This is an optimization exercise on Yosys and OpenROAD, whose aim is small area, a short achievable clock period and few clock cycles per item, not a production implementation. The RTL was checked by simulation tests, not by an equivalence proof against the original design. The series may have gaps, and a smaller design here may also do less where the tests do not look.

--- flow/design.v: outline only ---
// module lzc: 22 lines
// module gen_lzc: 25 lines
// module lzc_4: 10 lines
// module int_div: 103 lines
// module ks_sub: 36 lines
// module ks_add: 34 lines
// module int_sqrt: 90 lines
// module fp_rnd: 240 lines
// module fp_add_head: 221 lines
// module fp_add_tail: 141 lines
// module fp_mul_head: 130 lines
// module fp_mul_tail: 173 lines
// module mul24: 1955 lines
// module fp_fma_s2: 290 lines
// module fp_fma_tail: 186 lines
// module fp_fma_add_head: 302 lines
// module fma_addsub: 35 lines
// module fp_div: 225 lines
// module fp_div_tail: 124 lines
// module fp_sqrt: 189 lines
// module fp_i2f: 155 lines
// module fp_f2i: 229 lines
// module fp_cmp: 154 lines
// module fp_classify: 113 lines
// module f2d: 146 lines
// module d2f: 153 lines
// module fp_top: 817 lines
module fp_top
#(
    parameter fp_pkg::fp_format_e  FP_FORMAT   = fp_pkg::FP32,
    parameter fp_pkg::int_format_e INT_FORMAT  = fp_pkg::INT32,
    parameter logic        RISCV_MODE  = 1'b0
)
(
    input clk_i,
    input rst_i,
    input start_i,
    output logic ready_o,
    input [63:0] a_i,
    input [63:0] b_i,
    input [63:0] c_i,
    input fp_pkg::roundmode_e rnd_i,
    input fp_pkg::float_op_e op_i,
    input [1:0] op_modify_i,
    output logic [63:0] result_o,
    output logic valid_o,
    output fp_pkg::status_t flags_o
);
  // ...
==> flow/run.sh <==
#!/bin/bash
# synth_recipe.tcl (not shown) runs the flow's synth.tcl, then flattens the netlist and writes it again
# the make line also repeats each setting of config.mk as NAME=value (left out here)
make -C /OpenROAD-flow-scripts/flow DESIGN_CONFIG=/design/flow/config.mk WORK_HOME=/design/flow/orfs CLKGATE_MAP_FILE= SYNTH_SCRIPT=/design/flow/synth_recipe.tcl finish
==> flow/config.mk <==
export PLATFORM = sky130hd
export DESIGN_NAME = fp_top
export DESIGN_NICKNAME = fp_top
export VERILOG_FILES = /design/flow/design.v
export SDC_FILE = /design/flow/constraint.sdc
export NUM_CORES = 8
export LEC_CHECK = 0
export CAP_MARGIN = 20
export CORE_MARGIN = 2
export CORE_UTILIZATION = 40
export SETUP_SLACK_MARGIN = 5
export SLEW_MARGIN = 20
export SYNTH_HIERARCHICAL = 1
export SYNTH_MINIMUM_KEEP_SIZE = 200
export TNS_END_PERCENT = 5
==> flow/constraint.sdc <==
create_clock -name core_clock -period 20.0 [get_ports {clk_i}]
set_input_delay 4.0000 -clock core_clock [delete_from_list [all_inputs] [get_ports {clk_i}]]
set_output_delay 4.0000 -clock core_clock [all_outputs]
set_load 0.01 [all_outputs]
### Signal routing as the flow saved it, run 1

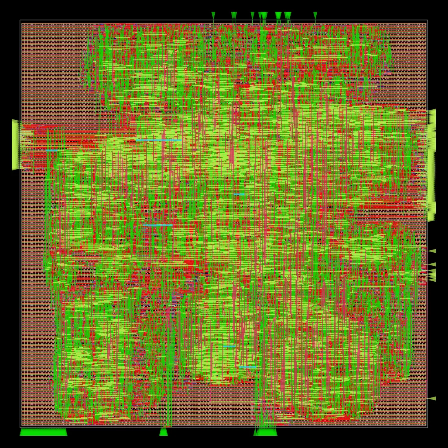
routed metal-1 wire length: 225000 µm
highest layer used for signal routing: met5
routed length on met3: 72300 µm
detail-routed net length per standard cell: 28.5 µm

### Cell density map, run 1

27 x 27 tiles, from dark purple (low) to yellow (high), 0 to 100% covered.
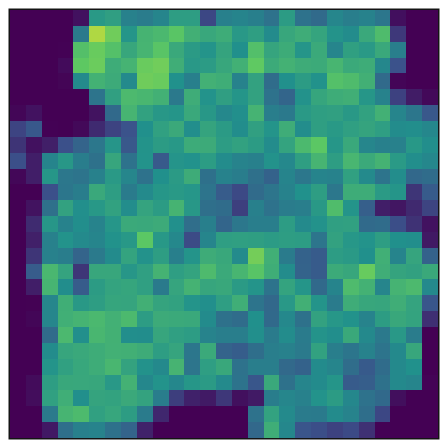
densest ninth of the die = top center
emptiest ninth of the die = upper left
fullest tile = 88%
nearly empty tiles = 12%
tiles over 75% full = 1.5%

### Signal wires on met4, run 1

Scale: 1 px per µm. Supply wires on this layer in gray. Cells faint in the background.
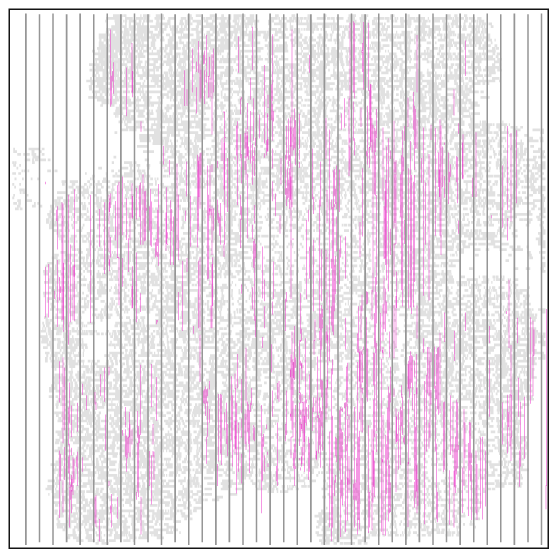
nets with wire on the layer = 463
wire length on this layer = 28.4 mm
main direction = vertical
share of all routed wire = 5.2%
vias: 126000
Routed WL: 544000 µm

### Port wiring, run 1

Scale: 1 px per µm.
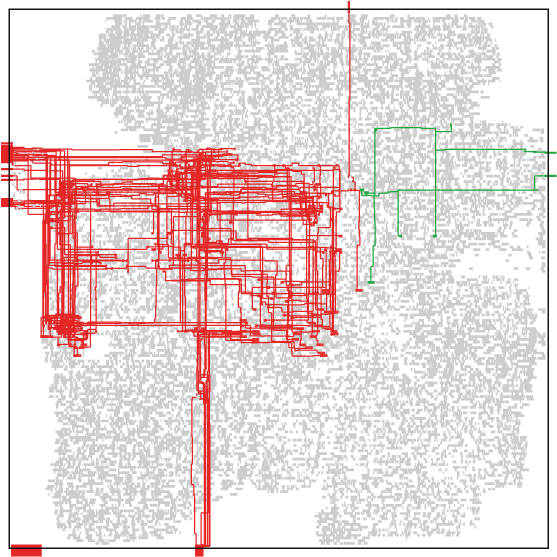
red -> b_i  # bits 64, direction input, edge 40 bottom, 23 left, 1 top, end cells 360, buffers 61, wire 26.2 mm
green -> op_modify_i  # bits 2, direction input, edge right, end cells 8, buffers 3, wire 750 µm

==> flow_metrics.py, run 1 <==
metrics = {
    "clocking": {
        "max-clock-path-buffers": 3,
        "cts_buffers": 87,
        "tritoncts_clock_tree": "built",
        "htree_num_levels": 3,
        "hold_buffers": 0,
        "root_buffer": "sky130_fd_sc_hd__clkbuf_16",
        "clkLatencyLatePin_ns": 0.74,
        "clock_sinks": 741,
        "worst_setup_hold_path_clk_slew_ns": 0.06,
    },
    "status": {
        "status": "finished clean",
    },
    "sta": {
        "min_period_over_period": 0.744,
        "max_slew.worst_pin.slew_ns": 1.30,
        "rsz0062_at_grt": "true",
        "slew_violations": 0,
        "timing_hold_violations_final": 0,
        "layout_setup_ws_ns": 5.12,
        "finalCriticalPeriod_ns": 14.88,
        "finalSetupViolCount": 0,
        "timing.setup.tns_ns": 0,
        "finClkSkew_ns": 0.0265,
        "worst_slew_margin_rel": 0.127,
        "max_clock_freq_mhz": 67.2,
    },
    "placement": {
        "gp_routability_congestion": 1.03,
        "place.detailed.instances": 18800,
        "port_buffer_count": 210,
        "post-dp-hpwl_um": 403000,
        "placement.setup.worst_slack_ns": 2.03,
    },
    "setup_path": {
        "timing.critical_path.required_ns": 16.00,
        "worst-setup-path-type": "reg -> out",
        "timing.critical_path.fanout_max": 6,
        "start_kind": "flip-flop",
        "most_prevalent_standard_cell_on_the_critical_path": "sky130_fd_sc_hd__a21o_1",
        "worst_path_dominant_cell_family": "compound AO/OA/AOI/OAI gates",
        "timing.reg2reg.worst_path_depth": 58,
        "path_buf_inv": 9,
        "timing.critical_path.slowest_cell_delay_ns": 0.55,
        "slowest_cell_on_crit_path": "sky130_fd_sc_hd__or4b_4",
        "crit_arrival_ns": 10.88,
        "worst_setup_slack_for_register_to_register_paths_ns": 5.24,
        "end_kind": "output pin",
        "path_depth": 50,
    },
    "route": {
        "post-route-drc-count": 0,
        "detail_route.first_pass.iterations": 20,
        "first_iter_violations": 19100,
        "detail-route-antenna-nets": 0,
        "route.detailed.vias_per_inst": 6.58,
    },
    "synthesis": {
        "syn-num-nets": 16700,
        "syn_area_um2": 114000,
        "yosysWarningCount": 58,
        "synthCells": 15500,
        "synthesis.area_per_instance_um2": 7.36,
    },
    "floorplanning": {
        "die_w_um": 537,
        "floorplan.initialDensity": 0.403,
        "io_pins": 275,
        "fp.dieH_um": 537,
        "design.core.area_um2": 283000,
        "placement_rows": 195,
        "die_area_um2": 289000,
    },
    "min_path": {
        "holdCritPathClass": "reg -> reg",
        "worstHoldPathCells": 0,
    },
    "final_layout": {
        "flip_flop_count_of_the_largest_register_after_layout": 53,
        "syn2layout_area_growth_pct": 10.7,
        "drive_above_1_share": 0.106,
        "mostFrequentLayoutCell": "sky130_fd_sc_hd__nand2_1",
        "final_net_count": 16500,
        "layout_common_cells": "sky130_fd_sc_hd__nand2_1, sky130_fd_sc_hd__nor2_1, sky130_fd_sc_hd__a21oi_1",
        "fin_cells": 19100,
    },
    "grt": {
        "antenna_found_initial": 45,
        "overflow_after_grt": 0,
        "maximum_number_of_pins_on_one_net_before_global_route_repair": 67,
        "grt_pass1_wl_um": 781000,
        "grt_use_total": 0.357,
        "grt_pass1_vias": 113000,
    },
    "run": {
        "drv.max_cap_violation_count": 0,
    },
}
Testbench counts for the RTL of run 1, summed over its fixed seeds: cycles 36,437, ops 24,000.
## run 1: through the flow
step / hold slack, ns / util / area (µm²)
after floorplan: 0.331 / - / 114000
after global placement: 0.335 / 0.424 / 120000
after detailed placement: 0.343 / 0.424 / 120000
after CTS: 0.354 / 0.440 / 124000
after global routing: 0.363 / 0.446 / 126000
final: 0.356 / 0.446 / 126000
## run 1: what timing repair did
action,4_1_cts,5_1_grt
pin swaps,27,65
gates cloned,12,7
gates resized for setup,156,196
setup buffers,43,84
setup endpoints to repair,139,125
## run 1: per-layer routing
layer	up-vias	wire, µm	global-route usage
met4	12	28400	0.154
met5	-	153	0.00164
met2	8394	218000	0.506
met3	1523	72300	0.100
li1	55700	-	-
met1	59900	225000	0.502
## run 1: layout make-up
type                            count  area, µm²
Sequential cell                   741      15200
Antenna cell                       17       42.5
Timing Repair Buffer              780       6720
Tap cell                         3743       4680
Inverter                         1051       4020
Multi-Input combinational cell  12600      92300
Timing Repair inverter              1       8.76
Clock buffer                      111       2460
Fill cell                       29000     157000
Clock inverter                     50        689
### The metal 1 layer, run 1

Scale: 1 px per µm. Supply wires on this layer in gray. Cells faint in the background.
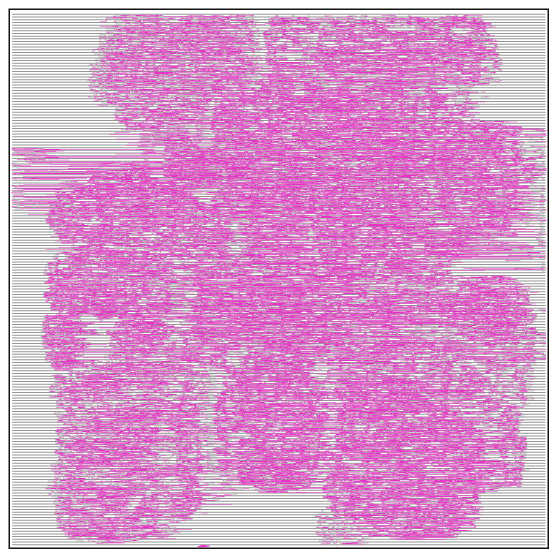

==> run 2, diff against run 1 <==
--- a/flow/design.v
+++ b/flow/design.v
@@ -241,29 +241,48 @@
 logic [QW-1:0] n_q;      
 logic [W-1:0] ss [0:S];
 logic [W-1:0] cs [0:S];
+logic [3:0] es [0:S];      
 logic [S-1:0] dp;
 logic [S-1:0] dn;
 assign ss[0] = s_q;
 assign cs[0] = c_q;
+assign es[0] = s_q[W-2 -: 4] + c_q[W-2 -: 4];
 genvar i;
 generate
   for (i = 0; i < S; i++) begin : g_step
     logic [W-1:0] s2;
     logic [W-1:0] c2;
     logic [W-1:0] dd;
-    logic [3:0] est;
     logic pos;
     logic neg;
     assign s2 = {ss[i][W-2:0], 1'b0};
     assign c2 = {cs[i][W-2:0], 1'b0};
-    assign est = s2[W-1 -: 4] + c2[W-1 -: 4];
-    assign pos = ~est[3];
-    assign neg = est[3] & ~(&est[2:0]);
+    assign pos = ~es[i][3];
+    assign neg = es[i][3] & ~(&es[i][2:0]);
     assign dd = ({W{pos}} & ~d_q) | ({W{neg}} & d_q);
     assign ss[i+1] = s2 ^ c2 ^ dd;
     assign cs[i+1] = {(s2[W-2:0] & c2[W-2:0]) | (s2[W-2:0] & dd[W-2:0]) | (c2[W-2:0] & dd[W-2:0]), pos};
     assign dp[S-1-i] = pos;
     assign dn[S-1-i] = neg;
+    logic [W-1:0] sp;
+    logic [W-1:0] cp;
+    logic [W-1:0] sn;
+    logic [W-1:0] cn;
+    logic [W-1:0] sz;
+    logic [W-1:0] cz;
+    assign sp = s2 ^ c2 ^ ~d_q;
+    assign cp = {(s2[W-2:0] & c2[W-2:0]) | (s2[W-2:0] & ~d_q[W-2:0]) | (c2[W-2:0] & ~d_q[W-2:0]), 1'b1};
+    assign sn = s2 ^ c2 ^ d_q;
+    assign cn = {(s2[W-2:0] & c2[W-2:0]) | (s2[W-2:0] & d_q[W-2:0]) | (c2[W-2:0] & d_q[W-2:0]), 1'b0};
+    assign sz = s2 ^ c2;
+    assign cz = {s2[W-2:0] & c2[W-2:0], 1'b0};
+    logic [3:0] ep;
+    logic [3:0] en;
+    logic [3:0] ez;
+    assign ep = sp[W-2 -: 4] + cp[W-2 -: 4];
+    assign en = sn[W-2 -: 4] + cn[W-2 -: 4];
+    assign ez = sz[W-2 -: 4] + cz[W-2 -: 4];
+    assign es[i+1] = pos ? ep : (neg ? en : ez);
   end
 endgenerate
 logic last;      
@@ -722,14 +741,11 @@
     input  [31:0] b_i,
     input         sub_i,
     input  fp_pkg::roundmode_e rnd_i,
-    output logic [31:0] spec_o,      
-    output logic [1:0]  sel_o,       
     output logic        sign_o,
     output logic [28:0] urpr_mant_o,
     output logic [7:0]  urpr_exp_o,
     output logic [4:0]  shamt_o,
-    output logic        sticky_o,
-    output logic        invalid_o
+    output logic        sticky_o
 );
 localparam fp_pkg::fp_format_e FP_FORMAT = fp_pkg::FP32;
 localparam int unsigned FP_WIDTH   = fp_pkg::fp_width(FP_FORMAT);
@@ -829,7 +845,6 @@
 logic [EXP_WIDTH-1:0] urpr_exp;
 fp_encoding_t a_decoded;
 fp_encoding_t b_decoded;
-fp_encoding_t result_o;
 logic [EXP_WIDTH:0] stickyindex;
 logic [MANT_WIDTH:0] sigB;
 logic [MANT_WIDTH:0] compressed_mant;
@@ -840,6 +855,160 @@
 fp_pkg::fp_info_t b_info;
 assign a_info = fp_info(a_i);
 assign b_info = fp_info(b_i);
+logic denormalA;
+logic denormalB;
+assign denormalA = (a_info.is_subnormal ^ b_info.is_subnormal) & a_info.is_subnormal;
+assign denormalB = (a_info.is_subnormal ^ b_info.is_subnormal) & b_info.is_subnormal;
+assign exp_eq = (a_decoded.exp == b_decoded.exp);
+assign exp_lt = (a_decoded.exp < b_decoded.exp);
+assign mant_lt = (a_decoded.mant < b_decoded.mant);
+assign lt = exp_lt | (exp_eq & mant_lt);
+assign exp_diff = lt? (b_decoded.exp - a_decoded.exp)
+                    : (a_decoded.exp - b_decoded.exp);
+assign shifted_mant = lt? ({{a_info.is_normal, a_decoded.mant},{fp_pkg::GUARD_BITS{1'b0}}} >> (denormalA ? exp_diff - 1 : exp_diff))
+                        : ({{b_info.is_normal, b_decoded.mant},{fp_pkg::GUARD_BITS{1'b0}}} >> (denormalB ? exp_diff - 1 : exp_diff));
+assign bigger_mant = lt? {b_info.is_normal, b_decoded.mant} : {a_info.is_normal, a_decoded.mant};
+assign urpr_s = lt? sub_i ^ b_decoded.sign : a_decoded.sign;
+assign urpr_mant = (a_decoded.sign ^ (sub_i ^ b_decoded.sign))? ({1'b0, bigger_mant,{fp_pkg::GUARD_BITS{1'b0}},1'b0} - {1'b0,shifted_mant,stickybit})
+                                                            : ({1'b0, bigger_mant,{fp_pkg::GUARD_BITS{1'b0}},1'b0} + {1'b0,shifted_mant,stickybit});
+assign urpr_exp = lt? b_decoded.exp : a_decoded.exp;
+logic [$clog2(FP_WIDTH)-1:0] shamt;
+lzc #(.WIDTH(MANT_WIDTH+fp_pkg::GUARD_BITS)) lzc_inst
+(
+    .a_i(urpr_mant[MANT_WIDTH + fp_pkg::GUARD_BITS + 1 : fp_pkg::GUARD_BITS - 1]),
+    .cnt_o(shamt),
+    .zero_o()
+);
+assign sigB = lt? {a_info.is_normal, a_decoded.mant} : {b_info.is_normal, b_decoded.mant};
+genvar i;
+generate
+    for(i = 0; i <= MANT_WIDTH; i= i+1)
+	begin : combine_sig
+        assign compressed_mant[i] = |sigB[i:0];
+	end
+endgenerate
+assign stickyindex = exp_diff - (fp_pkg::GUARD_BITS + 1);
+always_comb
+    if($signed(stickyindex) < $signed(0))
+        stickybit = 1'b0;
+    else if($signed(stickyindex) > $signed(MANT_WIDTH))
+        stickybit = compressed_mant[MANT_WIDTH];
+    else
+        stickybit = compressed_mant[stickyindex];
+assign sign_o = urpr_s;
+assign urpr_mant_o = urpr_mant;
+assign urpr_exp_o = urpr_exp;
+assign shamt_o = shamt;
+assign sticky_o = stickybit;
+endmodule
+module fp_add_spec
+#(
+    parameter fp_pkg::fp_format_e FP_FORMAT = fp_pkg::FP32
+)
+(
+    input  [31:0] a_i,
+    input  [31:0] b_i,
+    input         sub_i,
+    input  fp_pkg::roundmode_e rnd_i,
+    output logic [31:0] spec_o,      
+    output logic [1:0]  sel_o,       
+    output logic        invalid_o
+);
+localparam int unsigned FP_WIDTH   = fp_pkg::fp_width(FP_FORMAT);
+localparam int unsigned EXP_WIDTH  = fp_pkg::exp_bits(FP_FORMAT);
+localparam int unsigned MANT_WIDTH = fp_pkg::man_bits(FP_FORMAT);
+localparam R_IND = {1'b1, {EXP_WIDTH{1'b1}}, 1'b1, {MANT_WIDTH-1{1'b0}}};
+function logic sign(input logic [FP_WIDTH-1:0] val);
+    sign = val[FP_WIDTH-1];
+endfunction
+function logic [EXP_WIDTH-1:0] exp(input logic [FP_WIDTH-1:0] val);
+    exp = val[FP_WIDTH-2-:EXP_WIDTH];
+endfunction
+function logic [MANT_WIDTH-1:0] mant(input logic [FP_WIDTH-1:0] val);
+    mant = val[FP_WIDTH-2-EXP_WIDTH:0];
+endfunction
+function logic is_minus(input logic [FP_WIDTH-1:0] val);
+    is_minus = sign(val);
+endfunction
+function logic is_normal(input logic [FP_WIDTH-1:0] val);
+    is_normal = (exp(val) >= 1) && (exp(val) <= (2**EXP_WIDTH-2));
+endfunction
+function logic is_subnormal(input logic [FP_WIDTH-1:0] val);
+    is_subnormal = (exp(val) == 0) && (mant(val) != 0);
+endfunction
+function logic is_zero(input logic [FP_WIDTH-1:0] val);
+    is_zero = val[FP_WIDTH-2:0] == 0;
+endfunction
+function logic is_inf(input logic [FP_WIDTH-1:0] val);
+    is_inf = exp(val) == (2**EXP_WIDTH-1) && mant(val) == 0;
+endfunction
+function logic is_nan(input logic [FP_WIDTH-1:0] val);
+    is_nan = exp(val) == (2**EXP_WIDTH-1) && mant(val) != 0;
+endfunction
+function logic is_signalling(input logic [FP_WIDTH-1:0] val);
+    is_signalling = exp(val) == (2**EXP_WIDTH-1) && mant(val) != 0 && !val[FP_WIDTH-2-EXP_WIDTH];
+endfunction
+function logic is_quiet(input logic [FP_WIDTH-1:0] val);
+    is_quiet = exp(val) == (2**EXP_WIDTH-1) && val[FP_WIDTH-2-EXP_WIDTH];
+endfunction
+function logic is_canonical(input logic [FP_WIDTH-1:0] val);
+    is_canonical = is_finite(val) | is_inf(val) | (exp(val) == (2**EXP_WIDTH-1) && val[FP_WIDTH-2-EXP_WIDTH]);
+endfunction
+function logic is_finite(input logic [FP_WIDTH-1:0] val);
+    is_finite = is_zero(val) | is_subnormal(val) | is_normal(val);
+endfunction
+function fp_pkg::fp_info_t fp_info(input logic [FP_WIDTH-1:0] val);
+    fp_pkg::fp_info_t info;
+    info = '0;
+    info.is_minus       = is_minus(val);
+    info.is_normal      = is_normal(val);
+    info.is_subnormal   = is_subnormal(val);
+    info.is_zero        = is_zero(val);
+    info.is_inf         = is_inf(val);
+    info.is_nan         = is_nan(val);
+    info.is_signalling  = is_signalling(val);
+    info.is_canonical   = is_canonical(val);
+    info.is_finite      = is_finite(val);
+    info.is_quiet       = is_quiet(val);
+    fp_info = info;
+endfunction
+typedef struct packed {
+    logic sign;
+    logic [EXP_WIDTH-1:0] exp;
+    logic [MANT_WIDTH-1:0] mant;
+} fp_encoding_t;
+typedef struct packed {
+    fp_encoding_t u_result;
+    logic [1:0] rs;
+    logic round_en;
+    logic invalid;
+    logic [1:0] exp_cout;
+} uround_res_t;
+typedef struct packed {
+    fp_encoding_t result;
+    fp_pkg::status_t flags;
+} round_res_t;
+typedef struct packed {
+    logic sign;
+    logic [EXP_WIDTH-1:0] exp;
+    logic [2*MANT_WIDTH + 1:0] mant;
+} fp_encoding_fma_t;
+typedef struct packed {
+    fp_encoding_fma_t u_result;
+    logic [1:0] rs;
+    logic round_en;
+    logic invalid;
+    logic [1:0] exp_cout;
+} uround_res_fma_t;
+fp_encoding_t a_decoded;
+fp_encoding_t b_decoded;
+fp_encoding_t result_o;
+assign a_decoded = a_i;
+assign b_decoded = b_i;
+fp_pkg::fp_info_t a_info;
+fp_pkg::fp_info_t b_info;
+assign a_info = fp_info(a_i);
+assign b_info = fp_info(b_i);
 always_comb
 begin
     sel_o = 2'd0;
@@ -890,52 +1059,7 @@
     end
 end
 assign spec_o = result_o;
-logic denormalA;
-logic denormalB;
-assign denormalA = (a_info.is_subnormal ^ b_info.is_subnormal) & a_info.is_subnormal;
-assign denormalB = (a_info.is_subnormal ^ b_info.is_subnormal) & b_info.is_subnormal;
-assign exp_eq = (a_decoded.exp == b_decoded.exp);
-assign exp_lt = (a_decoded.exp < b_decoded.exp);
-assign mant_lt = (a_decoded.mant < b_decoded.mant);
-assign lt = exp_lt | (exp_eq & mant_lt);
-assign exp_diff = lt? (b_decoded.exp - a_decoded.exp)
-                    : (a_decoded.exp - b_decoded.exp);
-assign shifted_mant = lt? ({{a_info.is_normal, a_decoded.mant},{fp_pkg::GUARD_BITS{1'b0}}} >> (denormalA ? exp_diff - 1 : exp_diff))
-                        : ({{b_info.is_normal, b_decoded.mant},{fp_pkg::GUARD_BITS{1'b0}}} >> (denormalB ? exp_diff - 1 : exp_diff));
-assign bigger_mant = lt? {b_info.is_normal, b_decoded.mant} : {a_info.is_normal, a_decoded.mant};
-assign urpr_s = lt? sub_i ^ b_decoded.sign : a_decoded.sign;
-assign urpr_mant = (a_decoded.sign ^ (sub_i ^ b_decoded.sign))? ({1'b0, bigger_mant,{fp_pkg::GUARD_BITS{1'b0}},1'b0} - {1'b0,shifted_mant,stickybit})
-                                                            : ({1'b0, bigger_mant,{fp_pkg::GUARD_BITS{1'b0}},1'b0} + {1'b0,shifted_mant,stickybit});
-assign urpr_exp = lt? b_decoded.exp : a_decoded.exp;
-logic [$clog2(FP_WIDTH)-1:0] shamt;
-lzc #(.WIDTH(MANT_WIDTH+fp_pkg::GUARD_BITS)) lzc_inst
-(
-    .a_i(urpr_mant[MANT_WIDTH + fp_pkg::GUARD_BITS + 1 : fp_pkg::GUARD_BITS - 1]),
-    .cnt_o(shamt),
-    .zero_o()
-);
-assign sigB = lt? {a_info.is_normal, a_decoded.mant} : {b_info.is_normal, b_decoded.mant};
-genvar i;
-generate
-    for(i = 0; i <= MANT_WIDTH; i= i+1)
-	begin : combine_sig
-        assign compressed_mant[i] = |sigB[i:0];
-	end
-endgenerate
-assign stickyindex = exp_diff - (fp_pkg::GUARD_BITS + 1);
-always_comb
-    if($signed(stickyindex) < $signed(0))
-        stickybit = 1'b0;
-    else if($signed(stickyindex) > $signed(MANT_WIDTH))
-        stickybit = compressed_mant[MANT_WIDTH];
-    else
-        stickybit = compressed_mant[stickyindex];
 assign invalid_o = a_info.is_signalling | b_info.is_signalling | ((a_decoded.sign ^ (sub_i ^ b_decoded.sign)) & a_info.is_inf & b_info.is_inf);
-assign sign_o = urpr_s;
-assign urpr_mant_o = urpr_mant;
-assign urpr_exp_o = urpr_exp;
-assign shamt_o = shamt;
-assign sticky_o = stickybit;
 endmodule
 module fp_add_tail
 #(
@@ -5839,60 +5963,35 @@
 end
 logic add_done;
 assign add_done = add_start;
-logic [31:0] add_spec;
-logic [1:0]  add_sel;
 logic        add_sign;
 logic [28:0] add_urpr_mant;
 logic [7:0]  add_urpr_exp;
 logic [4:0]  add_shamt;
 logic        add_sticky;
-logic        add_invalid;
 fp_add_head fp_add_head_inst
 (
     .a_i(a_fp),
     .b_i(b_fp),
     .sub_i(op_modify_i == 2'b01),
     .rnd_i(rnd_i),
-    .spec_o(add_spec),
-    .sel_o(add_sel),
     .sign_o(add_sign),
     .urpr_mant_o(add_urpr_mant),
     .urpr_exp_o(add_urpr_exp),
     .shamt_o(add_shamt),
-    .sticky_o(add_sticky),
-    .invalid_o(add_invalid)
+    .sticky_o(add_sticky)
 );
-logic [31:0] add_spec_q;
-logic [1:0]  add_sel_q;
 logic        add_sign_q;
 logic [28:0] add_urpr_mant_q;
 logic [7:0]  add_urpr_exp_q;
 logic [4:0]  add_shamt_q;
 logic        add_sticky_q;
-logic        add_invalid_q;
 always_ff @(posedge clk_i) begin
-    add_spec_q      <= add_spec;
-    add_sel_q       <= add_sel;
     add_sign_q      <= add_sign;
     add_urpr_mant_q <= add_urpr_mant;
     add_urpr_exp_q  <= add_urpr_exp;
     add_shamt_q     <= add_shamt;
     add_sticky_q    <= add_sticky;
-    add_invalid_q   <= add_invalid;
 end
-uround_res_t add_urnd_result;
-fp_add_tail #(.FP_FORMAT(FP_FORMAT)) fp_add_tail_inst
-(
-    .spec_i(add_spec_q),
-    .sel_i(add_sel_q),
-    .sign_i(add_sign_q),
-    .urpr_mant_i(add_urpr_mant_q),
-    .urpr_exp_i(add_urpr_exp_q),
-    .shamt_i(add_shamt_q),
-    .sticky_i(add_sticky_q),
-    .invalid_i(add_invalid_q),
-    .urnd_result_o(add_urnd_result)
-);
 logic mul_done;
 assign mul_done = mul_start;
 logic [FP_WIDTH-1:0] m_a_fp;
@@ -5982,9 +6081,6 @@
     .asticky_o(f_asticky),
     .aexp_in_o()
 );
-logic        f_fsel_q;
-logic [31:0] f_fspec_q;
-logic        f_invalid_q;
 logic        f_msticky_q;
 logic        f_asel_add_q;
 logic        f_asel_sub_q;
@@ -6001,9 +6097,6 @@
 logic [5:0]  f_ashamt_q;
 logic        f_asticky_q;
 always_ff @(posedge clk_i) begin
-    f_fsel_q        <= f_fsel;
-    f_fspec_q       <= f_fspec;
-    f_invalid_q     <= f_invalid;
     f_msticky_q     <= f_msticky;
     f_asel_add_q    <= f_asel_add;
     f_asel_sub_q    <= f_asel_sub;
@@ -6040,21 +6133,13 @@
     .sign_o(div_sign),
     .shift_exp_o(div_shift_exp)
 );
-logic [31:0] div_spec_q;
-logic div_round_en_q;
-logic div_invalid_q;
-logic div_sign_q;
 logic [9:0] div_shift_exp_q;
 always_ff @(posedge clk_i) begin
-    div_spec_q      <= div_head.u_result;
-    div_round_en_q  <= div_head.round_en;
-    div_invalid_q   <= div_head.invalid;
-    div_sign_q      <= div_sign;
     div_shift_exp_q <= div_shift_exp;
 end
 logic [27:0] div_q;
 logic div_sticky;
-int_div #(.S(6)) int_div_inst
+int_div #(.S(7)) int_div_inst
 (
     .clk_i(clk_i),
     .reset_i(rst_i),
@@ -6065,6 +6150,28 @@
     .sticky_o(div_sticky),
     .done_o(div_done)
 );
+uround_res_t div_head_q;
+logic div_sign_q;
+fp_div #(.FP_FORMAT(FP_FORMAT)) fp_div_spec_inst
+(
+    .a_i(m_a_q),
+    .b_i(m_b_q),
+    .rnd_i(rnd_i),
+    .x_o(),
+    .y_o(),
+    .q_i('0),
+    .sticky_i(1'b0),
+    .urnd_result_o(div_head_q),
+    .divide_by_zero(),
+    .sign_o(div_sign_q),
+    .shift_exp_o()
+);
+logic [31:0] div_spec_q;
+logic div_round_en_q;
+logic div_invalid_q;
+assign div_spec_q     = div_head_q.u_result;
+assign div_round_en_q = div_head_q.round_en;
+assign div_invalid_q  = div_head_q.invalid;
 uround_res_t div_urnd_result;
 fp_div_tail fp_div_tail_inst
 (
@@ -6349,6 +6456,39 @@
     dz_q <= dz_sel;
     rnd_q <= rnd_sel;
 end
+logic        f_fsel_q;
+logic [31:0] f_fspec_q;
+logic        f_invalid_q;
+fp_fma_s2 #(.FP_FORMAT(FP_FORMAT)) fp_fma_spec_inst
+(
+    .prod_i(m_prod_q),
+    .expa_i(m_expa_q),
+    .expb_i(m_expb_q),
+    .a_i(m_a_q),
+    .b_i(m_b_q),
+    .c_i(m_c_q),
+    .sub_i(m_sub_q),
+    .rnd_i(fma_rnd_q),
+    .fsel_o(f_fsel_q),
+    .fspec_o(f_fspec_q),
+    .invalid_o(f_invalid_q),
+    .msticky_o(),
+    .asel_add_o(),
+    .asel_sub_o(),
+    .aspec_o(),
+    .aspec_sign_o(),
+    .aspec_exp_o(),
+    .around_en_o(),
+    .around_only_o(),
+    .amul_ovf_o(),
+    .amul_uf_o(),
+    .asign_o(),
+    .aurpr_mant_o(),
+    .aurpr_exp_o(),
+    .ashamt_o(),
+    .asticky_o(),
+    .aexp_in_o()
+);
 uround_res_t fma_urnd_result;
 logic round_only_q;
 logic mul_ovf_q;
@@ -6385,6 +6525,32 @@
     .mul_uround_out(fma_mul_uround_out),
     .urnd_result_o(fma_urnd_result)
 );
+logic [31:0] add_spec_q;
+logic [1:0]  add_sel_q;
+logic        add_invalid_q;
+fp_add_spec #(.FP_FORMAT(FP_FORMAT)) fp_add_spec_inst
+(
+    .a_i(m_a_q),
+    .b_i(m_b_q),
+    .sub_i(m_sub_q),
+    .rnd_i(rnd_q),
+    .spec_o(add_spec_q),
+    .sel_o(add_sel_q),
+    .invalid_o(add_invalid_q)
+);
+uround_res_t add_urnd_result;
+fp_add_tail #(.FP_FORMAT(FP_FORMAT)) fp_add_tail_inst
+(
+    .spec_i(add_spec_q),
+    .sel_i(add_sel_q),
+    .sign_i(add_sign_q),
+    .urpr_mant_i(add_urpr_mant_q),
+    .urpr_exp_i(add_urpr_exp_q),
+    .shamt_i(add_shamt_q),
+    .sticky_i(add_sticky_q),
+    .invalid_i(add_invalid_q),
+    .urnd_result_o(add_urnd_result)
+);
 uround_res_t urnd_o;
 always_comb begin
     urnd_o = urnd_q;
--- a/flow/config.mk
+++ b/flow/config.mk
@@ -12,4 +12,3 @@
 export SLEW_MARGIN = 20
 export SYNTH_HIERARCHICAL = 1
 export SYNTH_MINIMUM_KEEP_SIZE = 200
-export TNS_END_PERCENT = 5
### The metal 1 layer, run 2

Scale: 1 px per µm. Supply wires on this layer in gray. Cells faint in the background.
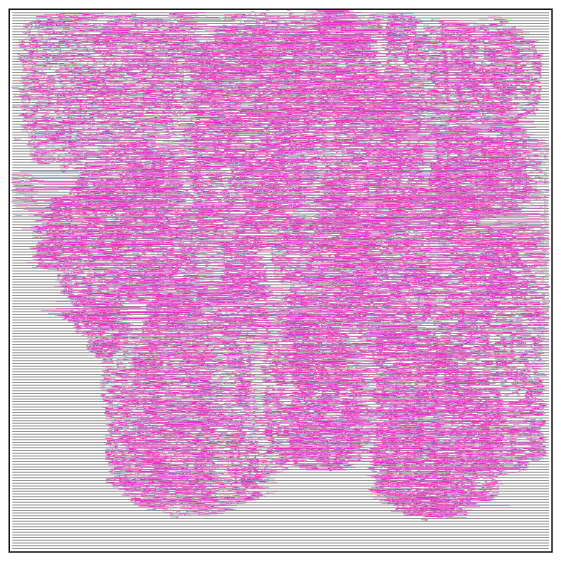
main direction = horizontal
wire length on this layer = 219 mm
nets with wire on the layer = 16058
share of all routed wire = 41%
vias: 127000
Routed WL: 539000 µm
met1 GRT Util: 0.476

### Cell density map, run 2

27 x 27 tiles, from dark purple (low) to yellow (high), 0 to 100% covered.
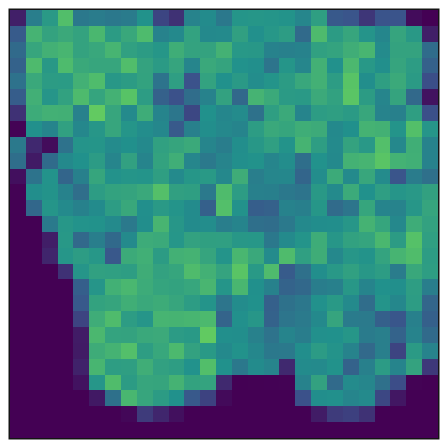
mean over tiles = 42%
nearly empty tiles = 14%
tiles over 75% full = 0.30%

### Signal wires on met4, run 2

Scale: 1 px per µm. Supply wires on this layer in gray. Cells faint in the background.
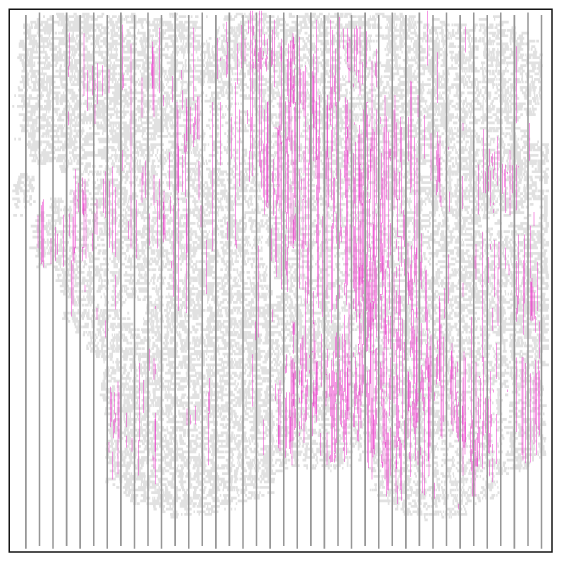
nets with wire on the layer = 553
longest straight run = 205 µm
main direction = vertical

==> flow_metrics.py, run 2 <==
metrics = {
    "synthesis": {
        "synthCells": 16000,
        "syn-num-nets": 17400,
        "syn_area_um2": 115000,
        "synthesis.area_per_instance_um2": 7.23,
        "yosysWarningCount": 60,
    },
    "clocking": {
        "tritoncts_clock_tree": "built",
        "clock_sinks": 633,
        "htree_num_levels": 3,
        "root_buffer": "sky130_fd_sc_hd__clkbuf_16",
        "clkLatencyLatePin_ns": 0.76,
        "worst_setup_hold_path_clk_slew_ns": 0.06,
        "cts_buffers": 84,
        "max-clock-path-buffers": 3,
    },
    "setup_path": {
        "crit_arrival_ns": 10.84,
        "timing.critical_path.required_ns": 16.00,
        "worst_setup_slack_for_register_to_register_paths_ns": 5.27,
        "worst-setup-path-type": "reg -> out",
        "timing.reg2reg.worst_path_depth": 56,
        "slowest_cell_on_crit_path": "sky130_fd_sc_hd__a2111oi_4",
        "timing.critical_path.fanout_max": 8,
        "end_kind": "output pin",
        "start_kind": "flip-flop",
        "timing.critical_path.slowest_cell_delay_ns": 0.41,
    },
    "final_layout": {
        "final_net_count": 17100,
        "area.sequential_um2": 13000,
        "finalCoreUtilization": 0.444,
        "syn2layout_area_growth_pct": 10.7,
        "drive_above_1_share": 0.102,
        "mostFrequentLayoutCell": "sky130_fd_sc_hd__nand2_1",
        "layout_common_cells": "sky130_fd_sc_hd__nand2_1, sky130_fd_sc_hd__nor2_1, sky130_fd_sc_hd__a21oi_1",
        "multi_input_area_um2": 95600,
        "flip_flop_count_of_the_largest_register_after_layout": 53,
        "filler_cell_count": 29600,
    },
    "status": {
        "status": "finished clean",
    },
    "sta": {
        "worst_slew_margin_rel": 0.0871,
        "timing_hold_violations_final": 0,
        "layout_setup_ws_ns": 5.16,
        "max_clock_freq_mhz": 67.4,
        "slew_violations": 0,
        "rsz0062_at_grt": "true",
        "finalCriticalPeriod_ns": 14.84,
        "finalSetupViolCount": 0,
        "finClkSkew_ns": 0.0630,
        "timing.setup.tns_ns": 0,
        "min_period_over_period": 0.742,
        "max_slew.worst_pin.slew_ns": 1.35,
    },
    "floorplanning": {
        "floorplan.initialDensity": 0.401,
        "design.core.area_um2": 288000,
        "io_pins": 275,
        "die_w_um": 541,
        "fp.dieH_um": 541,
        "die_area_um2": 293000,
        "placement_rows": 197,
    },
    "grt": {
        "grt_pass1_vias": 115000,
        "maximum_number_of_pins_on_one_net_before_global_route_repair": 87,
        "grt_use_total": 0.349,
        "antenna_found_initial": 44,
        "overflow_after_grt": 0,
        "grt_pass1_wl_um": 779000,
    },
    "placement": {
        "port_buffer_count": 210,
        "post-dp-hpwl_um": 406000,
        "gp_routability_congestion": 1.05,
        "placement.setup.worst_slack_ns": 2.36,
    },
    "run": {
        "drv.max_cap_violation_count": 0,
    },
    "route": {
        "route.detailed.vias_per_inst": 6.48,
        "post-route-drc-count": 0,
        "detail-route-antenna-nets": 0,
        "detail_route.first_pass.iterations": 9,
        "first_iter_violations": 18500,
        "routed_wire_length_per_instance_um": 27.5,
    },
    "min_path": {
        "holdCritPathClass": "reg -> reg",
        "worstHoldPathCells": 0,
    },
}
Testbench counts for the RTL of run 2, summed over its fixed seeds: cycles 35,466, ops 24,000.
==> run 2: area by class of cell <==
class / count / share of cell area
Inverter: 1163 / 0.0345
Tap cell: 3781 / 0.0370
Multi-Input combinational cell: 13000 / 0.749
Sequential cell: 633 / 0.102
Antenna cell: 33 / 0.000646
Timing Repair Buffer: 809 / 0.0539
Timing Repair inverter: 1 / 0.0000392
Clock inverter: 52 / 0.00538
Clock buffer: 105 / 0.0179
==> run 2: layer usage <==
layer / track usage / share of wire
met3: 0.0939 / 0.13
met4: 0.172 / 0.060
met5: 0 / 0.00016
met1: 0.476 / 0.41
met2: 0.503 / 0.41
==> run 2: worst max-delay path: cells and delay by family (launching register included) <==
kind                     cells  cell delay (ns)
multiplexers                 3             0.88
adder cells (fa/ha/maj)      4             0.83
AO/OA/AOI/OAI               24             4.58
buffers and inverters        9             1.31
flip-flops                   1             0.36
AND/OR/NAND/NOR             12             2.11
==> run 2: repair_timing <==
item	CTS	global route
setup endpoints to repair	86	107
setup buffers	38	78
hold endpoints to repair	0	0
pin swaps	28	70
resized for setup	155	239
hold buffers	0	0
gates cloned	6	12
==> run 2: stage by stage <==
step | hold slack, ns | std cells | cell area, µm²
3_3_place_gp | 0.341 | 19300 | 122000
5_1_grt | 0.360 | 19600 | 128000
6_report | 0.353 | 19600 | 128000
2_1_floorplan | 0.331 | 16000 | 115000
4_1_cts | 0.351 | 19500 | 126000
3_5_place_dp | 0.338 | 19300 | 122000
### Sequential cells colored by netlist name, run 2

Scale: 1 px per µm. Other sequential cells in the stronger gray, the rest of the logic in the fainter gray.
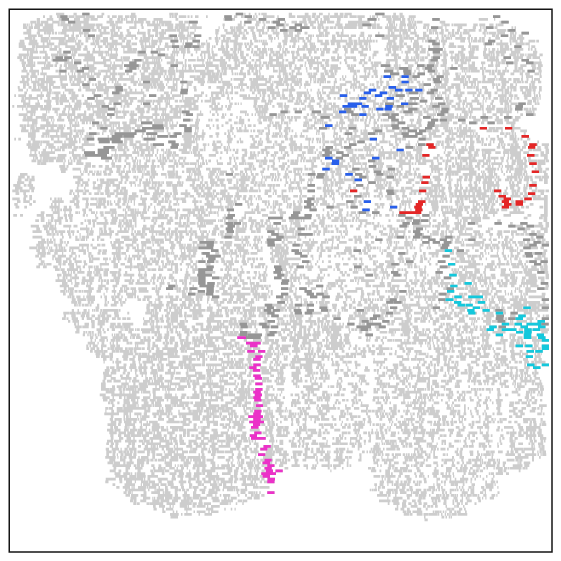

==> run 3, diff against run 2 <==
--- a/flow/design.v
+++ b/flow/design.v
@@ -736,6 +736,9 @@
 assign rnd_result_o.flags = flags_o;
 endmodule
 module fp_add_head
+#(
+    parameter fp_pkg::fp_format_e FP_FORMAT = fp_pkg::FP32
+)
 (
     input  [31:0] a_i,
     input  [31:0] b_i,
@@ -747,7 +750,6 @@
     output logic [4:0]  shamt_o,
     output logic        sticky_o
 );
-localparam fp_pkg::fp_format_e FP_FORMAT = fp_pkg::FP32;
 localparam int unsigned FP_WIDTH   = fp_pkg::fp_width(FP_FORMAT);
 localparam int unsigned EXP_WIDTH  = fp_pkg::exp_bits(FP_FORMAT);
 localparam int unsigned MANT_WIDTH = fp_pkg::man_bits(FP_FORMAT);
@@ -5968,7 +5970,7 @@
 logic [7:0]  add_urpr_exp;
 logic [4:0]  add_shamt;
 logic        add_sticky;
-fp_add_head fp_add_head_inst
+fp_add_head #(.FP_FORMAT(FP_FORMAT)) fp_add_head_inst
 (
     .a_i(a_fp),
     .b_i(b_fp),
### Sequential cells colored by netlist name, run 3

Scale: 1 px per µm. Other sequential cells in the stronger gray, the rest of the logic in the fainter gray.
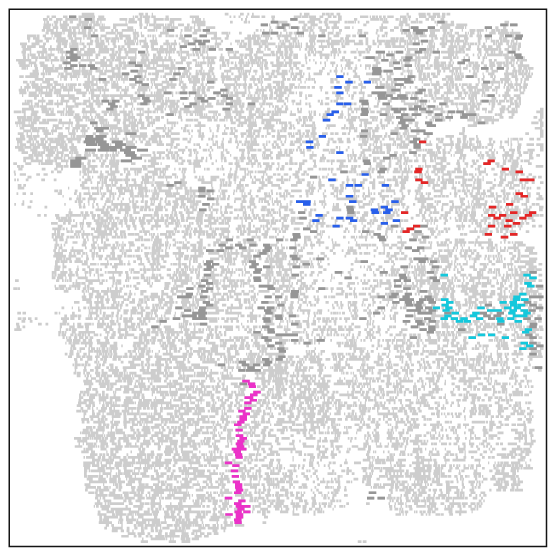
blue -> urnd_q  # placed flops 38
magenta -> m_prod_q  # placed flops 48, where bottom center
cyan -> f_aurpr_mant_q  # placed flops 53, where middle right
red -> direct_result_q  # placed flops 33
not colored = 461
Seq. cell area: 13000 µm²
final design utilization: 0.446
Seq/total area: 0.104

### The metal 1 layer, run 3

Scale: 1 px per µm. Supply wires on this layer in gray. Cells faint in the background.
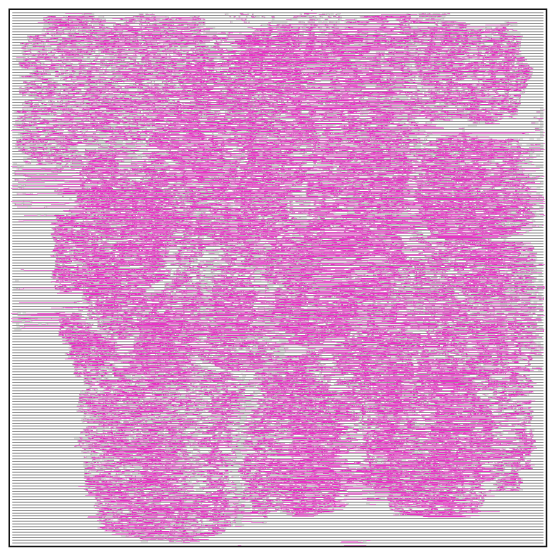
share of all routed wire = 41%
main direction = horizontal
longest straight run = 150 µm

### Signal routing as the flow saved it, run 3

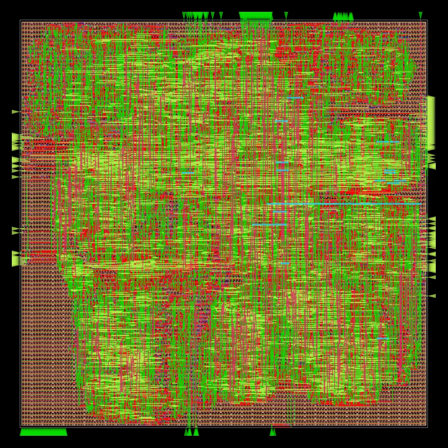
total length of routed met2 wires: 223000 µm
vias: 124000
routed length on met3: 62900 µm
Global Route Usage Sum: 0.361

==> flow_metrics.py, run 3 <==
metrics = {
    "synthesis": {
        "synthesis.area_per_instance_um2": 7.27,
        "asyncSetResetFlopFracSynth": 0.0300,
        "yosysTopAreaCell": "sky130_fd_sc_hd__dfxtp_1",
        "ys_seq_area_frac": 0.115,
        "ys_ff_latch": 633,
        "synthCells": 15600,
        "ys_top_cells_by_count": "sky130_fd_sc_hd__nand2_1, sky130_fd_sc_hd__nor2_1, sky130_fd_sc_hd__a21oi_1",
        "number_of_enable_flip_flop_cells_after_synthesis": 24,
        "yosysMostFrequentCell": "sky130_fd_sc_hd__nand2_1",
        "syn_area_um2": 113000,
        "post-synth-top-area-fraction": 0.104,
        "yosysWarningCount": 60,
        "yosys-top-cells-area": "sky130_fd_sc_hd__dfxtp_1, sky130_fd_sc_hd__fa_1, sky130_fd_sc_hd__ha_1",
        "syn-num-nets": 17000,
        "dominantRegCellSynth": "sky130_fd_sc_hd__dfxtp_1",
        "synth.lib_cells_used.distinct": 137,
    },
    "sta": {
        "slew_violations": 0,
        "max_slew.worst_pin.slew_ns": 1.34,
        "min_period_over_period": 0.742,
        "finalCriticalPeriod_ns": 14.84,
        "timing.setup.tns_ns": 0,
        "finalSetupViolCount": 0,
        "finClkSkew_ns": 0.0542,
        "timing_hold_violations_final": 0,
        "worst_slew_margin_rel": 0.0986,
        "max_clock_freq_mhz": 67.4,
        "rsz0062_at_grt": "true",
        "layout_setup_ws_ns": 5.16,
    },
    "setup_path": {
        "slowest_cell_on_crit_path": "sky130_fd_sc_hd__or4_4",
        "timing.reg2reg.worst_path_depth": 65,
        "timing.critical_path.required_ns": 20.60,
        "path_buf_inv": 14,
        "worst_path_dominant_cell_family": "compound AO/OA/AOI/OAI gates",
        "crit_arrival_ns": 15.44,
        "worst-setup-path-type": "reg -> reg",
        "start_kind": "flip-flop",
        "path_depth": 65,
        "end_kind": "flip-flop",
        "worst_setup_slack_for_register_to_register_paths_ns": 5.16,
        "timing.critical_path.slowest_cell_delay_ns": 0.60,
        "timing.critical_path.fanout_max": 31,
        "most_prevalent_standard_cell_on_the_critical_path": "sky130_fd_sc_hd__buf_4",
    },
    "status": {
        "status": "finished clean",
    },
    "final_layout": {
        "flip_flop_count_of_the_largest_register_after_layout": 53,
        "layout_common_cells": "sky130_fd_sc_hd__nand2_1, sky130_fd_sc_hd__nor2_1, sky130_fd_sc_hd__a21oi_1",
        "fin_cells": 19100,
        "final_net_count": 16700,
        "filler_cell_count": 29000,
        "mostFrequentLayoutCell": "sky130_fd_sc_hd__nand2_1",
        "drive_above_1_share": 0.104,
        "syn2layout_area_growth_pct": 11.1,
    },
    "floorplanning": {
        "io_pins": 275,
        "die_area_um2": 287000,
        "design.core.area_um2": 282000,
        "fp.dieH_um": 536,
        "placement_rows": 195,
        "floorplan.initialDensity": 0.401,
        "die_w_um": 536,
    },
    "route": {
        "detail_route.first_pass.iterations": 12,
        "drt_wl_total_um": 546000,
        "route.detailed.vias_per_inst": 6.45,
        "first_iter_violations": 17900,
        "post-route-drc-count": 0,
        "routed_wire_length_per_instance_um": 28.5,
        "detail-route-antenna-nets": 0,
    },
    "placement": {
        "place.detailed.instances": 18800,
        "gp_routability_congestion": 1.04,
        "port_buffer_count": 210,
        "placement.setup.worst_slack_ns": 2.48,
        "post-dp-hpwl_um": 415000,
    },
    "clocking": {
        "clkLatencyLatePin_ns": 0.74,
        "root_buffer": "sky130_fd_sc_hd__clkbuf_16",
        "max-clock-path-buffers": 3,
        "hold_buffers": 0,
        "tritoncts_clock_tree": "built",
        "cts_buffers": 81,
        "worst_setup_hold_path_clk_slew_ns": 0.07,
        "htree_num_levels": 3,
        "clock_sinks": 633,
    },
    "run": {
        "drv.max_cap_violation_count": 0,
    },
    "grt": {
        "overflow_after_grt": 0,
        "grt_pass1_vias": 113000,
        "grt_pass1_wl_um": 782000,
        "maximum_number_of_pins_on_one_net_before_global_route_repair": 84,
        "antenna_found_initial": 56,
    },
    "min_path": {
        "worstHoldPathCells": 0,
        "holdCritPathClass": "reg -> reg",
    },
}
Testbench counts for the RTL of run 3, summed over its fixed seeds: cycles 35,466, ops 24,000.
==> run 3: cells by family after synthesis <==
kind of cell | count (synthesis) | synth area share
buf+inv | 2254 | 0.0777
xor+xnor | 938 | 0.0727
simple gates | 4826 | 0.197
mux | 950 | 0.0957
compound gates | 4752 | 0.277
fa+ha+maj | 1197 | 0.165
flops | 633 | 0.115
==> run 3: worst register-to-register path, delay by kind of cell (launching register included) <==
kind,cells,cell delay [ns]
adders and majority gates,3,0.88
muxes,1,0.56
and+or+nand+nor,17,4.50
DFF,1,0.40
buffers and inverters,14,2.51
xor gates and xnor gates,2,0.29
AOI/OAI and AO/OA,28,5.60
==> run 3: cell type report <==
class | instances | area (µm²) | area share
repair buffers | 814 | 6750 | 0.0538
repair inverters | 1 | 5.00 | 0.0000398
clock inverters | 47 | 646 | 0.00514
flip-flops and latches | 633 | 13000 | 0.104
well taps | 3743 | 4680 | 0.0373
inverters | 1107 | 4230 | 0.0337
clock buffers | 102 | 2220 | 0.0176
diodes | 26 | 65.1 | 0.000518
multi-input cells | 12700 | 94000 | 0.748
==> run 3: metal layers <==
metal	global-route usage	share of wire
met5	0	0.00082
met4	0.195	0.066
met3	0.0954	0.12
met2	0.521	0.41
met1	0.488	0.41
==> run 3: what timing repair did <==
| action | CTS | global route |
|---|---|---|
| endpoints found under the hold margin | 0 | 0 |
| pin swaps | 20 | 47 |
| gates resized for setup | 186 | 277 |
| setup endpoints to repair | 120 | 116 |
| gates cloned | 5 | 10 |
| buffers inserted | 42 | 65 |
==> run 3: per-stage QoR <==
| stage | hold slack [ns] | area, µm² | utilization |
|---|---|---|---|
| 6_report | 0.348 | 126000 | 0.446 |
| 5_1_grt | 0.351 | 126000 | 0.446 |
| 4_1_cts | 0.342 | 124000 | 0.439 |
| 3_5_place_dp | 0.337 | 120000 | 0.425 |
| 3_3_place_gp | 0.336 | 120000 | 0.425 |
| 2_1_floorplan | 0.331 | 113000 | - |
==> run 4, diff against run 3 <==
--- a/flow/design.v
+++ b/flow/design.v
@@ -1205,6 +1205,9 @@
 assign urnd_result_o = urnd;
 endmodule
 module fp_mul_head
+#(
+    parameter fp_pkg::fp_format_e FP_FORMAT = fp_pkg::FP32
+)
 (
     input  [31:0] a_i,
     input  [31:0] b_i,
@@ -1212,7 +1215,6 @@
     output logic [9:0]  expa_o,      
     output logic [9:0]  expb_o       
 );
-localparam fp_pkg::fp_format_e FP_FORMAT = fp_pkg::FP32;
 localparam int unsigned FP_WIDTH   = fp_pkg::fp_width(FP_FORMAT);
 localparam int unsigned EXP_WIDTH  = fp_pkg::exp_bits(FP_FORMAT);
 localparam int unsigned MANT_WIDTH = fp_pkg::man_bits(FP_FORMAT);
@@ -6001,7 +6003,7 @@
 logic [47:0] m_prod;
 logic [9:0]  m_expa;
 logic [9:0]  m_expb;
-fp_mul_head fp_mul_head_inst
+fp_mul_head #(.FP_FORMAT(FP_FORMAT)) fp_mul_head_inst
 (
     .a_i(m_a_fp),
     .b_i(b_fp),
==> flow_metrics.py, run 4 <==
metrics = {
    "final_layout": {
        "syn2layout_area_growth_pct": 13.4,
        "final_net_count": 16500,
        "mostFrequentLayoutCell": "sky130_fd_sc_hd__nand2_1",
        "flip_flop_count_of_the_largest_register_after_layout": 53,
        "drive_above_1_share": 0.122,
        "multi_input_area_um2": 91500,
    },
    "synthesis": {
        "synth_fa_ha_area_frac": 0.168,
        "synth_compound_area_frac": 0.268,
        "post-synth-top-area-fraction": 0.108,
        "yosys-top-cells-area": "sky130_fd_sc_hd__dfxtp_1, sky130_fd_sc_hd__fa_1, sky130_fd_sc_hd__ha_1",
        "post_synth_mux_area_share": 0.0871,
        "number_of_enable_flip_flop_cells_after_synthesis": 24,
        "yosysMostFrequentCell": "sky130_fd_sc_hd__nand2_1",
        "synthCells": 15200,
        "ys_ff_latch": 633,
        "synth.lib_cells_used.distinct": 129,
        "asyncSetResetFlopFracSynth": 0.0300,
    },
    "setup_path": {
        "start_kind": "flip-flop",
        "timing.reg2reg.worst_path_depth": 60,
        "most_prevalent_standard_cell_on_the_critical_path": "sky130_fd_sc_hd__a21o_1",
        "worst_setup_slack_for_register_to_register_paths_ns": 5.24,
        "crit_arrival_ns": 10.88,
        "timing.critical_path.slowest_cell_delay_ns": 0.61,
        "timing.critical_path.fanout_max": 12,
        "worst-setup-path-type": "reg -> out",
    },
    "sta": {
        "slew_violations": 0,
        "rsz0062_at_grt": "true",
        "finalSetupViolCount": 0,
        "worst_slew_margin_rel": 0.115,
        "finalCriticalPeriod_ns": 14.88,
        "timing_hold_violations_final": 0,
        "whs_ns": 0.352,
        "finClkSkew_ns": 0.0640,
        "min_period_over_period": 0.744,
    },
    "clocking": {
        "cts_buffers": 82,
        "clkLatencyLatePin_ns": 0.76,
        "tritoncts_clock_tree": "built",
        "hold_buffers": 0,
        "worst_setup_hold_path_clk_slew_ns": 0.06,
        "clock_sinks": 633,
    },
    "route": {
        "first_iter_violations": 17300,
        "detail_route.first_pass.iterations": 9,
        "detail-route-antenna-nets": 0,
        "route.detailed.vias_per_inst": 6.49,
    },
    "min_path": {
        "worstHoldPathCells": 0,
        "holdCritPathClass": "reg -> reg",
    },
    "grt": {
        "grt_pass1_vias": 110000,
        "maximum_number_of_pins_on_one_net_before_global_route_repair": 77,
    },
    "floorplanning": {
        "placement_rows": 192,
        "floorplan.initialDensity": 0.401,
        "fp.dieH_um": 528,
        "io_pins": 275,
    },
    "placement": {
        "post-dp-hpwl_um": 431000,
        "gp_routability_congestion": 1.06,
    },
    "run": {
        "drv.max_cap_violation_count": 0,
    },
    "status": {
        "status": "finished clean",
    },
}
Testbench counts for the RTL of run 4, summed over its fixed seeds: cycles 35,466, ops 24,000.
==> run 4: changes by cell type after synthesis, sizes merged, moves of 39 or more <==
cell / change
a21oi: +90
o21ai: -61
xor2: -81
clkbuf: -62
nor3: +47
o22ai: -67
nor2: +127
a22oi: -49
xnor2: +39
mux2i: -118
a21o: -52
==> run 4: final cells by class <==
type                    instances  share of cell area
repair buffers                953              0.0654
clock buffers                 108              0.0187
repair inverters                3            0.000121
diodes                         56             0.00113
flip-flops and latches        633               0.105
multi-input cells           12400               0.736
inverters                    1110              0.0342
well taps                    3589              0.0361
clock inverters                44             0.00393
==> run 4: timing repair <==
action,4_1_cts,5_1_grt
pin swaps,42,107
endpoints found under the hold margin,0,0
resized for setup,313,412
cloned,4,11
setup endpoints to repair,114,78
buffers inserted,70,133
==> run 4: cells by family after synthesis <==
| group | after synthesis |
|---|---|
| flops | 633 |
| fa+ha+maj | 1176 |
| mux | 828 |
| compound gates | 4532 |
| xor+xnor | 899 |
| simple gates | 4942 |
| buf+inv | 2189 |
==> run 4: layer usage <==
metal	vias up	wire length (µm)	part of all wire	track usage
met5	-	254	0.00045	0.00139
met4	32	36800	0.066	0.220
met3	1642	67000	0.12	0.107
met2	7789	230000	0.41	0.549
met1	58600	226000	0.40	0.509
li1	54400	-	-	-
==> run 4: stage by stage <==
step	setup WS, ns	cells	cell area, µm²	utilization
final	5.12	18900	124000	0.455
after floorplan	5.01	15200	110000	-
after global placement	2.16	18400	117000	0.427
after detailed placement	2.04	18400	117000	0.427
after global routing	4.82	18800	124000	0.455
after CTS	4.99	18700	121000	0.444
==> run 4: worst max-delay path, delay by kind of cell (launching register included) <==
kind | cells | cell delay [ns]
AO/OA/AOI/OAI | 18 | 3.36
XOR/XNOR | 2 | 0.30
adder cells (fa/ha/maj) | 3 | 0.71
buffers and inverters | 10 | 2.01
flip-flops | 1 | 0.44
multiplexers | 1 | 0.53
AND/OR/NAND/NOR | 12 | 2.80
### Sequential cells colored by netlist name, run 4

Scale: 1 px per µm. Other sequential cells in the stronger gray, the rest of the logic in the fainter gray.
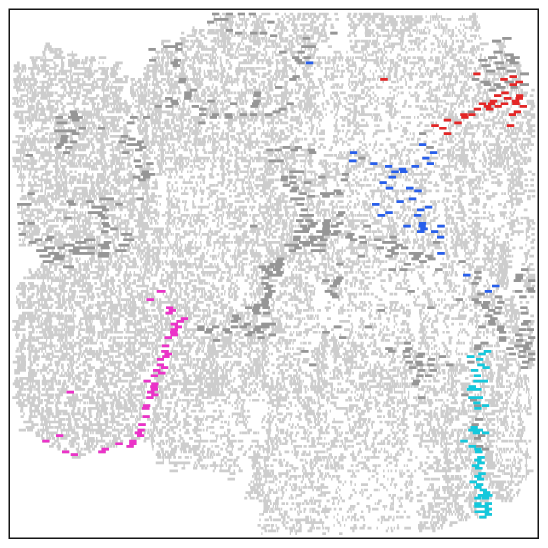
magenta -> m_prod_q  # placed flops 48
cyan -> f_aurpr_mant_q  # placed flops 53, where lower right
blue -> urnd_q  # placed flops 38
red -> direct_result_q  # placed flops 33, where upper right
not colored = 461
Seq. cell area: 13000 µm²
final design utilization: 0.455
Seq/total area: 0.105

### Signal wires on met4, run 4

Scale: 1 px per µm. Supply wires on this layer in gray. Cells faint in the background.
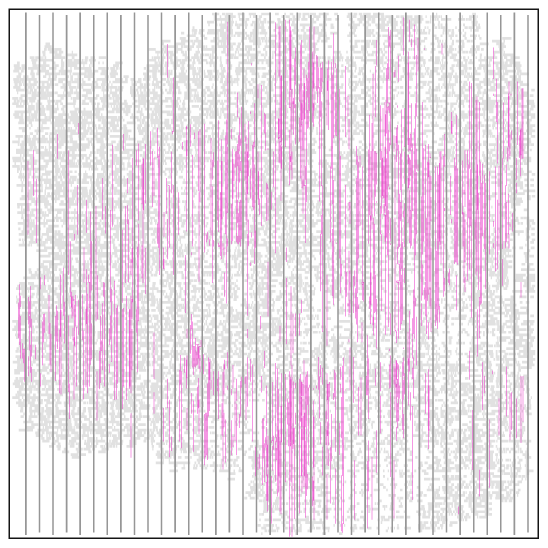
main direction = vertical
nets with wire on the layer = 546
longest straight run = 235 µm

### The metal 1 layer, run 4

Scale: 1 px per µm. Supply wires on this layer in gray. Cells faint in the background.
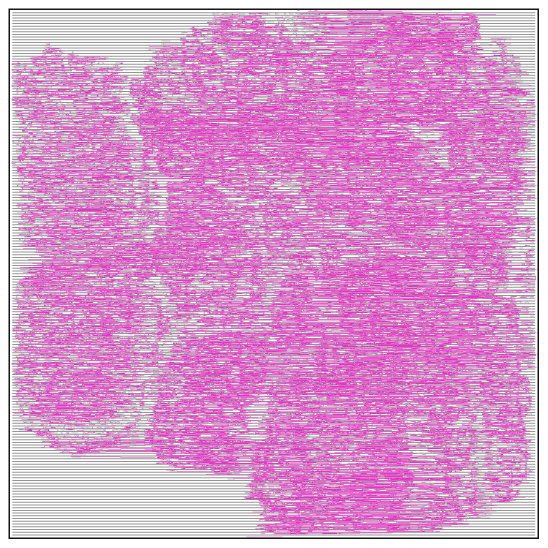
main direction = horizontal
longest straight run = 106 µm
nets with wire on the layer = 15472
wire length on this layer = 226 mm

### Cell density map, run 4

26 x 26 tiles, from dark purple (low) to yellow (high), 0 to 100% covered.
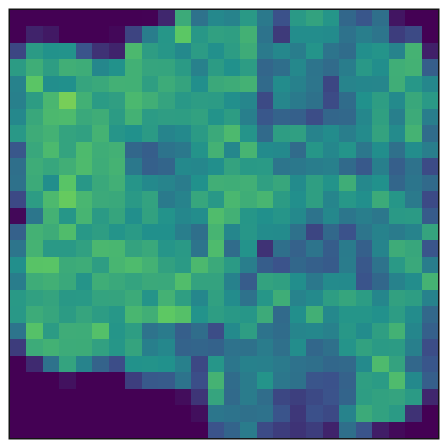

==> run 5, diff against run 4 <==
--- a/flow/config.mk
+++ b/flow/config.mk
@@ -7,7 +7,7 @@
 export LEC_CHECK = 0
 export CAP_MARGIN = 20
 export CORE_MARGIN = 2
-export CORE_UTILIZATION = 40
+export CORE_UTILIZATION = 48
 export SETUP_SLACK_MARGIN = 5
 export SLEW_MARGIN = 20
 export SYNTH_HIERARCHICAL = 1
### Cell density map, run 5

24 x 24 tiles, from dark purple (low) to yellow (high), 0 to 100% covered.
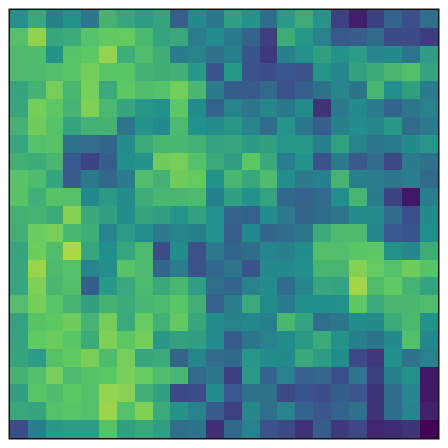
mean over tiles = 52%
nearly empty tiles = 0.20%
fullest tile = 87%
tiles over 75% full = 7.8%
final design utilization: 0.543
core region area: 227000 µm²

### Signal routing as the flow saved it, run 5

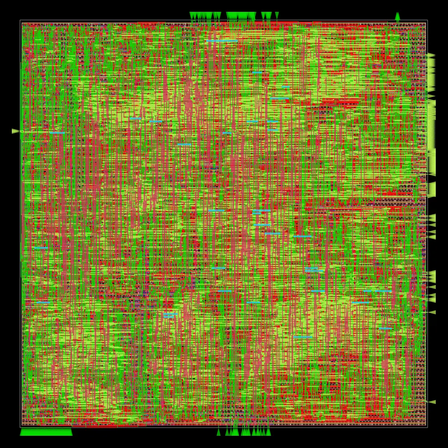
detail-routed net length per standard cell: 31.9 µm
vias: 128000
Routed WL: 583000 µm
total length of routed met2 wires: 233000 µm
routed length on met3: 80900 µm

==> flow_metrics.py, run 5 <==
metrics = {
    "synthesis": {
        "post_synth_mux_area_share": 0.0871,
        "yosysTopAreaCell": "sky130_fd_sc_hd__dfxtp_1",
        "number_of_enable_flip_flop_cells_after_synthesis": 24,
        "syn_area_um2": 110000,
        "synthCells": 15200,
        "ys_top_cells_by_count": "sky130_fd_sc_hd__nand2_1, sky130_fd_sc_hd__nor2_1, sky130_fd_sc_hd__a21oi_1",
        "synthesis.area_per_instance_um2": 7.22,
        "synth_fa_ha_area_frac": 0.168,
        "syn-num-nets": 16600,
        "synth_xor_xnor_area_share": 0.0722,
        "yosys-top-cells-area": "sky130_fd_sc_hd__dfxtp_1, sky130_fd_sc_hd__fa_1, sky130_fd_sc_hd__ha_1",
        "synth.lib_cells_used.distinct": 129,
        "ys_seq_area_frac": 0.119,
        "yosysWarningCount": 60,
        "synth_top_family_by_area": "compound AO/OA/AOI/OAI gates",
        "dominantRegCellSynth": "sky130_fd_sc_hd__dfxtp_1",
        "post-synth-top-area-fraction": 0.108,
        "yosysMostFrequentCell": "sky130_fd_sc_hd__nand2_1",
        "simple_gate_fraction_of_synth_area": 0.207,
        "synth_compound_area_frac": 0.268,
        "asyncSetResetFlopFracSynth": 0.0300,
        "ys_ff_latch": 633,
    },
    "grt": {
        "overflow_after_grt": 0,
        "grt_use_total": 0.476,
        "maximum_number_of_pins_on_one_net_before_global_route_repair": 80,
        "antenna_found_initial": 66,
        "grt_pass1_vias": 118000,
        "grt_pass1_wl_um": 821000,
    },
    "min_path": {
        "holdCritPathClass": "reg -> reg",
        "worstHoldPathCells": 0,
    },
    "final_layout": {
        "final_net_count": 16500,
        "flip_flop_count_of_the_largest_register_after_layout": 53,
        "syn2layout_area_growth_pct": 12.5,
        "filler_cell_count": 21600,
        "drive_above_1_share": 0.120,
        "fin_cells": 18300,
        "mostFrequentLayoutCell": "sky130_fd_sc_hd__nand2_1",
        "layout_common_cells": "sky130_fd_sc_hd__nand2_1, sky130_fd_sc_hd__nor2_1, sky130_fd_sc_hd__a21oi_1",
    },
    "clocking": {
        "htree_num_levels": 3,
        "max-clock-path-buffers": 3,
        "clkLatencyLatePin_ns": 0.76,
        "tritoncts_clock_tree": "built",
        "clock_sinks": 633,
        "root_buffer": "sky130_fd_sc_hd__clkbuf_16",
        "cts_buffers": 83,
        "worst_setup_hold_path_clk_slew_ns": 0.07,
    },
    "route": {
        "route.detailed.vias_per_inst": 7.01,
        "detail-route-antenna-nets": 0,
        "first_iter_violations": 20500,
        "detail_route.first_pass.iterations": 13,
        "post-route-drc-count": 0,
    },
    "floorplanning": {
        "fp.dieH_um": 482,
        "placement_rows": 175,
        "io_pins": 275,
        "floorplan.initialDensity": 0.483,
        "die_area_um2": 232000,
        "die_w_um": 482,
    },
    "sta": {
        "rsz0062_at_grt": "true",
        "timing.setup.tns_ns": 0,
        "timing_hold_violations_final": 0,
        "max_slew.worst_pin.slew_ns": 1.27,
        "finClkSkew_ns": 0.0445,
        "worst_slew_margin_rel": 0.137,
        "finalCriticalPeriod_ns": 15.12,
        "min_period_over_period": 0.756,
        "max_clock_freq_mhz": 66.1,
        "slew_violations": 0,
        "finalSetupViolCount": 0,
        "whs_ns": 0.349,
    },
    "setup_path": {
        "timing.critical_path.required_ns": 20.65,
        "worst-setup-path-type": "reg -> reg",
        "slowest_cell_on_crit_path": "sky130_fd_sc_hd__or4_4",
        "crit_arrival_ns": 15.77,
        "timing.reg2reg.worst_path_depth": 61,
        "timing.critical_path.slowest_cell_delay_ns": 0.58,
        "start_kind": "flip-flop",
        "end_kind": "flip-flop",
        "worst_setup_slack_for_register_to_register_paths_ns": 4.88,
        "timing.critical_path.fanout_max": 14,
        "most_prevalent_standard_cell_on_the_critical_path": "sky130_fd_sc_hd__buf_4",
    },
    "run": {
        "drv.max_cap_violation_count": 0,
    },
    "placement": {
        "port_buffer_count": 210,
        "gp_routability_congestion": 1.11,
        "post-dp-hpwl_um": 445000,
        "place.detailed.instances": 17900,
    },
    "status": {
        "status": "finished clean",
    },
}
### Sequential cells colored by netlist name, run 5

Scale: 1.5 px per µm. Other sequential cells in the stronger gray, the rest of the logic in the fainter gray.
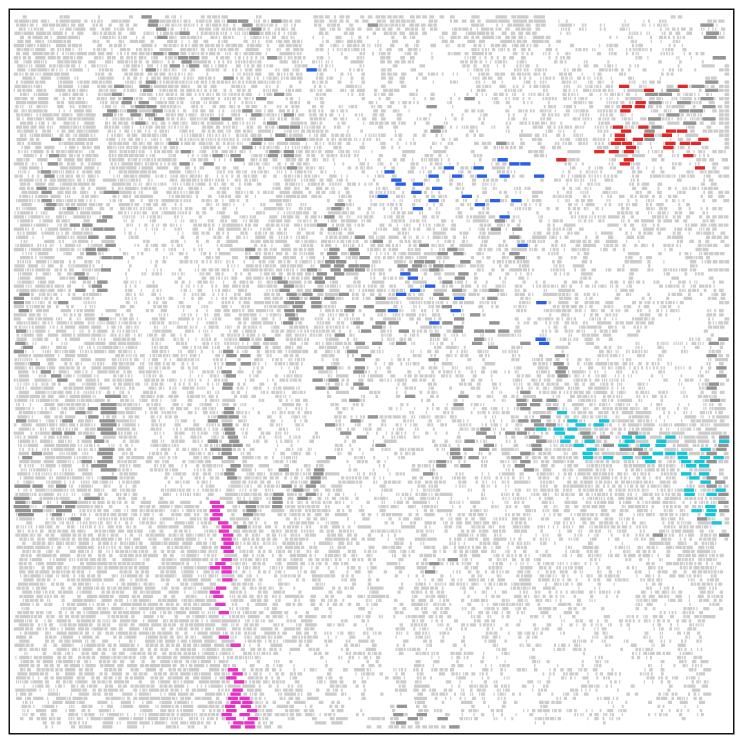
red -> direct_result_q  # placed flops 33, where upper right
cyan -> f_aurpr_mant_q  # placed flops 53, where middle right
magenta -> m_prod_q  # placed flops 48
blue -> urnd_q  # placed flops 38, where top center
not colored = 461
Seq/total area: 0.106
Seq. cell area: 13000 µm²

## run 5: cell counts after synthesis
No cell type changed its count.
## run 5: logic make-up (layout without fill, tap and decap cells)
family          Yosys count  in the layout
simple gates           4942           4944
compound gates         4532           4532
buf+inv                2189           2190
fa+ha+maj              1176           1176
xor+xnor                899            900
mux                     828            828
flops                   633            633
other cells               0             44
## run 5: timing repair
item                       CTS  global route
gates resized for setup    318           391
cloned                       4             8
setup endpoints to repair  109           114
pin swaps                   51            98
buffers inserted            67           124
hold buffers                 0             0
## run 5: cell type report
class | count | area [µm²] | area share
multi-input combinational | 12400 | 91400 | 0.741
tap | 3009 | 3760 | 0.0305
clock buffer | 108 | 2340 | 0.0189
clock inverter | 45 | 556 | 0.00450
timing repair buffer | 925 | 7920 | 0.0641
timing repair inverter | 2 | 10.0 | 0.0000811
antenna | 44 | 110 | 0.000892
sequential | 633 | 13000 | 0.106
inverter | 1110 | 4250 | 0.0344
## run 5: per-stage QoR
step,setup WS (ns),cell area (µm²)
finish,4.88,123000
global route,4.63,123000
CTS,4.97,120000
detailed placement,2.01,116000
global placement,2.36,116000
floorplan,5.01,110000
## run 5: metal layers
| metal | part of all wire | vias to the layer above | global-route usage |
|---|---|---|---|
| li1 | - | 54400 | - |
| met1 | 0.37 | 60600 | 0.593 |
| met2 | 0.40 | 10200 | 0.677 |
| met3 | 0.14 | 2712 | 0.164 |
| met4 | 0.091 | 66 | 0.348 |
| met5 | 0.00082 | - | 0 |
## run 5: worst max-delay path, delay by kind of cell, from the launching register on
kind / cells / cell delay (ns)
compound gates: 23 / 4.63
xor+xnor: 1 / 0.17
fa+ha+maj: 3 / 0.94
buf+inv: 9 / 1.69
flops: 1 / 0.34
mux: 4 / 1.03
simple gates: 21 / 6.13
==> run 6, diff against run 5 <==
--- a/flow/design.v
+++ b/flow/design.v
@@ -736,9 +736,6 @@
 assign rnd_result_o.flags = flags_o;
 endmodule
 module fp_add_head
-#(
-    parameter fp_pkg::fp_format_e FP_FORMAT = fp_pkg::FP32
-)
 (
     input  [31:0] a_i,
     input  [31:0] b_i,
@@ -750,6 +747,7 @@
     output logic [4:0]  shamt_o,
     output logic        sticky_o
 );
+localparam fp_pkg::fp_format_e FP_FORMAT = fp_pkg::FP32;
 localparam int unsigned FP_WIDTH   = fp_pkg::fp_width(FP_FORMAT);
 localparam int unsigned EXP_WIDTH  = fp_pkg::exp_bits(FP_FORMAT);
 localparam int unsigned MANT_WIDTH = fp_pkg::man_bits(FP_FORMAT);
@@ -1205,9 +1203,6 @@
 assign urnd_result_o = urnd;
 endmodule
 module fp_mul_head
-#(
-    parameter fp_pkg::fp_format_e FP_FORMAT = fp_pkg::FP32
-)
 (
     input  [31:0] a_i,
     input  [31:0] b_i,
@@ -1215,6 +1210,7 @@
     output logic [9:0]  expa_o,      
     output logic [9:0]  expb_o       
 );
+localparam fp_pkg::fp_format_e FP_FORMAT = fp_pkg::FP32;
 localparam int unsigned FP_WIDTH   = fp_pkg::fp_width(FP_FORMAT);
 localparam int unsigned EXP_WIDTH  = fp_pkg::exp_bits(FP_FORMAT);
 localparam int unsigned MANT_WIDTH = fp_pkg::man_bits(FP_FORMAT);
@@ -5972,7 +5968,7 @@
 logic [7:0]  add_urpr_exp;
 logic [4:0]  add_shamt;
 logic        add_sticky;
-fp_add_head #(.FP_FORMAT(FP_FORMAT)) fp_add_head_inst
+fp_add_head fp_add_head_inst
 (
     .a_i(a_fp),
     .b_i(b_fp),
@@ -6003,7 +5999,7 @@
 logic [47:0] m_prod;
 logic [9:0]  m_expa;
 logic [9:0]  m_expb;
-fp_mul_head #(.FP_FORMAT(FP_FORMAT)) fp_mul_head_inst
+fp_mul_head fp_mul_head_inst
 (
     .a_i(m_a_fp),
     .b_i(b_fp),
### The metal 1 layer, run 6

Scale: 1 px per µm. Supply wires on this layer in gray. Cells faint in the background.
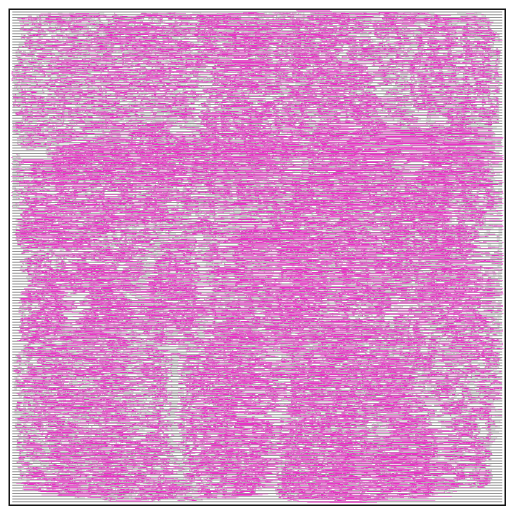
share of all routed wire = 41%
main direction = horizontal

### Signal wires on met4, run 6

Scale: 1 px per µm. Supply wires on this layer in gray. Cells faint in the background.
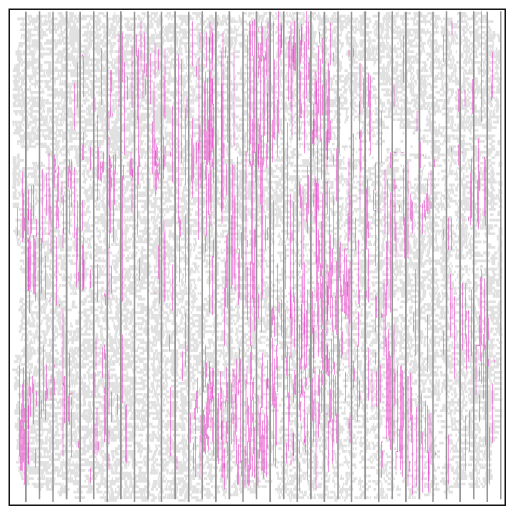
main direction = vertical
share of all routed wire = 6.0%
longest straight run = 197 µm
nets with wire on the layer = 514

### Signal routing as the flow saved it, run 6

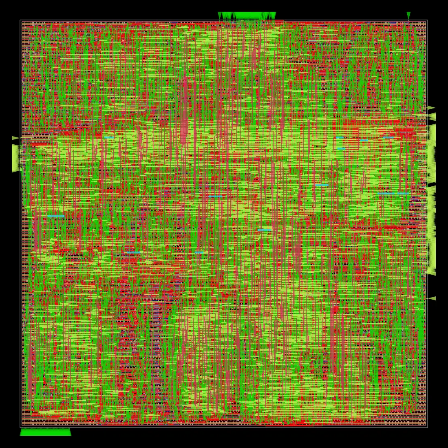
routed length on met3: 69000 µm
Routed WL: 543000 µm
total length of routed met2 wires: 221000 µm

==> flow_metrics.py, run 6 <==
metrics = {
    "sta": {
        "timing.setup.tns_ns": 0,
        "finalCriticalPeriod_ns": 14.75,
        "min_period_over_period": 0.738,
        "finClkSkew_ns": 0.0542,
        "max_slew.worst_pin.slew_ns": 1.32,
        "finalSetupViolCount": 0,
        "worst_slew_margin_rel": 0.110,
        "slew_violations": 0,
        "rsz0062_at_grt": "false",
        "timing_hold_violations_final": 0,
        "max_clock_freq_mhz": 67.8,
    },
    "placement": {
        "postPlaceCellArea_um2": 121000,
        "post-dp-hpwl_um": 413000,
        "gp_routability_congestion": 1.06,
        "port_buffer_count": 210,
    },
    "grt": {
        "grt_pass1_wl_um": 782000,
        "grt_pass1_vias": 115000,
        "overflow_after_grt": 0,
        "antenna_found_initial": 34,
        "maximum_number_of_pins_on_one_net_before_global_route_repair": 87,
        "grt_use_total": 0.422,
    },
    "setup_path": {
        "path_buf_inv": 5,
        "start_kind": "flip-flop",
        "most_prevalent_standard_cell_on_the_critical_path": "sky130_fd_sc_hd__a21o_1",
        "timing.critical_path.required_ns": 20.62,
        "crit_arrival_ns": 15.37,
        "worst_path_dominant_cell_family": "compound AO/OA/AOI/OAI gates",
        "worst_setup_slack_for_register_to_register_paths_ns": 5.25,
        "worst-setup-path-type": "reg -> reg",
        "timing.critical_path.fanout_max": 68,
        "timing.critical_path.slowest_cell_delay_ns": 0.69,
        "slowest_cell_on_crit_path": "sky130_fd_sc_hd__or4_1",
        "end_kind": "flip-flop",
        "path_depth": 55,
        "timing.reg2reg.worst_path_depth": 55,
    },
    "min_path": {
        "worstHoldPathCells": 0,
        "holdCritPathClass": "reg -> reg",
    },
    "status": {
        "status": "finished clean",
    },
    "route": {
        "detail-route-antenna-nets": 0,
        "detail_route.first_pass.iterations": 16,
        "routed_wire_length_per_instance_um": 28.5,
        "route.vias.total": 127000,
        "post-route-drc-count": 0,
        "route.detailed.vias_per_inst": 6.66,
        "first_iter_violations": 17700,
    },
    "clocking": {
        "clock_sinks": 633,
        "cts_buffers": 79,
        "tritoncts_clock_tree": "built",
        "htree_num_levels": 3,
        "worst_setup_hold_path_clk_slew_ns": 0.07,
        "max-clock-path-buffers": 3,
        "hold_buffers": 0,
        "clkLatencyLatePin_ns": 0.75,
        "root_buffer": "sky130_fd_sc_hd__clkbuf_16",
    },
    "final_layout": {
        "multi_input_area_um2": 95400,
        "syn2layout_area_growth_pct": 9.54,
        "flip_flop_count_of_the_largest_register_after_layout": 53,
        "drive_above_1_share": 0.0999,
        "mostFrequentLayoutCell": "sky130_fd_sc_hd__nand2_1",
        "final_net_count": 17200,
        "filler_cell_count": 24200,
        "area.sequential_um2": 13000,
        "postLayoutCellArea_um2": 126000,
        "layout_common_cells": "sky130_fd_sc_hd__nand2_1, sky130_fd_sc_hd__nor2_1, sky130_fd_sc_hd__a21oi_1",
    },
    "synthesis": {
        "syn-num-nets": 17400,
        "yosysWarningCount": 60,
        "syn_area_um2": 115000,
        "synthCells": 16000,
        "synthesis.area_per_instance_um2": 7.23,
    },
    "floorplanning": {
        "placement_rows": 180,
        "die_area_um2": 244000,
        "design.core.area_um2": 240000,
        "die_w_um": 494,
        "io_pins": 275,
        "fp.dieH_um": 494,
        "floorplan.initialDensity": 0.481,
    },
    "run": {
        "drv.max_cap_violation_count": 0,
    },
}
Testbench counts for the RTL of run 6, summed over its fixed seeds: cycles 35,466, ops 24,000.
run 6: stage by stage:
| step | hold slack, ns | instances | utilization | worst slack [ns] |
|---|---|---|---|---|
| after global routing | 0.351 | 19000 | 0.527 | 4.95 |
| final | 0.339 | 19000 | 0.527 | 5.25 |
| after detailed placement | 0.337 | 18700 | 0.507 | 2.82 |
| after CTS | 0.350 | 18900 | 0.521 | 4.95 |
| after global placement | 0.337 | 18700 | 0.506 | 2.92 |
| after floorplan | 0.331 | 16000 | - | 5.00 |
run 6: timing repair:
action,CTS,global route
cloned,6,9
setup endpoints to repair,89,126
resized for setup,115,193
setup buffers,31,65
pin swaps,22,58
run 6: layout make-up:
type                            instances  share of cell area
Multi-Input combinational cell      13000               0.754
Sequential cell                       633               0.103
Timing Repair Buffer                  839              0.0548
Inverter                             1163              0.0348
Tap cell                             3185              0.0315
Clock buffer                          100              0.0174
Clock inverter                         41             0.00333
Antenna cell                           34            0.000673
Timing Repair inverter                  2           0.0000989
run 6: routing by layer:
layer,track usage,up-vias,share of wire
met5,0,-,0.00029
li1,-,57000,-
met2,0.605,7899,0.41
met3,0.129,1612,0.13
met1,0.569,60300,0.41
met4,0.212,26,0.060
==> run 7, diff against run 6 <==
--- a/flow/design.v
+++ b/flow/design.v
@@ -736,6 +736,9 @@
 assign rnd_result_o.flags = flags_o;
 endmodule
 module fp_add_head
+#(
+    parameter fp_pkg::fp_format_e FP_FORMAT = fp_pkg::FP32
+)
 (
     input  [31:0] a_i,
     input  [31:0] b_i,
@@ -747,7 +750,6 @@
     output logic [4:0]  shamt_o,
     output logic        sticky_o
 );
-localparam fp_pkg::fp_format_e FP_FORMAT = fp_pkg::FP32;
 localparam int unsigned FP_WIDTH   = fp_pkg::fp_width(FP_FORMAT);
 localparam int unsigned EXP_WIDTH  = fp_pkg::exp_bits(FP_FORMAT);
 localparam int unsigned MANT_WIDTH = fp_pkg::man_bits(FP_FORMAT);
@@ -1203,6 +1205,9 @@
 assign urnd_result_o = urnd;
 endmodule
 module fp_mul_head
+#(
+    parameter fp_pkg::fp_format_e FP_FORMAT = fp_pkg::FP32
+)
 (
     input  [31:0] a_i,
     input  [31:0] b_i,
@@ -1210,7 +1215,6 @@
     output logic [9:0]  expa_o,      
     output logic [9:0]  expb_o       
 );
-localparam fp_pkg::fp_format_e FP_FORMAT = fp_pkg::FP32;
 localparam int unsigned FP_WIDTH   = fp_pkg::fp_width(FP_FORMAT);
 localparam int unsigned EXP_WIDTH  = fp_pkg::exp_bits(FP_FORMAT);
 localparam int unsigned MANT_WIDTH = fp_pkg::man_bits(FP_FORMAT);
@@ -5968,7 +5972,7 @@
 logic [7:0]  add_urpr_exp;
 logic [4:0]  add_shamt;
 logic        add_sticky;
-fp_add_head fp_add_head_inst
+fp_add_head #(.FP_FORMAT(FP_FORMAT)) fp_add_head_inst
 (
     .a_i(a_fp),
     .b_i(b_fp),
@@ -5999,7 +6003,7 @@
 logic [47:0] m_prod;
 logic [9:0]  m_expa;
 logic [9:0]  m_expb;
-fp_mul_head fp_mul_head_inst
+fp_mul_head #(.FP_FORMAT(FP_FORMAT)) fp_mul_head_inst
 (
     .a_i(m_a_fp),
     .b_i(b_fp),
--- a/flow/config.mk
+++ b/flow/config.mk
@@ -7,8 +7,6 @@
 export LEC_CHECK = 0
 export CAP_MARGIN = 20
 export CORE_MARGIN = 2
-export CORE_UTILIZATION = 48
+export CORE_UTILIZATION = 40
 export SETUP_SLACK_MARGIN = 5
 export SLEW_MARGIN = 20
-export SYNTH_HIERARCHICAL = 1
-export SYNTH_MINIMUM_KEEP_SIZE = 200
### Signal wires on met4, run 7

Scale: 1 px per µm. Supply wires on this layer in gray. Cells faint in the background.
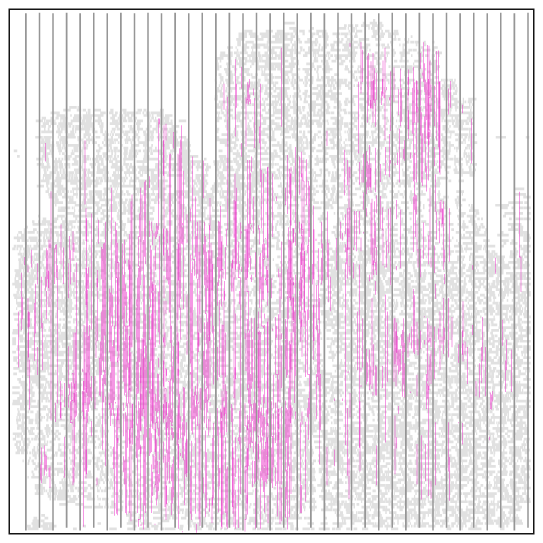
wire length on this layer = 40.8 mm
nets with wire on the layer = 627
longest straight run = 229 µm
main direction = vertical
share of all routed wire = 7.5%
Routed WL: 543000 µm
vias: 120000

### Signal routing as the flow saved it, run 7

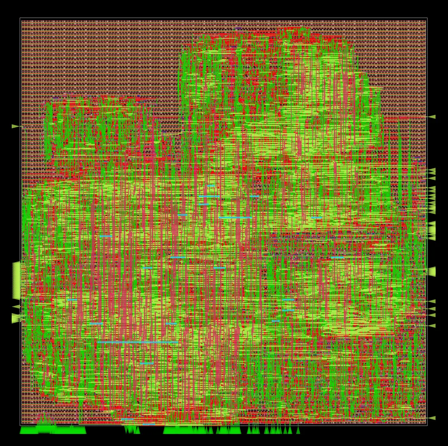
routed length on met3: 71800 µm
Global Route Usage Sum: 0.379
detail-routed net length per standard cell: 29.6 µm
total length of routed met2 wires: 217000 µm

==> flow_metrics.py, run 7 <==
metrics = {
    "synthesis": {
        "yosysWarningCount": 54,
        "syn_area_um2": 108000,
        "yosys-top-cells-area": "sky130_fd_sc_hd__dfxtp_1, sky130_fd_sc_hd__fa_1, sky130_fd_sc_hd__ha_1",
    },
    "setup_path": {
        "timing.critical_path.fanout_max": 13,
        "path_depth": 39,
        "start_kind": "flip-flop",
        "timing.critical_path.required_ns": 16.00,
        "most_prevalent_standard_cell_on_the_critical_path": "sky130_fd_sc_hd__a21o_1",
        "worst-setup-path-type": "reg -> out",
        "timing.critical_path.slowest_cell_delay_ns": 0.64,
        "path_buf_inv": 7,
        "slowest_cell_on_crit_path": "sky130_fd_sc_hd__o41ai_1",
        "timing.reg2reg.worst_path_depth": 54,
        "crit_arrival_ns": 10.71,
    },
    "sta": {
        "slew_violations": 0,
        "worst_slew_margin_rel": 0.0937,
        "rsz0062_at_grt": "true",
        "layout_setup_ws_ns": 5.29,
        "timing.setup.tns_ns": 0,
        "max_clock_freq_mhz": 68.0,
        "finalCriticalPeriod_ns": 14.71,
        "max_slew.worst_pin.slew_ns": 1.35,
        "finalSetupViolCount": 0,
        "finClkSkew_ns": 0.0703,
        "min_period_over_period": 0.735,
        "timing_hold_violations_final": 0,
    },
    "clocking": {
        "cts_buffers": 80,
        "clkLatencyLatePin_ns": 0.75,
        "root_buffer": "sky130_fd_sc_hd__clkbuf_16",
        "tritoncts_clock_tree": "built",
        "clock_sinks": 633,
        "htree_num_levels": 3,
        "max-clock-path-buffers": 3,
    },
    "placement": {
        "post-dp-hpwl_um": 407000,
        "port_buffer_count": 210,
        "gp_routability_congestion": 1.11,
        "placement.setup.worst_slack_ns": 2.43,
    },
    "grt": {
        "overflow_after_grt": 0,
        "antenna_found_initial": 50,
        "grt_pass1_vias": 109000,
        "maximum_number_of_pins_on_one_net_before_global_route_repair": 81,
        "grt_pass1_wl_um": 771000,
    },
    "min_path": {
        "holdCritPathClass": "reg -> reg",
        "worstHoldPathCells": 0,
    },
    "floorplanning": {
        "design.core.area_um2": 268000,
        "die_area_um2": 274000,
        "fp.dieH_um": 523,
        "io_pins": 275,
        "placement_rows": 190,
    },
    "final_layout": {
        "multi_input_area_um2": 88800,
        "final_net_count": 16100,
        "syn2layout_area_growth_pct": 11.8,
        "flip_flop_count_of_the_largest_register_after_layout": 53,
        "layout_common_cells": "sky130_fd_sc_hd__nand2_1, sky130_fd_sc_hd__nor2_1, sky130_fd_sc_hd__a21oi_1",
        "drive_above_1_share": 0.103,
        "mostFrequentLayoutCell": "sky130_fd_sc_hd__nand2_1",
    },
    "status": {
        "status": "finished clean",
    },
    "route": {
        "first_iter_violations": 17900,
        "detail-route-antenna-nets": 0,
        "route.detailed.vias_per_inst": 6.56,
        "post-route-drc-count": 0,
    },
    "run": {
        "drv.max_cap_violation_count": 0,
    },
}
Testbench counts for the RTL of run 7, summed over its fixed seeds: cycles 35,466, ops 24,000.
### Sequential cells colored by netlist name, run 7

Scale: 1 px per µm. Other sequential cells in the stronger gray, the rest of the logic in the fainter gray.
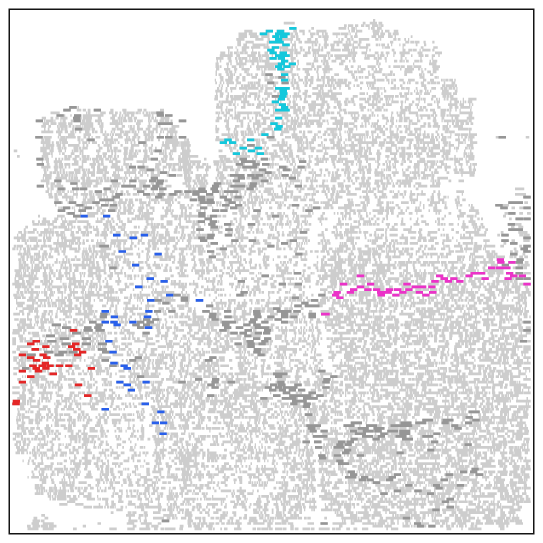
red -> direct_result_q  # placed flops 33
blue -> urnd_q  # placed flops 38
magenta -> m_prod_q  # placed flops 48, where middle right
cyan -> f_aurpr_mant_q  # placed flops 53, where top center
not colored = 461
Seq/total area: 0.108
final design utilization: 0.450
Seq. cell area: 13000 µm²

==> run 7: area by class of cell <==
type,instances,share of cell area
flip-flops and latches,633,0.108
clock buffers,95,0.0179
multi-input cells,12000,0.737
diodes,35,0.000727
inverters,1130,0.0358
well taps,3552,0.0369
repair buffers,790,0.0572
clock inverters,53,0.00604
==> run 7: cells by family after synthesis <==
family	after synthesis	share of synthesized area
XOR/XNOR	909	0.0740
flip-flops	633	0.121
AND/OR/NAND/NOR	4754	0.202
AO/OA/AOI/OAI	4468	0.273
multiplexers	737	0.0810
buffers and inverters	2186	0.0788
adder cells (fa/ha/maj)	1168	0.170
==> run 7: stage by stage <==
| stage | hold slack (ns) | cell area (µm²) | std cells |
|---|---|---|---|
| 6_report | 0.359 | 120000 | 18300 |
| 4_1_cts | 0.358 | 118000 | 18200 |
| 3_5_place_dp | 0.342 | 114000 | 18000 |
| 3_3_place_gp | 0.336 | 114000 | 18000 |
| 2_1_floorplan | 0.331 | 108000 | 14900 |
| 5_1_grt | 0.367 | 120000 | 18300 |
==> run 7: worst register-to-register path: cells and delay by family, from the launching register on <==
kind | cells | cell delay, ns
flip-flops | 1 | 0.36
buffers and inverters | 9 | 1.72
multiplexers | 4 | 1.63
AO/OA/AOI/OAI | 22 | 5.29
AND/OR/NAND/NOR | 15 | 4.47
adder cells (fa/ha/maj) | 3 | 0.89
XOR/XNOR | 1 | 0.20
==> run 7: routing by layer <==
metal	vias to the layer above	track usage	routed length [µm]
li1	52900	-	-
met1	57200	0.491	213000
met2	8175	0.536	217000
met3	1968	0.127	71800
met4	44	0.236	40800
met5	-	0.000866	397
==> run 7: repair_timing <==
action                     4_1_cts  5_1_grt
pin swaps                       19       48
buffers inserted                35       85
resized for setup              192      327
setup endpoints to repair       89       74
gates cloned                     4       10
==> run 8, diff against run 7 <==
--- a/flow/config.mk
+++ b/flow/config.mk
@@ -5,6 +5,7 @@
 export SDC_FILE = /design/flow/constraint.sdc
 export NUM_CORES = 8
 export LEC_CHECK = 0
+export ABC_AREA = 1
 export CAP_MARGIN = 20
 export CORE_MARGIN = 2
 export CORE_UTILIZATION = 40
### Cell density map, run 8

26 x 26 tiles, from dark purple (low) to yellow (high), 0 to 100% covered.
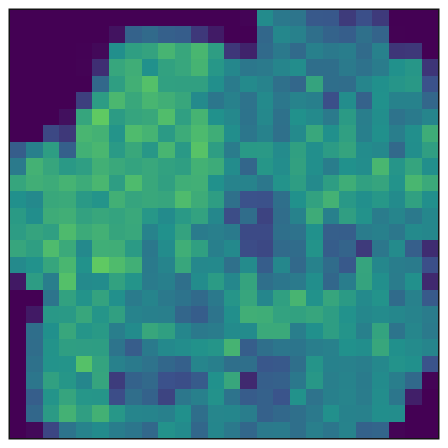
fullest tile = 75%
emptiest ninth of the die = upper left
densest ninth of the die = middle left
tiles over 75% full = 0.30%
mean over tiles = 41%

### Sequential cells colored by netlist name, run 8

Scale: 1 px per µm. Other sequential cells in the stronger gray, the rest of the logic in the fainter gray.
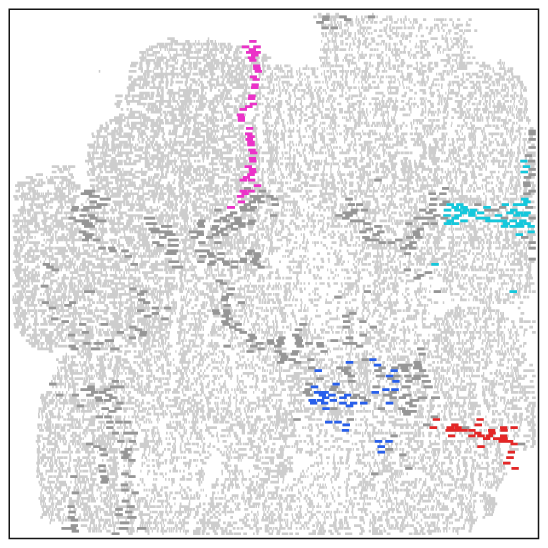
blue -> urnd_q  # placed flops 38
cyan -> f_aurpr_mant_q  # placed flops 53, where middle right
red -> direct_result_q  # placed flops 33, where lower right
magenta -> m_prod_q  # placed flops 48, where top center
Seq. cell area: 13000 µm²
final design utilization: 0.438

==> flow_metrics.py, run 8 <==
metrics = {
    "setup_path": {
        "timing.critical_path.slowest_cell_delay_ns": 0.62,
        "start_kind": "flip-flop",
        "timing.critical_path.required_ns": 16.00,
        "timing.reg2reg.worst_path_depth": 67,
        "worst-setup-path-type": "reg -> out",
        "most_prevalent_standard_cell_on_the_critical_path": "sky130_fd_sc_hd__nand2_1",
        "crit_arrival_ns": 10.54,
        "timing.critical_path.fanout_max": 34,
    },
    "sta": {
        "max_clock_freq_mhz": 68.8,
        "max_slew.worst_pin.slew_ns": 1.35,
        "min_period_over_period": 0.727,
        "slew_violations": 0,
        "rsz0062_at_grt": "false",
        "finClkSkew_ns": 0.0968,
        "finalSetupViolCount": 0,
        "timing_hold_violations_final": 0,
        "timing.setup.tns_ns": 0,
        "finalCriticalPeriod_ns": 14.54,
    },
    "grt": {
        "antenna_found_initial": 46,
        "grt_pass1_vias": 117000,
        "overflow_after_grt": 0,
        "grt_pass1_wl_um": 782000,
        "groute.layer.met2.usage": 0.554,
        "groute.layer.met1.usage": 0.475,
        "maximum_number_of_pins_on_one_net_before_global_route_repair": 101,
    },
    "run": {
        "drv.max_cap_violation_count": 0,
    },
    "synthesis": {
        "syn_area_um2": 110000,
        "yosysWarningCount": 54,
        "yosys-top-cells-area": "sky130_fd_sc_hd__nand2_1, sky130_fd_sc_hd__dfxtp_1, sky130_fd_sc_hd__fa_1",
    },
    "clocking": {
        "clock_sinks": 633,
        "max-clock-path-buffers": 3,
        "htree_num_levels": 3,
        "clkLatencyLatePin_ns": 0.76,
        "tritoncts_clock_tree": "built",
    },
    "route": {
        "detail-route-antenna-nets": 0,
        "route.detailed.vias_per_inst": 5.94,
        "first_iter_violations": 16800,
        "drt_wl_total_um": 539000,
        "post-route-drc-count": 0,
    },
    "status": {
        "status": "finished clean",
    },
    "placement": {
        "gp_routability_congestion": 1.12,
        "postPlaceCellArea_um2": 115000,
        "port_buffer_count": 210,
        "post-dp-hpwl_um": 421000,
    },
    "floorplanning": {
        "fp.dieH_um": 528,
        "io_pins": 275,
        "die_area_um2": 279000,
        "design.core.area_um2": 273000,
    },
    "final_layout": {
        "mostFrequentLayoutCell": "sky130_fd_sc_hd__nand2_1",
        "layout_common_cells": "sky130_fd_sc_hd__nand2_1, sky130_fd_sc_hd__inv_1, sky130_fd_sc_hd__o21ai_0",
        "flip_flop_count_of_the_largest_register_after_layout": 53,
        "final_net_count": 19100,
    },
    "min_path": {
        "holdCritPathClass": "reg -> reg",
    },
}
### Signal routing as the flow saved it, run 8

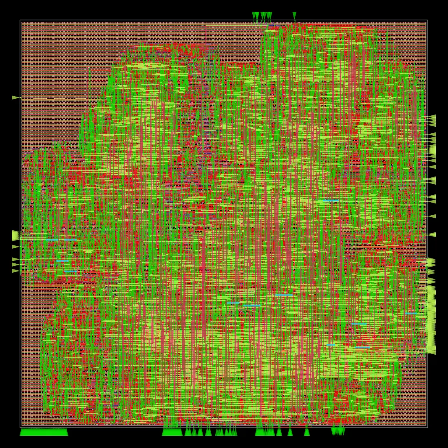
total length of routed met2 wires: 224000 µm
routed length on met3: 61600 µm
detail-routed net length per standard cell: 25.1 µm
routed metal-1 wire length: 213000 µm
vias: 127000

==> run 8: final cells by class <==
cell class	count	area, µm²	share of cell area
clock inverters	52	792	0.00662
well taps	3589	4490	0.0375
flip-flops and latches	633	13000	0.109
repair buffers	613	5270	0.0441
clock buffers	98	2220	0.0186
multi-input cells	13900	84300	0.704
inverters	2477	9420	0.0788
repair inverters	12	70.1	0.000586
diodes	33	82.6	0.000690
==> run 8: worst max-delay path: cells and delay by family (launching register included) <==
| kind | cells | cell delay [ns] |
|---|---|---|
| and+or+nand+nor | 27 | 4.37 |
| buffers and inverters | 10 | 2.16 |
| AOI/OAI and AO/OA | 8 | 2.23 |
| adders and majority gates | 2 | 0.51 |
| DFF | 1 | 0.41 |
==> run 8: through the flow <==
| stage | cells | worst slack, ns | hold slack (ns) |
|---|---|---|---|
| finish | 21500 | 5.46 | 0.349 |
| global placement | 21200 | 3.46 | 0.338 |
| floorplan | 18000 | 6.04 | 0.331 |
| detailed placement | 21200 | 3.38 | 0.337 |
| global route | 21400 | 4.97 | 0.353 |
| CTS | 21400 | 4.93 | 0.351 |
==> run 8: cells by family after synthesis <==
logic type                 synth area share
AOI/OAI and AO/OA                     0.232
xor gates and xnor gates             0.0651
adders and majority gates             0.167
buffers and inverters                 0.120
DFF                                   0.119
muxes                               0.00968
and+or+nand+nor                       0.288
==> run 8: timing repair <==
item	4_1_cts	5_1_grt
cloned	3	10
resized for setup	64	150
endpoints found under the setup margin	52	122
pin swaps	1	11
setup buffers	7	46
==> run 8: layer usage <==
| metal | vias to the layer above | wire length, µm |
|---|---|---|
| li1 | 59300 | - |
| met1 | 58900 | 213000 |
| met2 | 7517 | 224000 |
| met3 | 1696 | 61600 |
| met4 | 24 | 39800 |
| met5 | - | 184 |
==> run 9, diff against run 8 <==
--- a/flow/config.mk
+++ b/flow/config.mk
@@ -5,9 +5,8 @@
 export SDC_FILE = /design/flow/constraint.sdc
 export NUM_CORES = 8
 export LEC_CHECK = 0
-export ABC_AREA = 1
 export CAP_MARGIN = 20
 export CORE_MARGIN = 2
-export CORE_UTILIZATION = 40
+export CORE_UTILIZATION = 45
 export SETUP_SLACK_MARGIN = 5
 export SLEW_MARGIN = 20
### Sequential cells colored by netlist name, run 9

Scale: 1.5 px per µm. Other sequential cells in the stronger gray, the rest of the logic in the fainter gray.
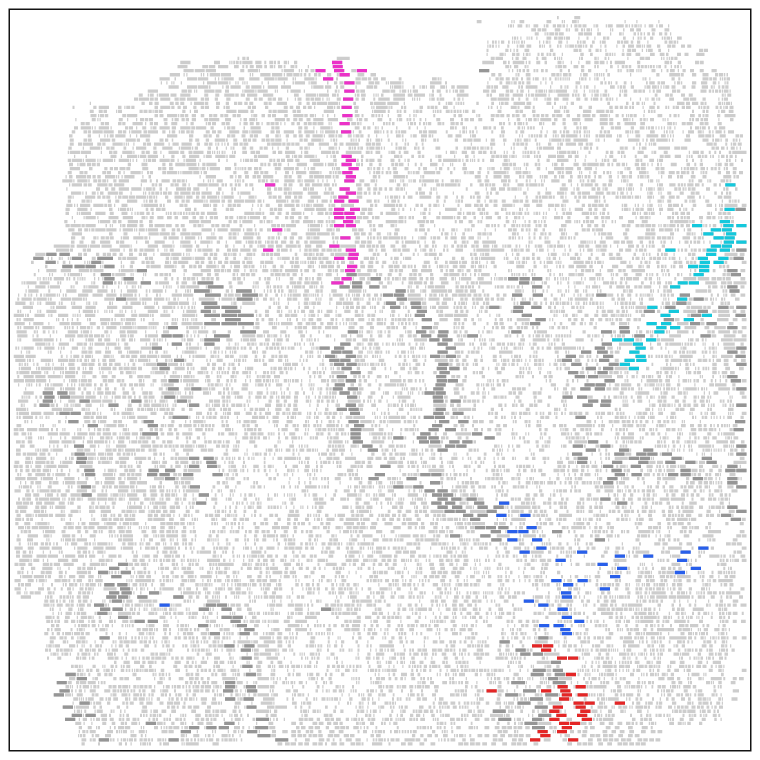
magenta -> m_prod_q  # placed flops 48, where top center
blue -> urnd_q  # placed flops 38, where lower right
red -> direct_result_q  # placed flops 33, where lower right
cyan -> f_aurpr_mant_q  # placed flops 53
not colored = 461
final design utilization: 0.504
Seq. cell area: 13000 µm²

### Signal wires on met4, run 9

Scale: 1 px per µm. Supply wires on this layer in gray. Cells faint in the background.
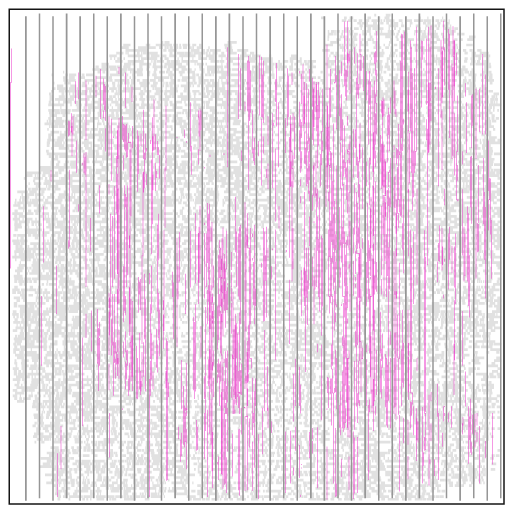
main direction = vertical
nets with wire on the layer = 631
longest straight run = 186 µm

### The metal 1 layer, run 9

Scale: 1 px per µm. Supply wires on this layer in gray. Cells faint in the background.
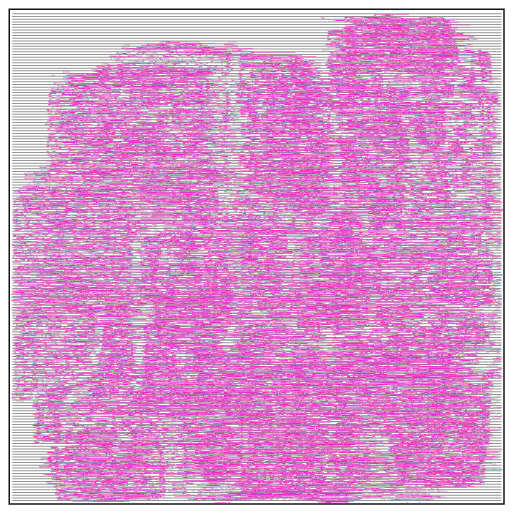
nets with wire on the layer = 15026
main direction = horizontal
longest straight run = 109 µm
wire length on this layer = 201 mm
vias: 119000
met1 GRT Util: 0.529
Routed WL: 519000 µm

==> flow_metrics.py, run 9 <==
metrics = {
    "status": {
        "status": "finished clean",
    },
    "setup_path": {
        "crit_arrival_ns": 15.45,
        "timing.critical_path.required_ns": 20.68,
        "worst_path_dominant_cell_family": "compound AO/OA/AOI/OAI gates",
        "end_kind": "flip-flop",
        "timing.critical_path.slowest_cell_delay_ns": 0.64,
        "worst-setup-path-type": "in -> reg",
        "path_buf_inv": 10,
        "path_depth": 44,
        "timing.critical_path.fanout_max": 28,
        "most_prevalent_standard_cell_on_the_critical_path": "sky130_fd_sc_hd__a21oi_1",
        "start_kind": "primary input",
        "worst_setup_slack_for_register_to_register_paths_ns": 5.38,
        "timing.reg2reg.worst_path_depth": 60,
    },
    "run": {
        "drv.max_cap_violation_count": 0,
    },
    "synthesis": {
        "synth.lib_cells_used.distinct": 131,
        "ys_ff_latch": 633,
        "asyncSetResetFlopFracSynth": 0.0300,
        "yosysTopAreaCell": "sky130_fd_sc_hd__dfxtp_1",
        "ys_seq_area_frac": 0.121,
        "dominantRegCellSynth": "sky130_fd_sc_hd__dfxtp_1",
        "number_of_enable_flip_flop_cells_after_synthesis": 24,
        "syn-num-nets": 16200,
        "syn_area_um2": 108000,
        "synthCells": 14900,
        "yosysWarningCount": 54,
        "yosys-top-cells-area": "sky130_fd_sc_hd__dfxtp_1, sky130_fd_sc_hd__fa_1, sky130_fd_sc_hd__ha_1",
    },
    "sta": {
        "whs_ns": 0.347,
        "slew_violations": 0,
        "min_period_over_period": 0.739,
        "timing_hold_violations_final": 0,
        "rsz0062_at_grt": "true",
        "timing.setup.tns_ns": 0,
        "finalCriticalPeriod_ns": 14.77,
        "max_clock_freq_mhz": 67.7,
        "finClkSkew_ns": 0.0718,
        "max_slew.worst_pin.slew_ns": 1.38,
        "finalSetupViolCount": 0,
        "worst_slew_margin_rel": 0.0742,
    },
    "route": {
        "post-route-drc-count": 0,
        "first_iter_violations": 18400,
        "detail-route-antenna-nets": 0,
        "route.detailed.vias_per_inst": 6.63,
        "routed_wire_length_per_instance_um": 29.0,
    },
    "floorplanning": {
        "die_area_um2": 243000,
        "placement_rows": 179,
        "io_pins": 275,
        "floorplan.initialDensity": 0.453,
        "fp.dieH_um": 493,
        "design.core.area_um2": 238000,
    },
    "final_layout": {
        "layout_common_cells": "sky130_fd_sc_hd__nand2_1, sky130_fd_sc_hd__nor2_1, sky130_fd_sc_hd__a21oi_1",
        "final_net_count": 16000,
        "flip_flop_count_of_the_largest_register_after_layout": 53,
        "drive_above_1_share": 0.104,
        "mostFrequentLayoutCell": "sky130_fd_sc_hd__nand2_1",
        "syn2layout_area_growth_pct": 11.4,
    },
    "placement": {
        "post-dp-hpwl_um": 391000,
        "port_buffer_count": 210,
        "gp_routability_congestion": 1.10,
    },
    "min_path": {
        "worstHoldPathCells": 0,
        "holdCritPathClass": "reg -> reg",
    },
    "grt": {
        "grt_pass1_wl_um": 744000,
        "maximum_number_of_pins_on_one_net_before_global_route_repair": 84,
        "antenna_found_initial": 38,
        "grt_use_total": 0.407,
        "overflow_after_grt": 0,
        "grt_pass1_vias": 108000,
    },
    "clocking": {
        "clkLatencyLatePin_ns": 0.79,
        "tritoncts_clock_tree": "built",
        "htree_num_levels": 3,
        "worst_setup_hold_path_clk_slew_ns": 0.07,
        "clock_sinks": 633,
        "max-clock-path-buffers": 3,
        "root_buffer": "sky130_fd_sc_hd__clkbuf_16",
    },
}
[run 9: cell count changes in the layout (fill, tap and decap cells not counted), sizes merged, moves of 148 or more]
cell / change
xnor2: +442
a211oi: +175
buf: +148
a22oi: +322
o22ai: -198
o21ai: -1089
a21oi: +152
xor2: -346
inv: -1289
nand3: -933
mux2i: +429
nand2: -2355
a21o: +151
nor2: -154
[run 9: kinds of logic after synthesis]
| kind of cell | count (synthesis) | share of synthesized area |
|---|---|---|
| compound gates | 4468 | 0.273 |
| buf+inv | 2186 | 0.0788 |
| mux | 737 | 0.0810 |
| fa+ha+maj | 1168 | 0.170 |
| simple gates | 4754 | 0.202 |
| flops | 633 | 0.121 |
| xor+xnor | 909 | 0.0740 |
[run 9: final cells by class]
type | instances | area (µm²)
clock buffer | 93 | 2110
inverter | 1130 | 4340
antenna | 23 | 57.6
clock inverter | 54 | 785
timing repair buffer | 759 | 6620
tap | 3167 | 3960
multi-input combinational | 12000 | 89100
sequential | 633 | 13000
timing repair inverter | 4 | 27.5
fill | 23900 | 118000
[run 9: per-stage QoR]
stage / cell area, µm² / setup slack, ns / util / std cells
6_report: 120000 / 5.23 / 0.504 / 17900
5_1_grt: 120000 / 4.87 / 0.504 / 17900
4_1_cts: 118000 / 5.01 / 0.495 / 17800
3_5_place_dp: 114000 / 2.60 / 0.477 / 17600
3_3_place_gp: 114000 / 1.97 / 0.477 / 17600
2_1_floorplan: 108000 / 5.02 / - / 14900
[run 9: per-layer routing]
metal	up-vias	wire [µm]	track usage
li1	52900	-	-
met3	1871	69400	0.131
met4	40	38000	0.233
met5	-	615	0.00196
met1	55800	201000	0.529
met2	8142	210000	0.588
[run 9: timing repair]
item | 4_1_cts | 5_1_grt
cloned | 8 | 3
setup buffers | 34 | 76
resized for setup | 256 | 302
endpoints found under the hold margin | 0 | 0
setup endpoints to repair | 100 | 78
pin swaps | 26 | 45
### Signal routing as the flow saved it, run 9

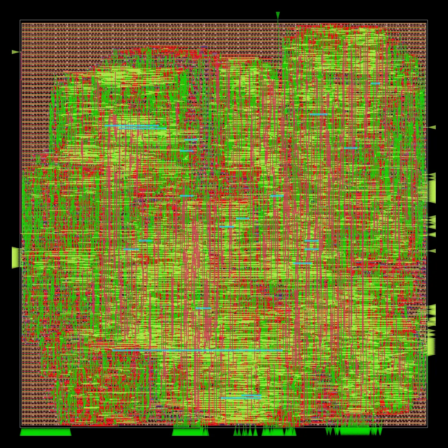

==> run 10, diff against run 9 <==
--- a/flow/design.v
+++ b/flow/design.v
@@ -1212,6 +1212,7 @@
     input  [31:0] a_i,
     input  [31:0] b_i,
     output logic [47:0] prod_o,      
+    output logic [5:0]  lsum_o,      
     output logic [9:0]  expa_o,      
     output logic [9:0]  expb_o       
 );
@@ -1319,16 +1320,13 @@
 logic zb;
 lzc #(.WIDTH(MANT_WIDTH+1)) lzc_a (.a_i(ma), .cnt_o(la), .zero_o(za));
 lzc #(.WIDTH(MANT_WIDTH+1)) lzc_b (.a_i(mb), .cnt_o(lb), .zero_o(zb));
-logic [MANT_WIDTH:0] ma_n;
-logic [MANT_WIDTH:0] mb_n;
-assign ma_n = ma << la;
-assign mb_n = mb << lb;
 mul24 mul24_inst
 (
-    .x_i(ma_n),
-    .y_i(mb_n),
+    .x_i(ma),
+    .y_i(mb),
     .p_o(prod_o)
 );
+assign lsum_o = la + lb;
 logic [EXP_WIDTH + 1:0] urpr_exp;
 logic [EXP_WIDTH + 1:0] uexp_n;
 assign urpr_exp = (a_decoded.exp + b_decoded.exp) - ((a_info.is_subnormal | b_info.is_subnormal) ? BIAS-1 : BIAS );
@@ -1344,6 +1342,7 @@
     input  [31:0] a_i,
     input  [31:0] b_i,
     input  [47:0] prod_i,
+    input  [5:0]  lsum_i,
     input  [9:0]  expa_i,
     input  [9:0]  expb_i,
     output logic [38:0] urnd_result_o
@@ -1455,7 +1454,7 @@
 fp_pkg::fp_info_t b_info;
 assign a_info = fp_info(a_i);
 assign b_info = fp_info(b_i);
-assign prod_n = prod_i;
+assign prod_n = prod_i << lsum_i;
 always_comb
 begin
     round_en_o = 1'b0;
@@ -3470,6 +3469,7 @@
 )
 (
     input  [47:0] prod_i,
+    input  [5:0]  lsum_i,
     input  [9:0]  expa_i,
     input  [9:0]  expb_i,
     input  [31:0] a_i,           
@@ -3645,7 +3645,7 @@
             mul_result = {mul_sign, {FP_WIDTH-1{1'b0}}};
 end
 assign mul_urpr_s = a_decoded.sign ^ b_decoded.sign;
-assign prod_n = prod_i;
+assign prod_n = prod_i << lsum_i;
 assign mul_sign = mul_urpr_s;
 assign {mul_exp_cout, mul_exp} = prod_n[2*MANT_WIDTH + 1] ? expb_i : expa_i;
 assign mul_norm_mant = prod_n[2*MANT_WIDTH + 1] ? {prod_n[2*MANT_WIDTH : 0],1'b0} : {prod_n[2*MANT_WIDTH - 1 : 0],2'b0};
@@ -6001,6 +6001,7 @@
 logic [FP_WIDTH-1:0] m_a_fp;
 assign m_a_fp = {a_fp[FP_WIDTH-1] ^ ((op_i == fp_pkg::FMADD) & op_modify_i[1]), a_fp[FP_WIDTH-2:0]};
 logic [47:0] m_prod;
+logic [5:0]  m_lsum;
 logic [9:0]  m_expa;
 logic [9:0]  m_expb;
 fp_mul_head #(.FP_FORMAT(FP_FORMAT)) fp_mul_head_inst
@@ -6008,10 +6009,12 @@
     .a_i(m_a_fp),
     .b_i(b_fp),
     .prod_o(m_prod),
+    .lsum_o(m_lsum),
     .expa_o(m_expa),
     .expb_o(m_expb)
 );
 logic [47:0] m_prod_q;
+logic [5:0]  m_lsum_q;
 logic [9:0]  m_expa_q;
 logic [9:0]  m_expb_q;
 logic [31:0] m_a_q;
@@ -6020,6 +6023,7 @@
 logic        m_sub_q;
 always_ff @(posedge clk_i) begin
     m_prod_q  <= m_prod;
+    m_lsum_q  <= m_lsum;
     m_expa_q  <= m_expa;
     m_expb_q  <= m_expb;
     m_a_q     <= m_a_fp;
@@ -6033,6 +6037,7 @@
     .a_i(m_a_q),
     .b_i(m_b_q),
     .prod_i(m_prod_q),
+    .lsum_i(m_lsum_q),
     .expa_i(m_expa_q),
     .expb_i(m_expb_q),
     .urnd_result_o(mul_urnd_result)
@@ -6058,6 +6063,7 @@
 fp_fma_s2 #(.FP_FORMAT(FP_FORMAT)) fp_fma_s2_inst
 (
     .prod_i(m_prod_q),
+    .lsum_i(m_lsum_q),
     .expa_i(m_expa_q),
     .expb_i(m_expb_q),
     .a_i(m_a_q),
@@ -6466,6 +6472,7 @@
 fp_fma_s2 #(.FP_FORMAT(FP_FORMAT)) fp_fma_spec_inst
 (
     .prod_i(m_prod_q),
+    .lsum_i(m_lsum_q),
     .expa_i(m_expa_q),
     .expb_i(m_expb_q),
     .a_i(m_a_q),
--- a/flow/config.mk
+++ b/flow/config.mk
@@ -5,8 +5,9 @@
 export SDC_FILE = /design/flow/constraint.sdc
 export NUM_CORES = 8
 export LEC_CHECK = 0
+export ABC_AREA = 1
 export CAP_MARGIN = 20
 export CORE_MARGIN = 2
-export CORE_UTILIZATION = 45
+export CORE_UTILIZATION = 40
 export SETUP_SLACK_MARGIN = 5
 export SLEW_MARGIN = 20
### Signal routing as the flow saved it, run 10

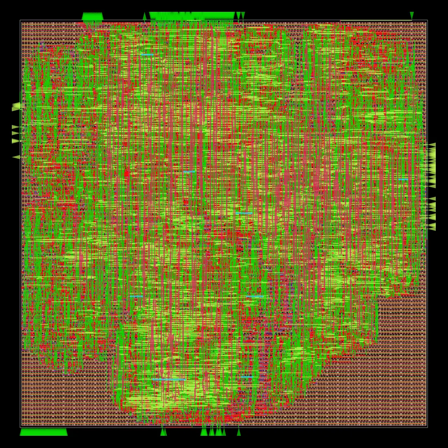
Global Route Usage Sum: 0.372
total length of routed met2 wires: 233000 µm
vias: 130000
Routed WL: 553000 µm

### Sequential cells colored by netlist name, run 10

Scale: 1 px per µm. Other sequential cells in the stronger gray, the rest of the logic in the fainter gray.
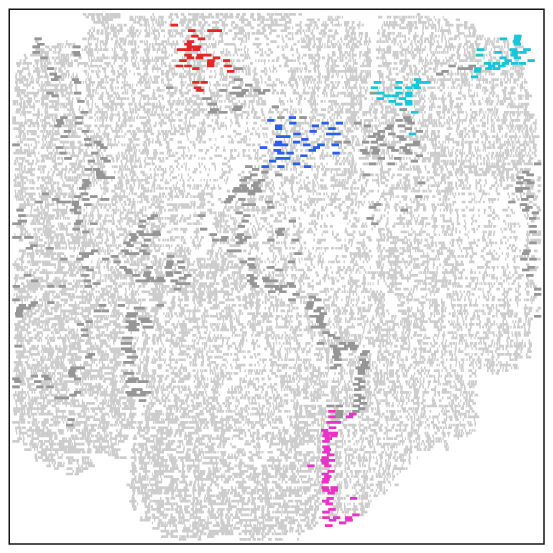
magenta -> m_prod_q  # placed flops 48, where bottom center
blue -> urnd_q  # placed flops 38, where top center
red -> direct_result_q  # placed flops 33
cyan -> f_aurpr_mant_q  # placed flops 53, where upper right
not colored = 467
final design utilization: 0.437
Seq/total area: 0.108
Seq. cell area: 13100 µm²

==> flow_metrics.py, run 10 <==
metrics = {
    "floorplanning": {
        "design.core.area_um2": 279000,
        "io_pins": 275,
        "die_area_um2": 284000,
        "floorplan.initialDensity": 0.402,
        "placement_rows": 194,
        "fp.dieH_um": 533,
        "die_w_um": 533,
    },
    "setup_path": {
        "worst-setup-path-type": "reg -> out",
        "timing.critical_path.slowest_cell_delay_ns": 0.56,
        "timing.reg2reg.worst_path_depth": 69,
        "end_kind": "output pin",
        "worst_setup_slack_for_register_to_register_paths_ns": 5.71,
        "crit_arrival_ns": 10.66,
        "start_kind": "flip-flop",
        "timing.critical_path.required_ns": 16.00,
        "slowest_cell_on_crit_path": "sky130_fd_sc_hd__clkdlybuf4s50_1",
        "timing.critical_path.fanout_max": 28,
        "most_prevalent_standard_cell_on_the_critical_path": "sky130_fd_sc_hd__nand2_1",
    },
    "sta": {
        "slew_violations": 0,
        "min_period_over_period": 0.733,
        "max_slew.worst_pin.slew_ns": 1.25,
        "timing_hold_violations_final": 0,
        "timing.setup.tns_ns": 0,
        "layout_setup_ws_ns": 5.34,
        "max_clock_freq_mhz": 68.2,
        "finalSetupViolCount": 0,
        "worst_slew_margin_rel": 0.160,
        "finClkSkew_ns": 0.0732,
        "finalCriticalPeriod_ns": 14.66,
        "rsz0062_at_grt": "false",
    },
    "synthesis": {
        "asyncSetResetFlopFracSynth": 0.0297,
        "syn-num-nets": 19900,
        "post-synth-top-area-fraction": 0.144,
        "yosysTopAreaCell": "sky130_fd_sc_hd__nand2_1",
        "synth_xor_xnor_area_share": 0.0635,
        "ys_seq_area_frac": 0.117,
        "yosys-top-cells-area": "sky130_fd_sc_hd__nand2_1, sky130_fd_sc_hd__dfxtp_1, sky130_fd_sc_hd__o21ai_0",
        "synth_compound_area_frac": 0.230,
        "yosysMostFrequentCell": "sky130_fd_sc_hd__nand2_1",
        "synthesis.area_per_instance_um2": 6.07,
        "yosysWarningCount": 54,
        "number_of_enable_flip_flop_cells_after_synthesis": 24,
        "dominantRegCellSynth": "sky130_fd_sc_hd__dfxtp_1",
        "simple_gate_fraction_of_synth_area": 0.294,
        "post_synth_mux_area_share": 0.0105,
        "ys_ff_latch": 639,
        "synth_fa_ha_area_frac": 0.164,
        "ys_top_cells_by_count": "sky130_fd_sc_hd__nand2_1, sky130_fd_sc_hd__inv_1, sky130_fd_sc_hd__o21ai_0",
        "synth.lib_cells_used.distinct": 94,
        "syn_area_um2": 112000,
        "synthCells": 18500,
        "synth_top_family_by_area": "simple AND/OR/NAND/NOR gates",
    },
    "final_layout": {
        "postLayoutCellArea_um2": 122000,
        "mostFrequentLayoutCell": "sky130_fd_sc_hd__nand2_1",
        "flip_flop_count_of_the_largest_register_after_layout": 53,
        "layout_common_cells": "sky130_fd_sc_hd__nand2_1, sky130_fd_sc_hd__inv_1, sky130_fd_sc_hd__o21ai_0",
        "final_net_count": 19600,
        "syn2layout_area_growth_pct": 8.89,
        "drive_above_1_share": 0.0579,
    },
    "clocking": {
        "tritoncts_clock_tree": "built",
        "root_buffer": "sky130_fd_sc_hd__clkbuf_16",
        "clock_sinks": 639,
        "max-clock-path-buffers": 3,
        "clkLatencyLatePin_ns": 0.77,
        "htree_num_levels": 3,
        "cts_buffers": 81,
        "worst_setup_hold_path_clk_slew_ns": 0.08,
    },
    "grt": {
        "overflow_after_grt": 0,
        "grt_pass1_vias": 119000,
        "maximum_number_of_pins_on_one_net_before_global_route_repair": 90,
        "grt_pass1_wl_um": 798000,
        "antenna_found_initial": 46,
    },
    "route": {
        "first_iter_violations": 17900,
        "routed_wire_length_per_instance_um": 25.1,
        "post-route-drc-count": 0,
        "detail_route.first_pass.iterations": 9,
        "detail-route-antenna-nets": 0,
        "route.detailed.vias_per_inst": 5.91,
    },
    "placement": {
        "postPlaceCellArea_um2": 117000,
        "post-dp-hpwl_um": 434000,
        "port_buffer_count": 210,
        "gp_routability_congestion": 1.10,
        "placement.setup.worst_slack_ns": 3.21,
    },
    "status": {
        "status": "finished clean",
    },
    "run": {
        "drv.max_cap_violation_count": 0,
    },
    "min_path": {
        "holdCritPathClass": "reg -> reg",
        "worstHoldPathCells": 0,
    },
}
Testbench counts for the RTL of run 10, summed over its fixed seeds: cycles 35,466, ops 24,000.
### Signal wires on met4, run 10

Scale: 1 px per µm. Supply wires on this layer in gray. Cells faint in the background.
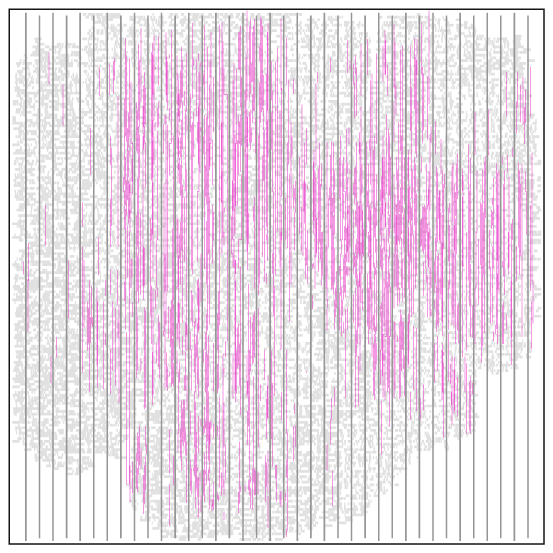
longest straight run = 300 µm
nets with wire on the layer = 586

## run 10: stage by stage
stage	hold slack, ns	utilization	instances
finish	0.344	0.437	22100
global route	0.354	0.437	22000
CTS	0.344	0.433	22000
detailed placement	0.341	0.421	21800
global placement	0.336	0.421	21800
floorplan	0.331	-	18500
## run 10: logic make-up (layout without fill, tap and decap cells)
group / after synthesis / count (layout)
AOI/OAI and AO/OA: 4463 / 4463
DFF: 639 / 639
buffers and inverters: 3452 / 3272
and+or+nand+nor: 7820 / 7825
adders and majority gates: 1175 / 1175
muxes: 118 / 118
other: 0 / 46
xor gates and xnor gates: 813 / 813
## run 10: what timing repair did
| action | 4_1_cts | 5_1_grt |
|---|---|---|
| pin swaps | 7 | 19 |
| resized for setup | 82 | 179 |
| hold buffers | 0 | 0 |
| buffers inserted | 25 | 53 |
| hold endpoints to repair | 0 | 0 |
| cloned | 4 | 9 |
| endpoints found under the setup margin | 82 | 132 |
## run 10: area by class of cell
type                    count  area (µm²)
clock inverters            48         566
fillers                 30700      157000
repair buffers            646        5510
flip-flops and latches    639       13100
inverters                2470        9410
diodes                     46         115
multi-input cells       14400       86400
well taps                3724        4660
repair inverters            7        42.5
clock buffers             101        2240
## run 10: metal layers
layer,share of wire,global-route usage,up-vias
li1,-,-,61000
met1,0.40,0.471,60200
met2,0.42,0.563,7411
met3,0.099,0.0733,1831
met4,0.084,0.265,16
met5,0.00027,0,-
## run 10: worst max-delay path: cells and delay by family, from the launching register on
family | cells | cell delay (ns)
AO/OA/AOI/OAI | 8 | 1.80
XOR/XNOR | 2 | 0.29
adder cells (fa/ha/maj) | 6 | 2.09
buffers and inverters | 11 | 1.77
flip-flops | 1 | 0.39
AND/OR/NAND/NOR | 24 | 3.53

## static timing again, ports no longer ideal
The results above use ideal ports. As a check the final layouts listed here were re-extracted and re-timed, cells and wires unchanged. Step 1 assumes that a clkbuf_16 drives the clock port and a buf_2 every other input. Step 2 times the ports against the registers' clock, not the clock port: input delays grow and output delays shrink by t, the midpoint of the rising clock arrivals with the driver on. Slacks: no drivers / after step 1 / after step 2; pairs: no drivers / after step 1.
run	t, ns	setup WS [ns]	worst hold slack (ns)	worst slew at a driven data input, ns	pins driven straight from the clock port
run 1	0.827	5.117 / 5.020 / 4.374	0.356 / 0.356 / 0.356	0.17	1
run 2	0.820	5.161 / 5.065 / 4.526	0.353 / 0.353 / 0.353	0.16	1
run 3	0.824	5.162 / 5.101 / 4.354	0.348 / 0.348 / 0.348	0.17	1
run 4	0.844	5.122 / 5.009 / 4.496	0.352 / 0.352 / 0.352	0.20	1
run 5	0.853	4.881 / 4.881 / 4.469	0.349 / 0.349 / 0.349	0.27	1
run 6	0.831	5.247 / 5.169 / 4.709	0.339 / 0.339 / 0.339	0.15	1
run 7	0.835	5.292 / 5.176 / 4.536	0.359 / 0.359 / 0.359	0.23	1
run 8	0.806	5.463 / 5.365 / 4.766	0.349 / 0.349 / 0.349	0.16	1
run 9	0.863	5.228 / 5.123 / 4.445	0.347 / 0.347 / 0.347	0.11	1
run 10	0.846	5.341 / 5.233 / 4.937	0.344 / 0.344 / 0.344	0.17	1
After both steps every run listed still meets setup and hold. For run 3, which loses most, drivers alone change the setup slack by -0.061 ns; drivers and shift together by -0.808 ns.
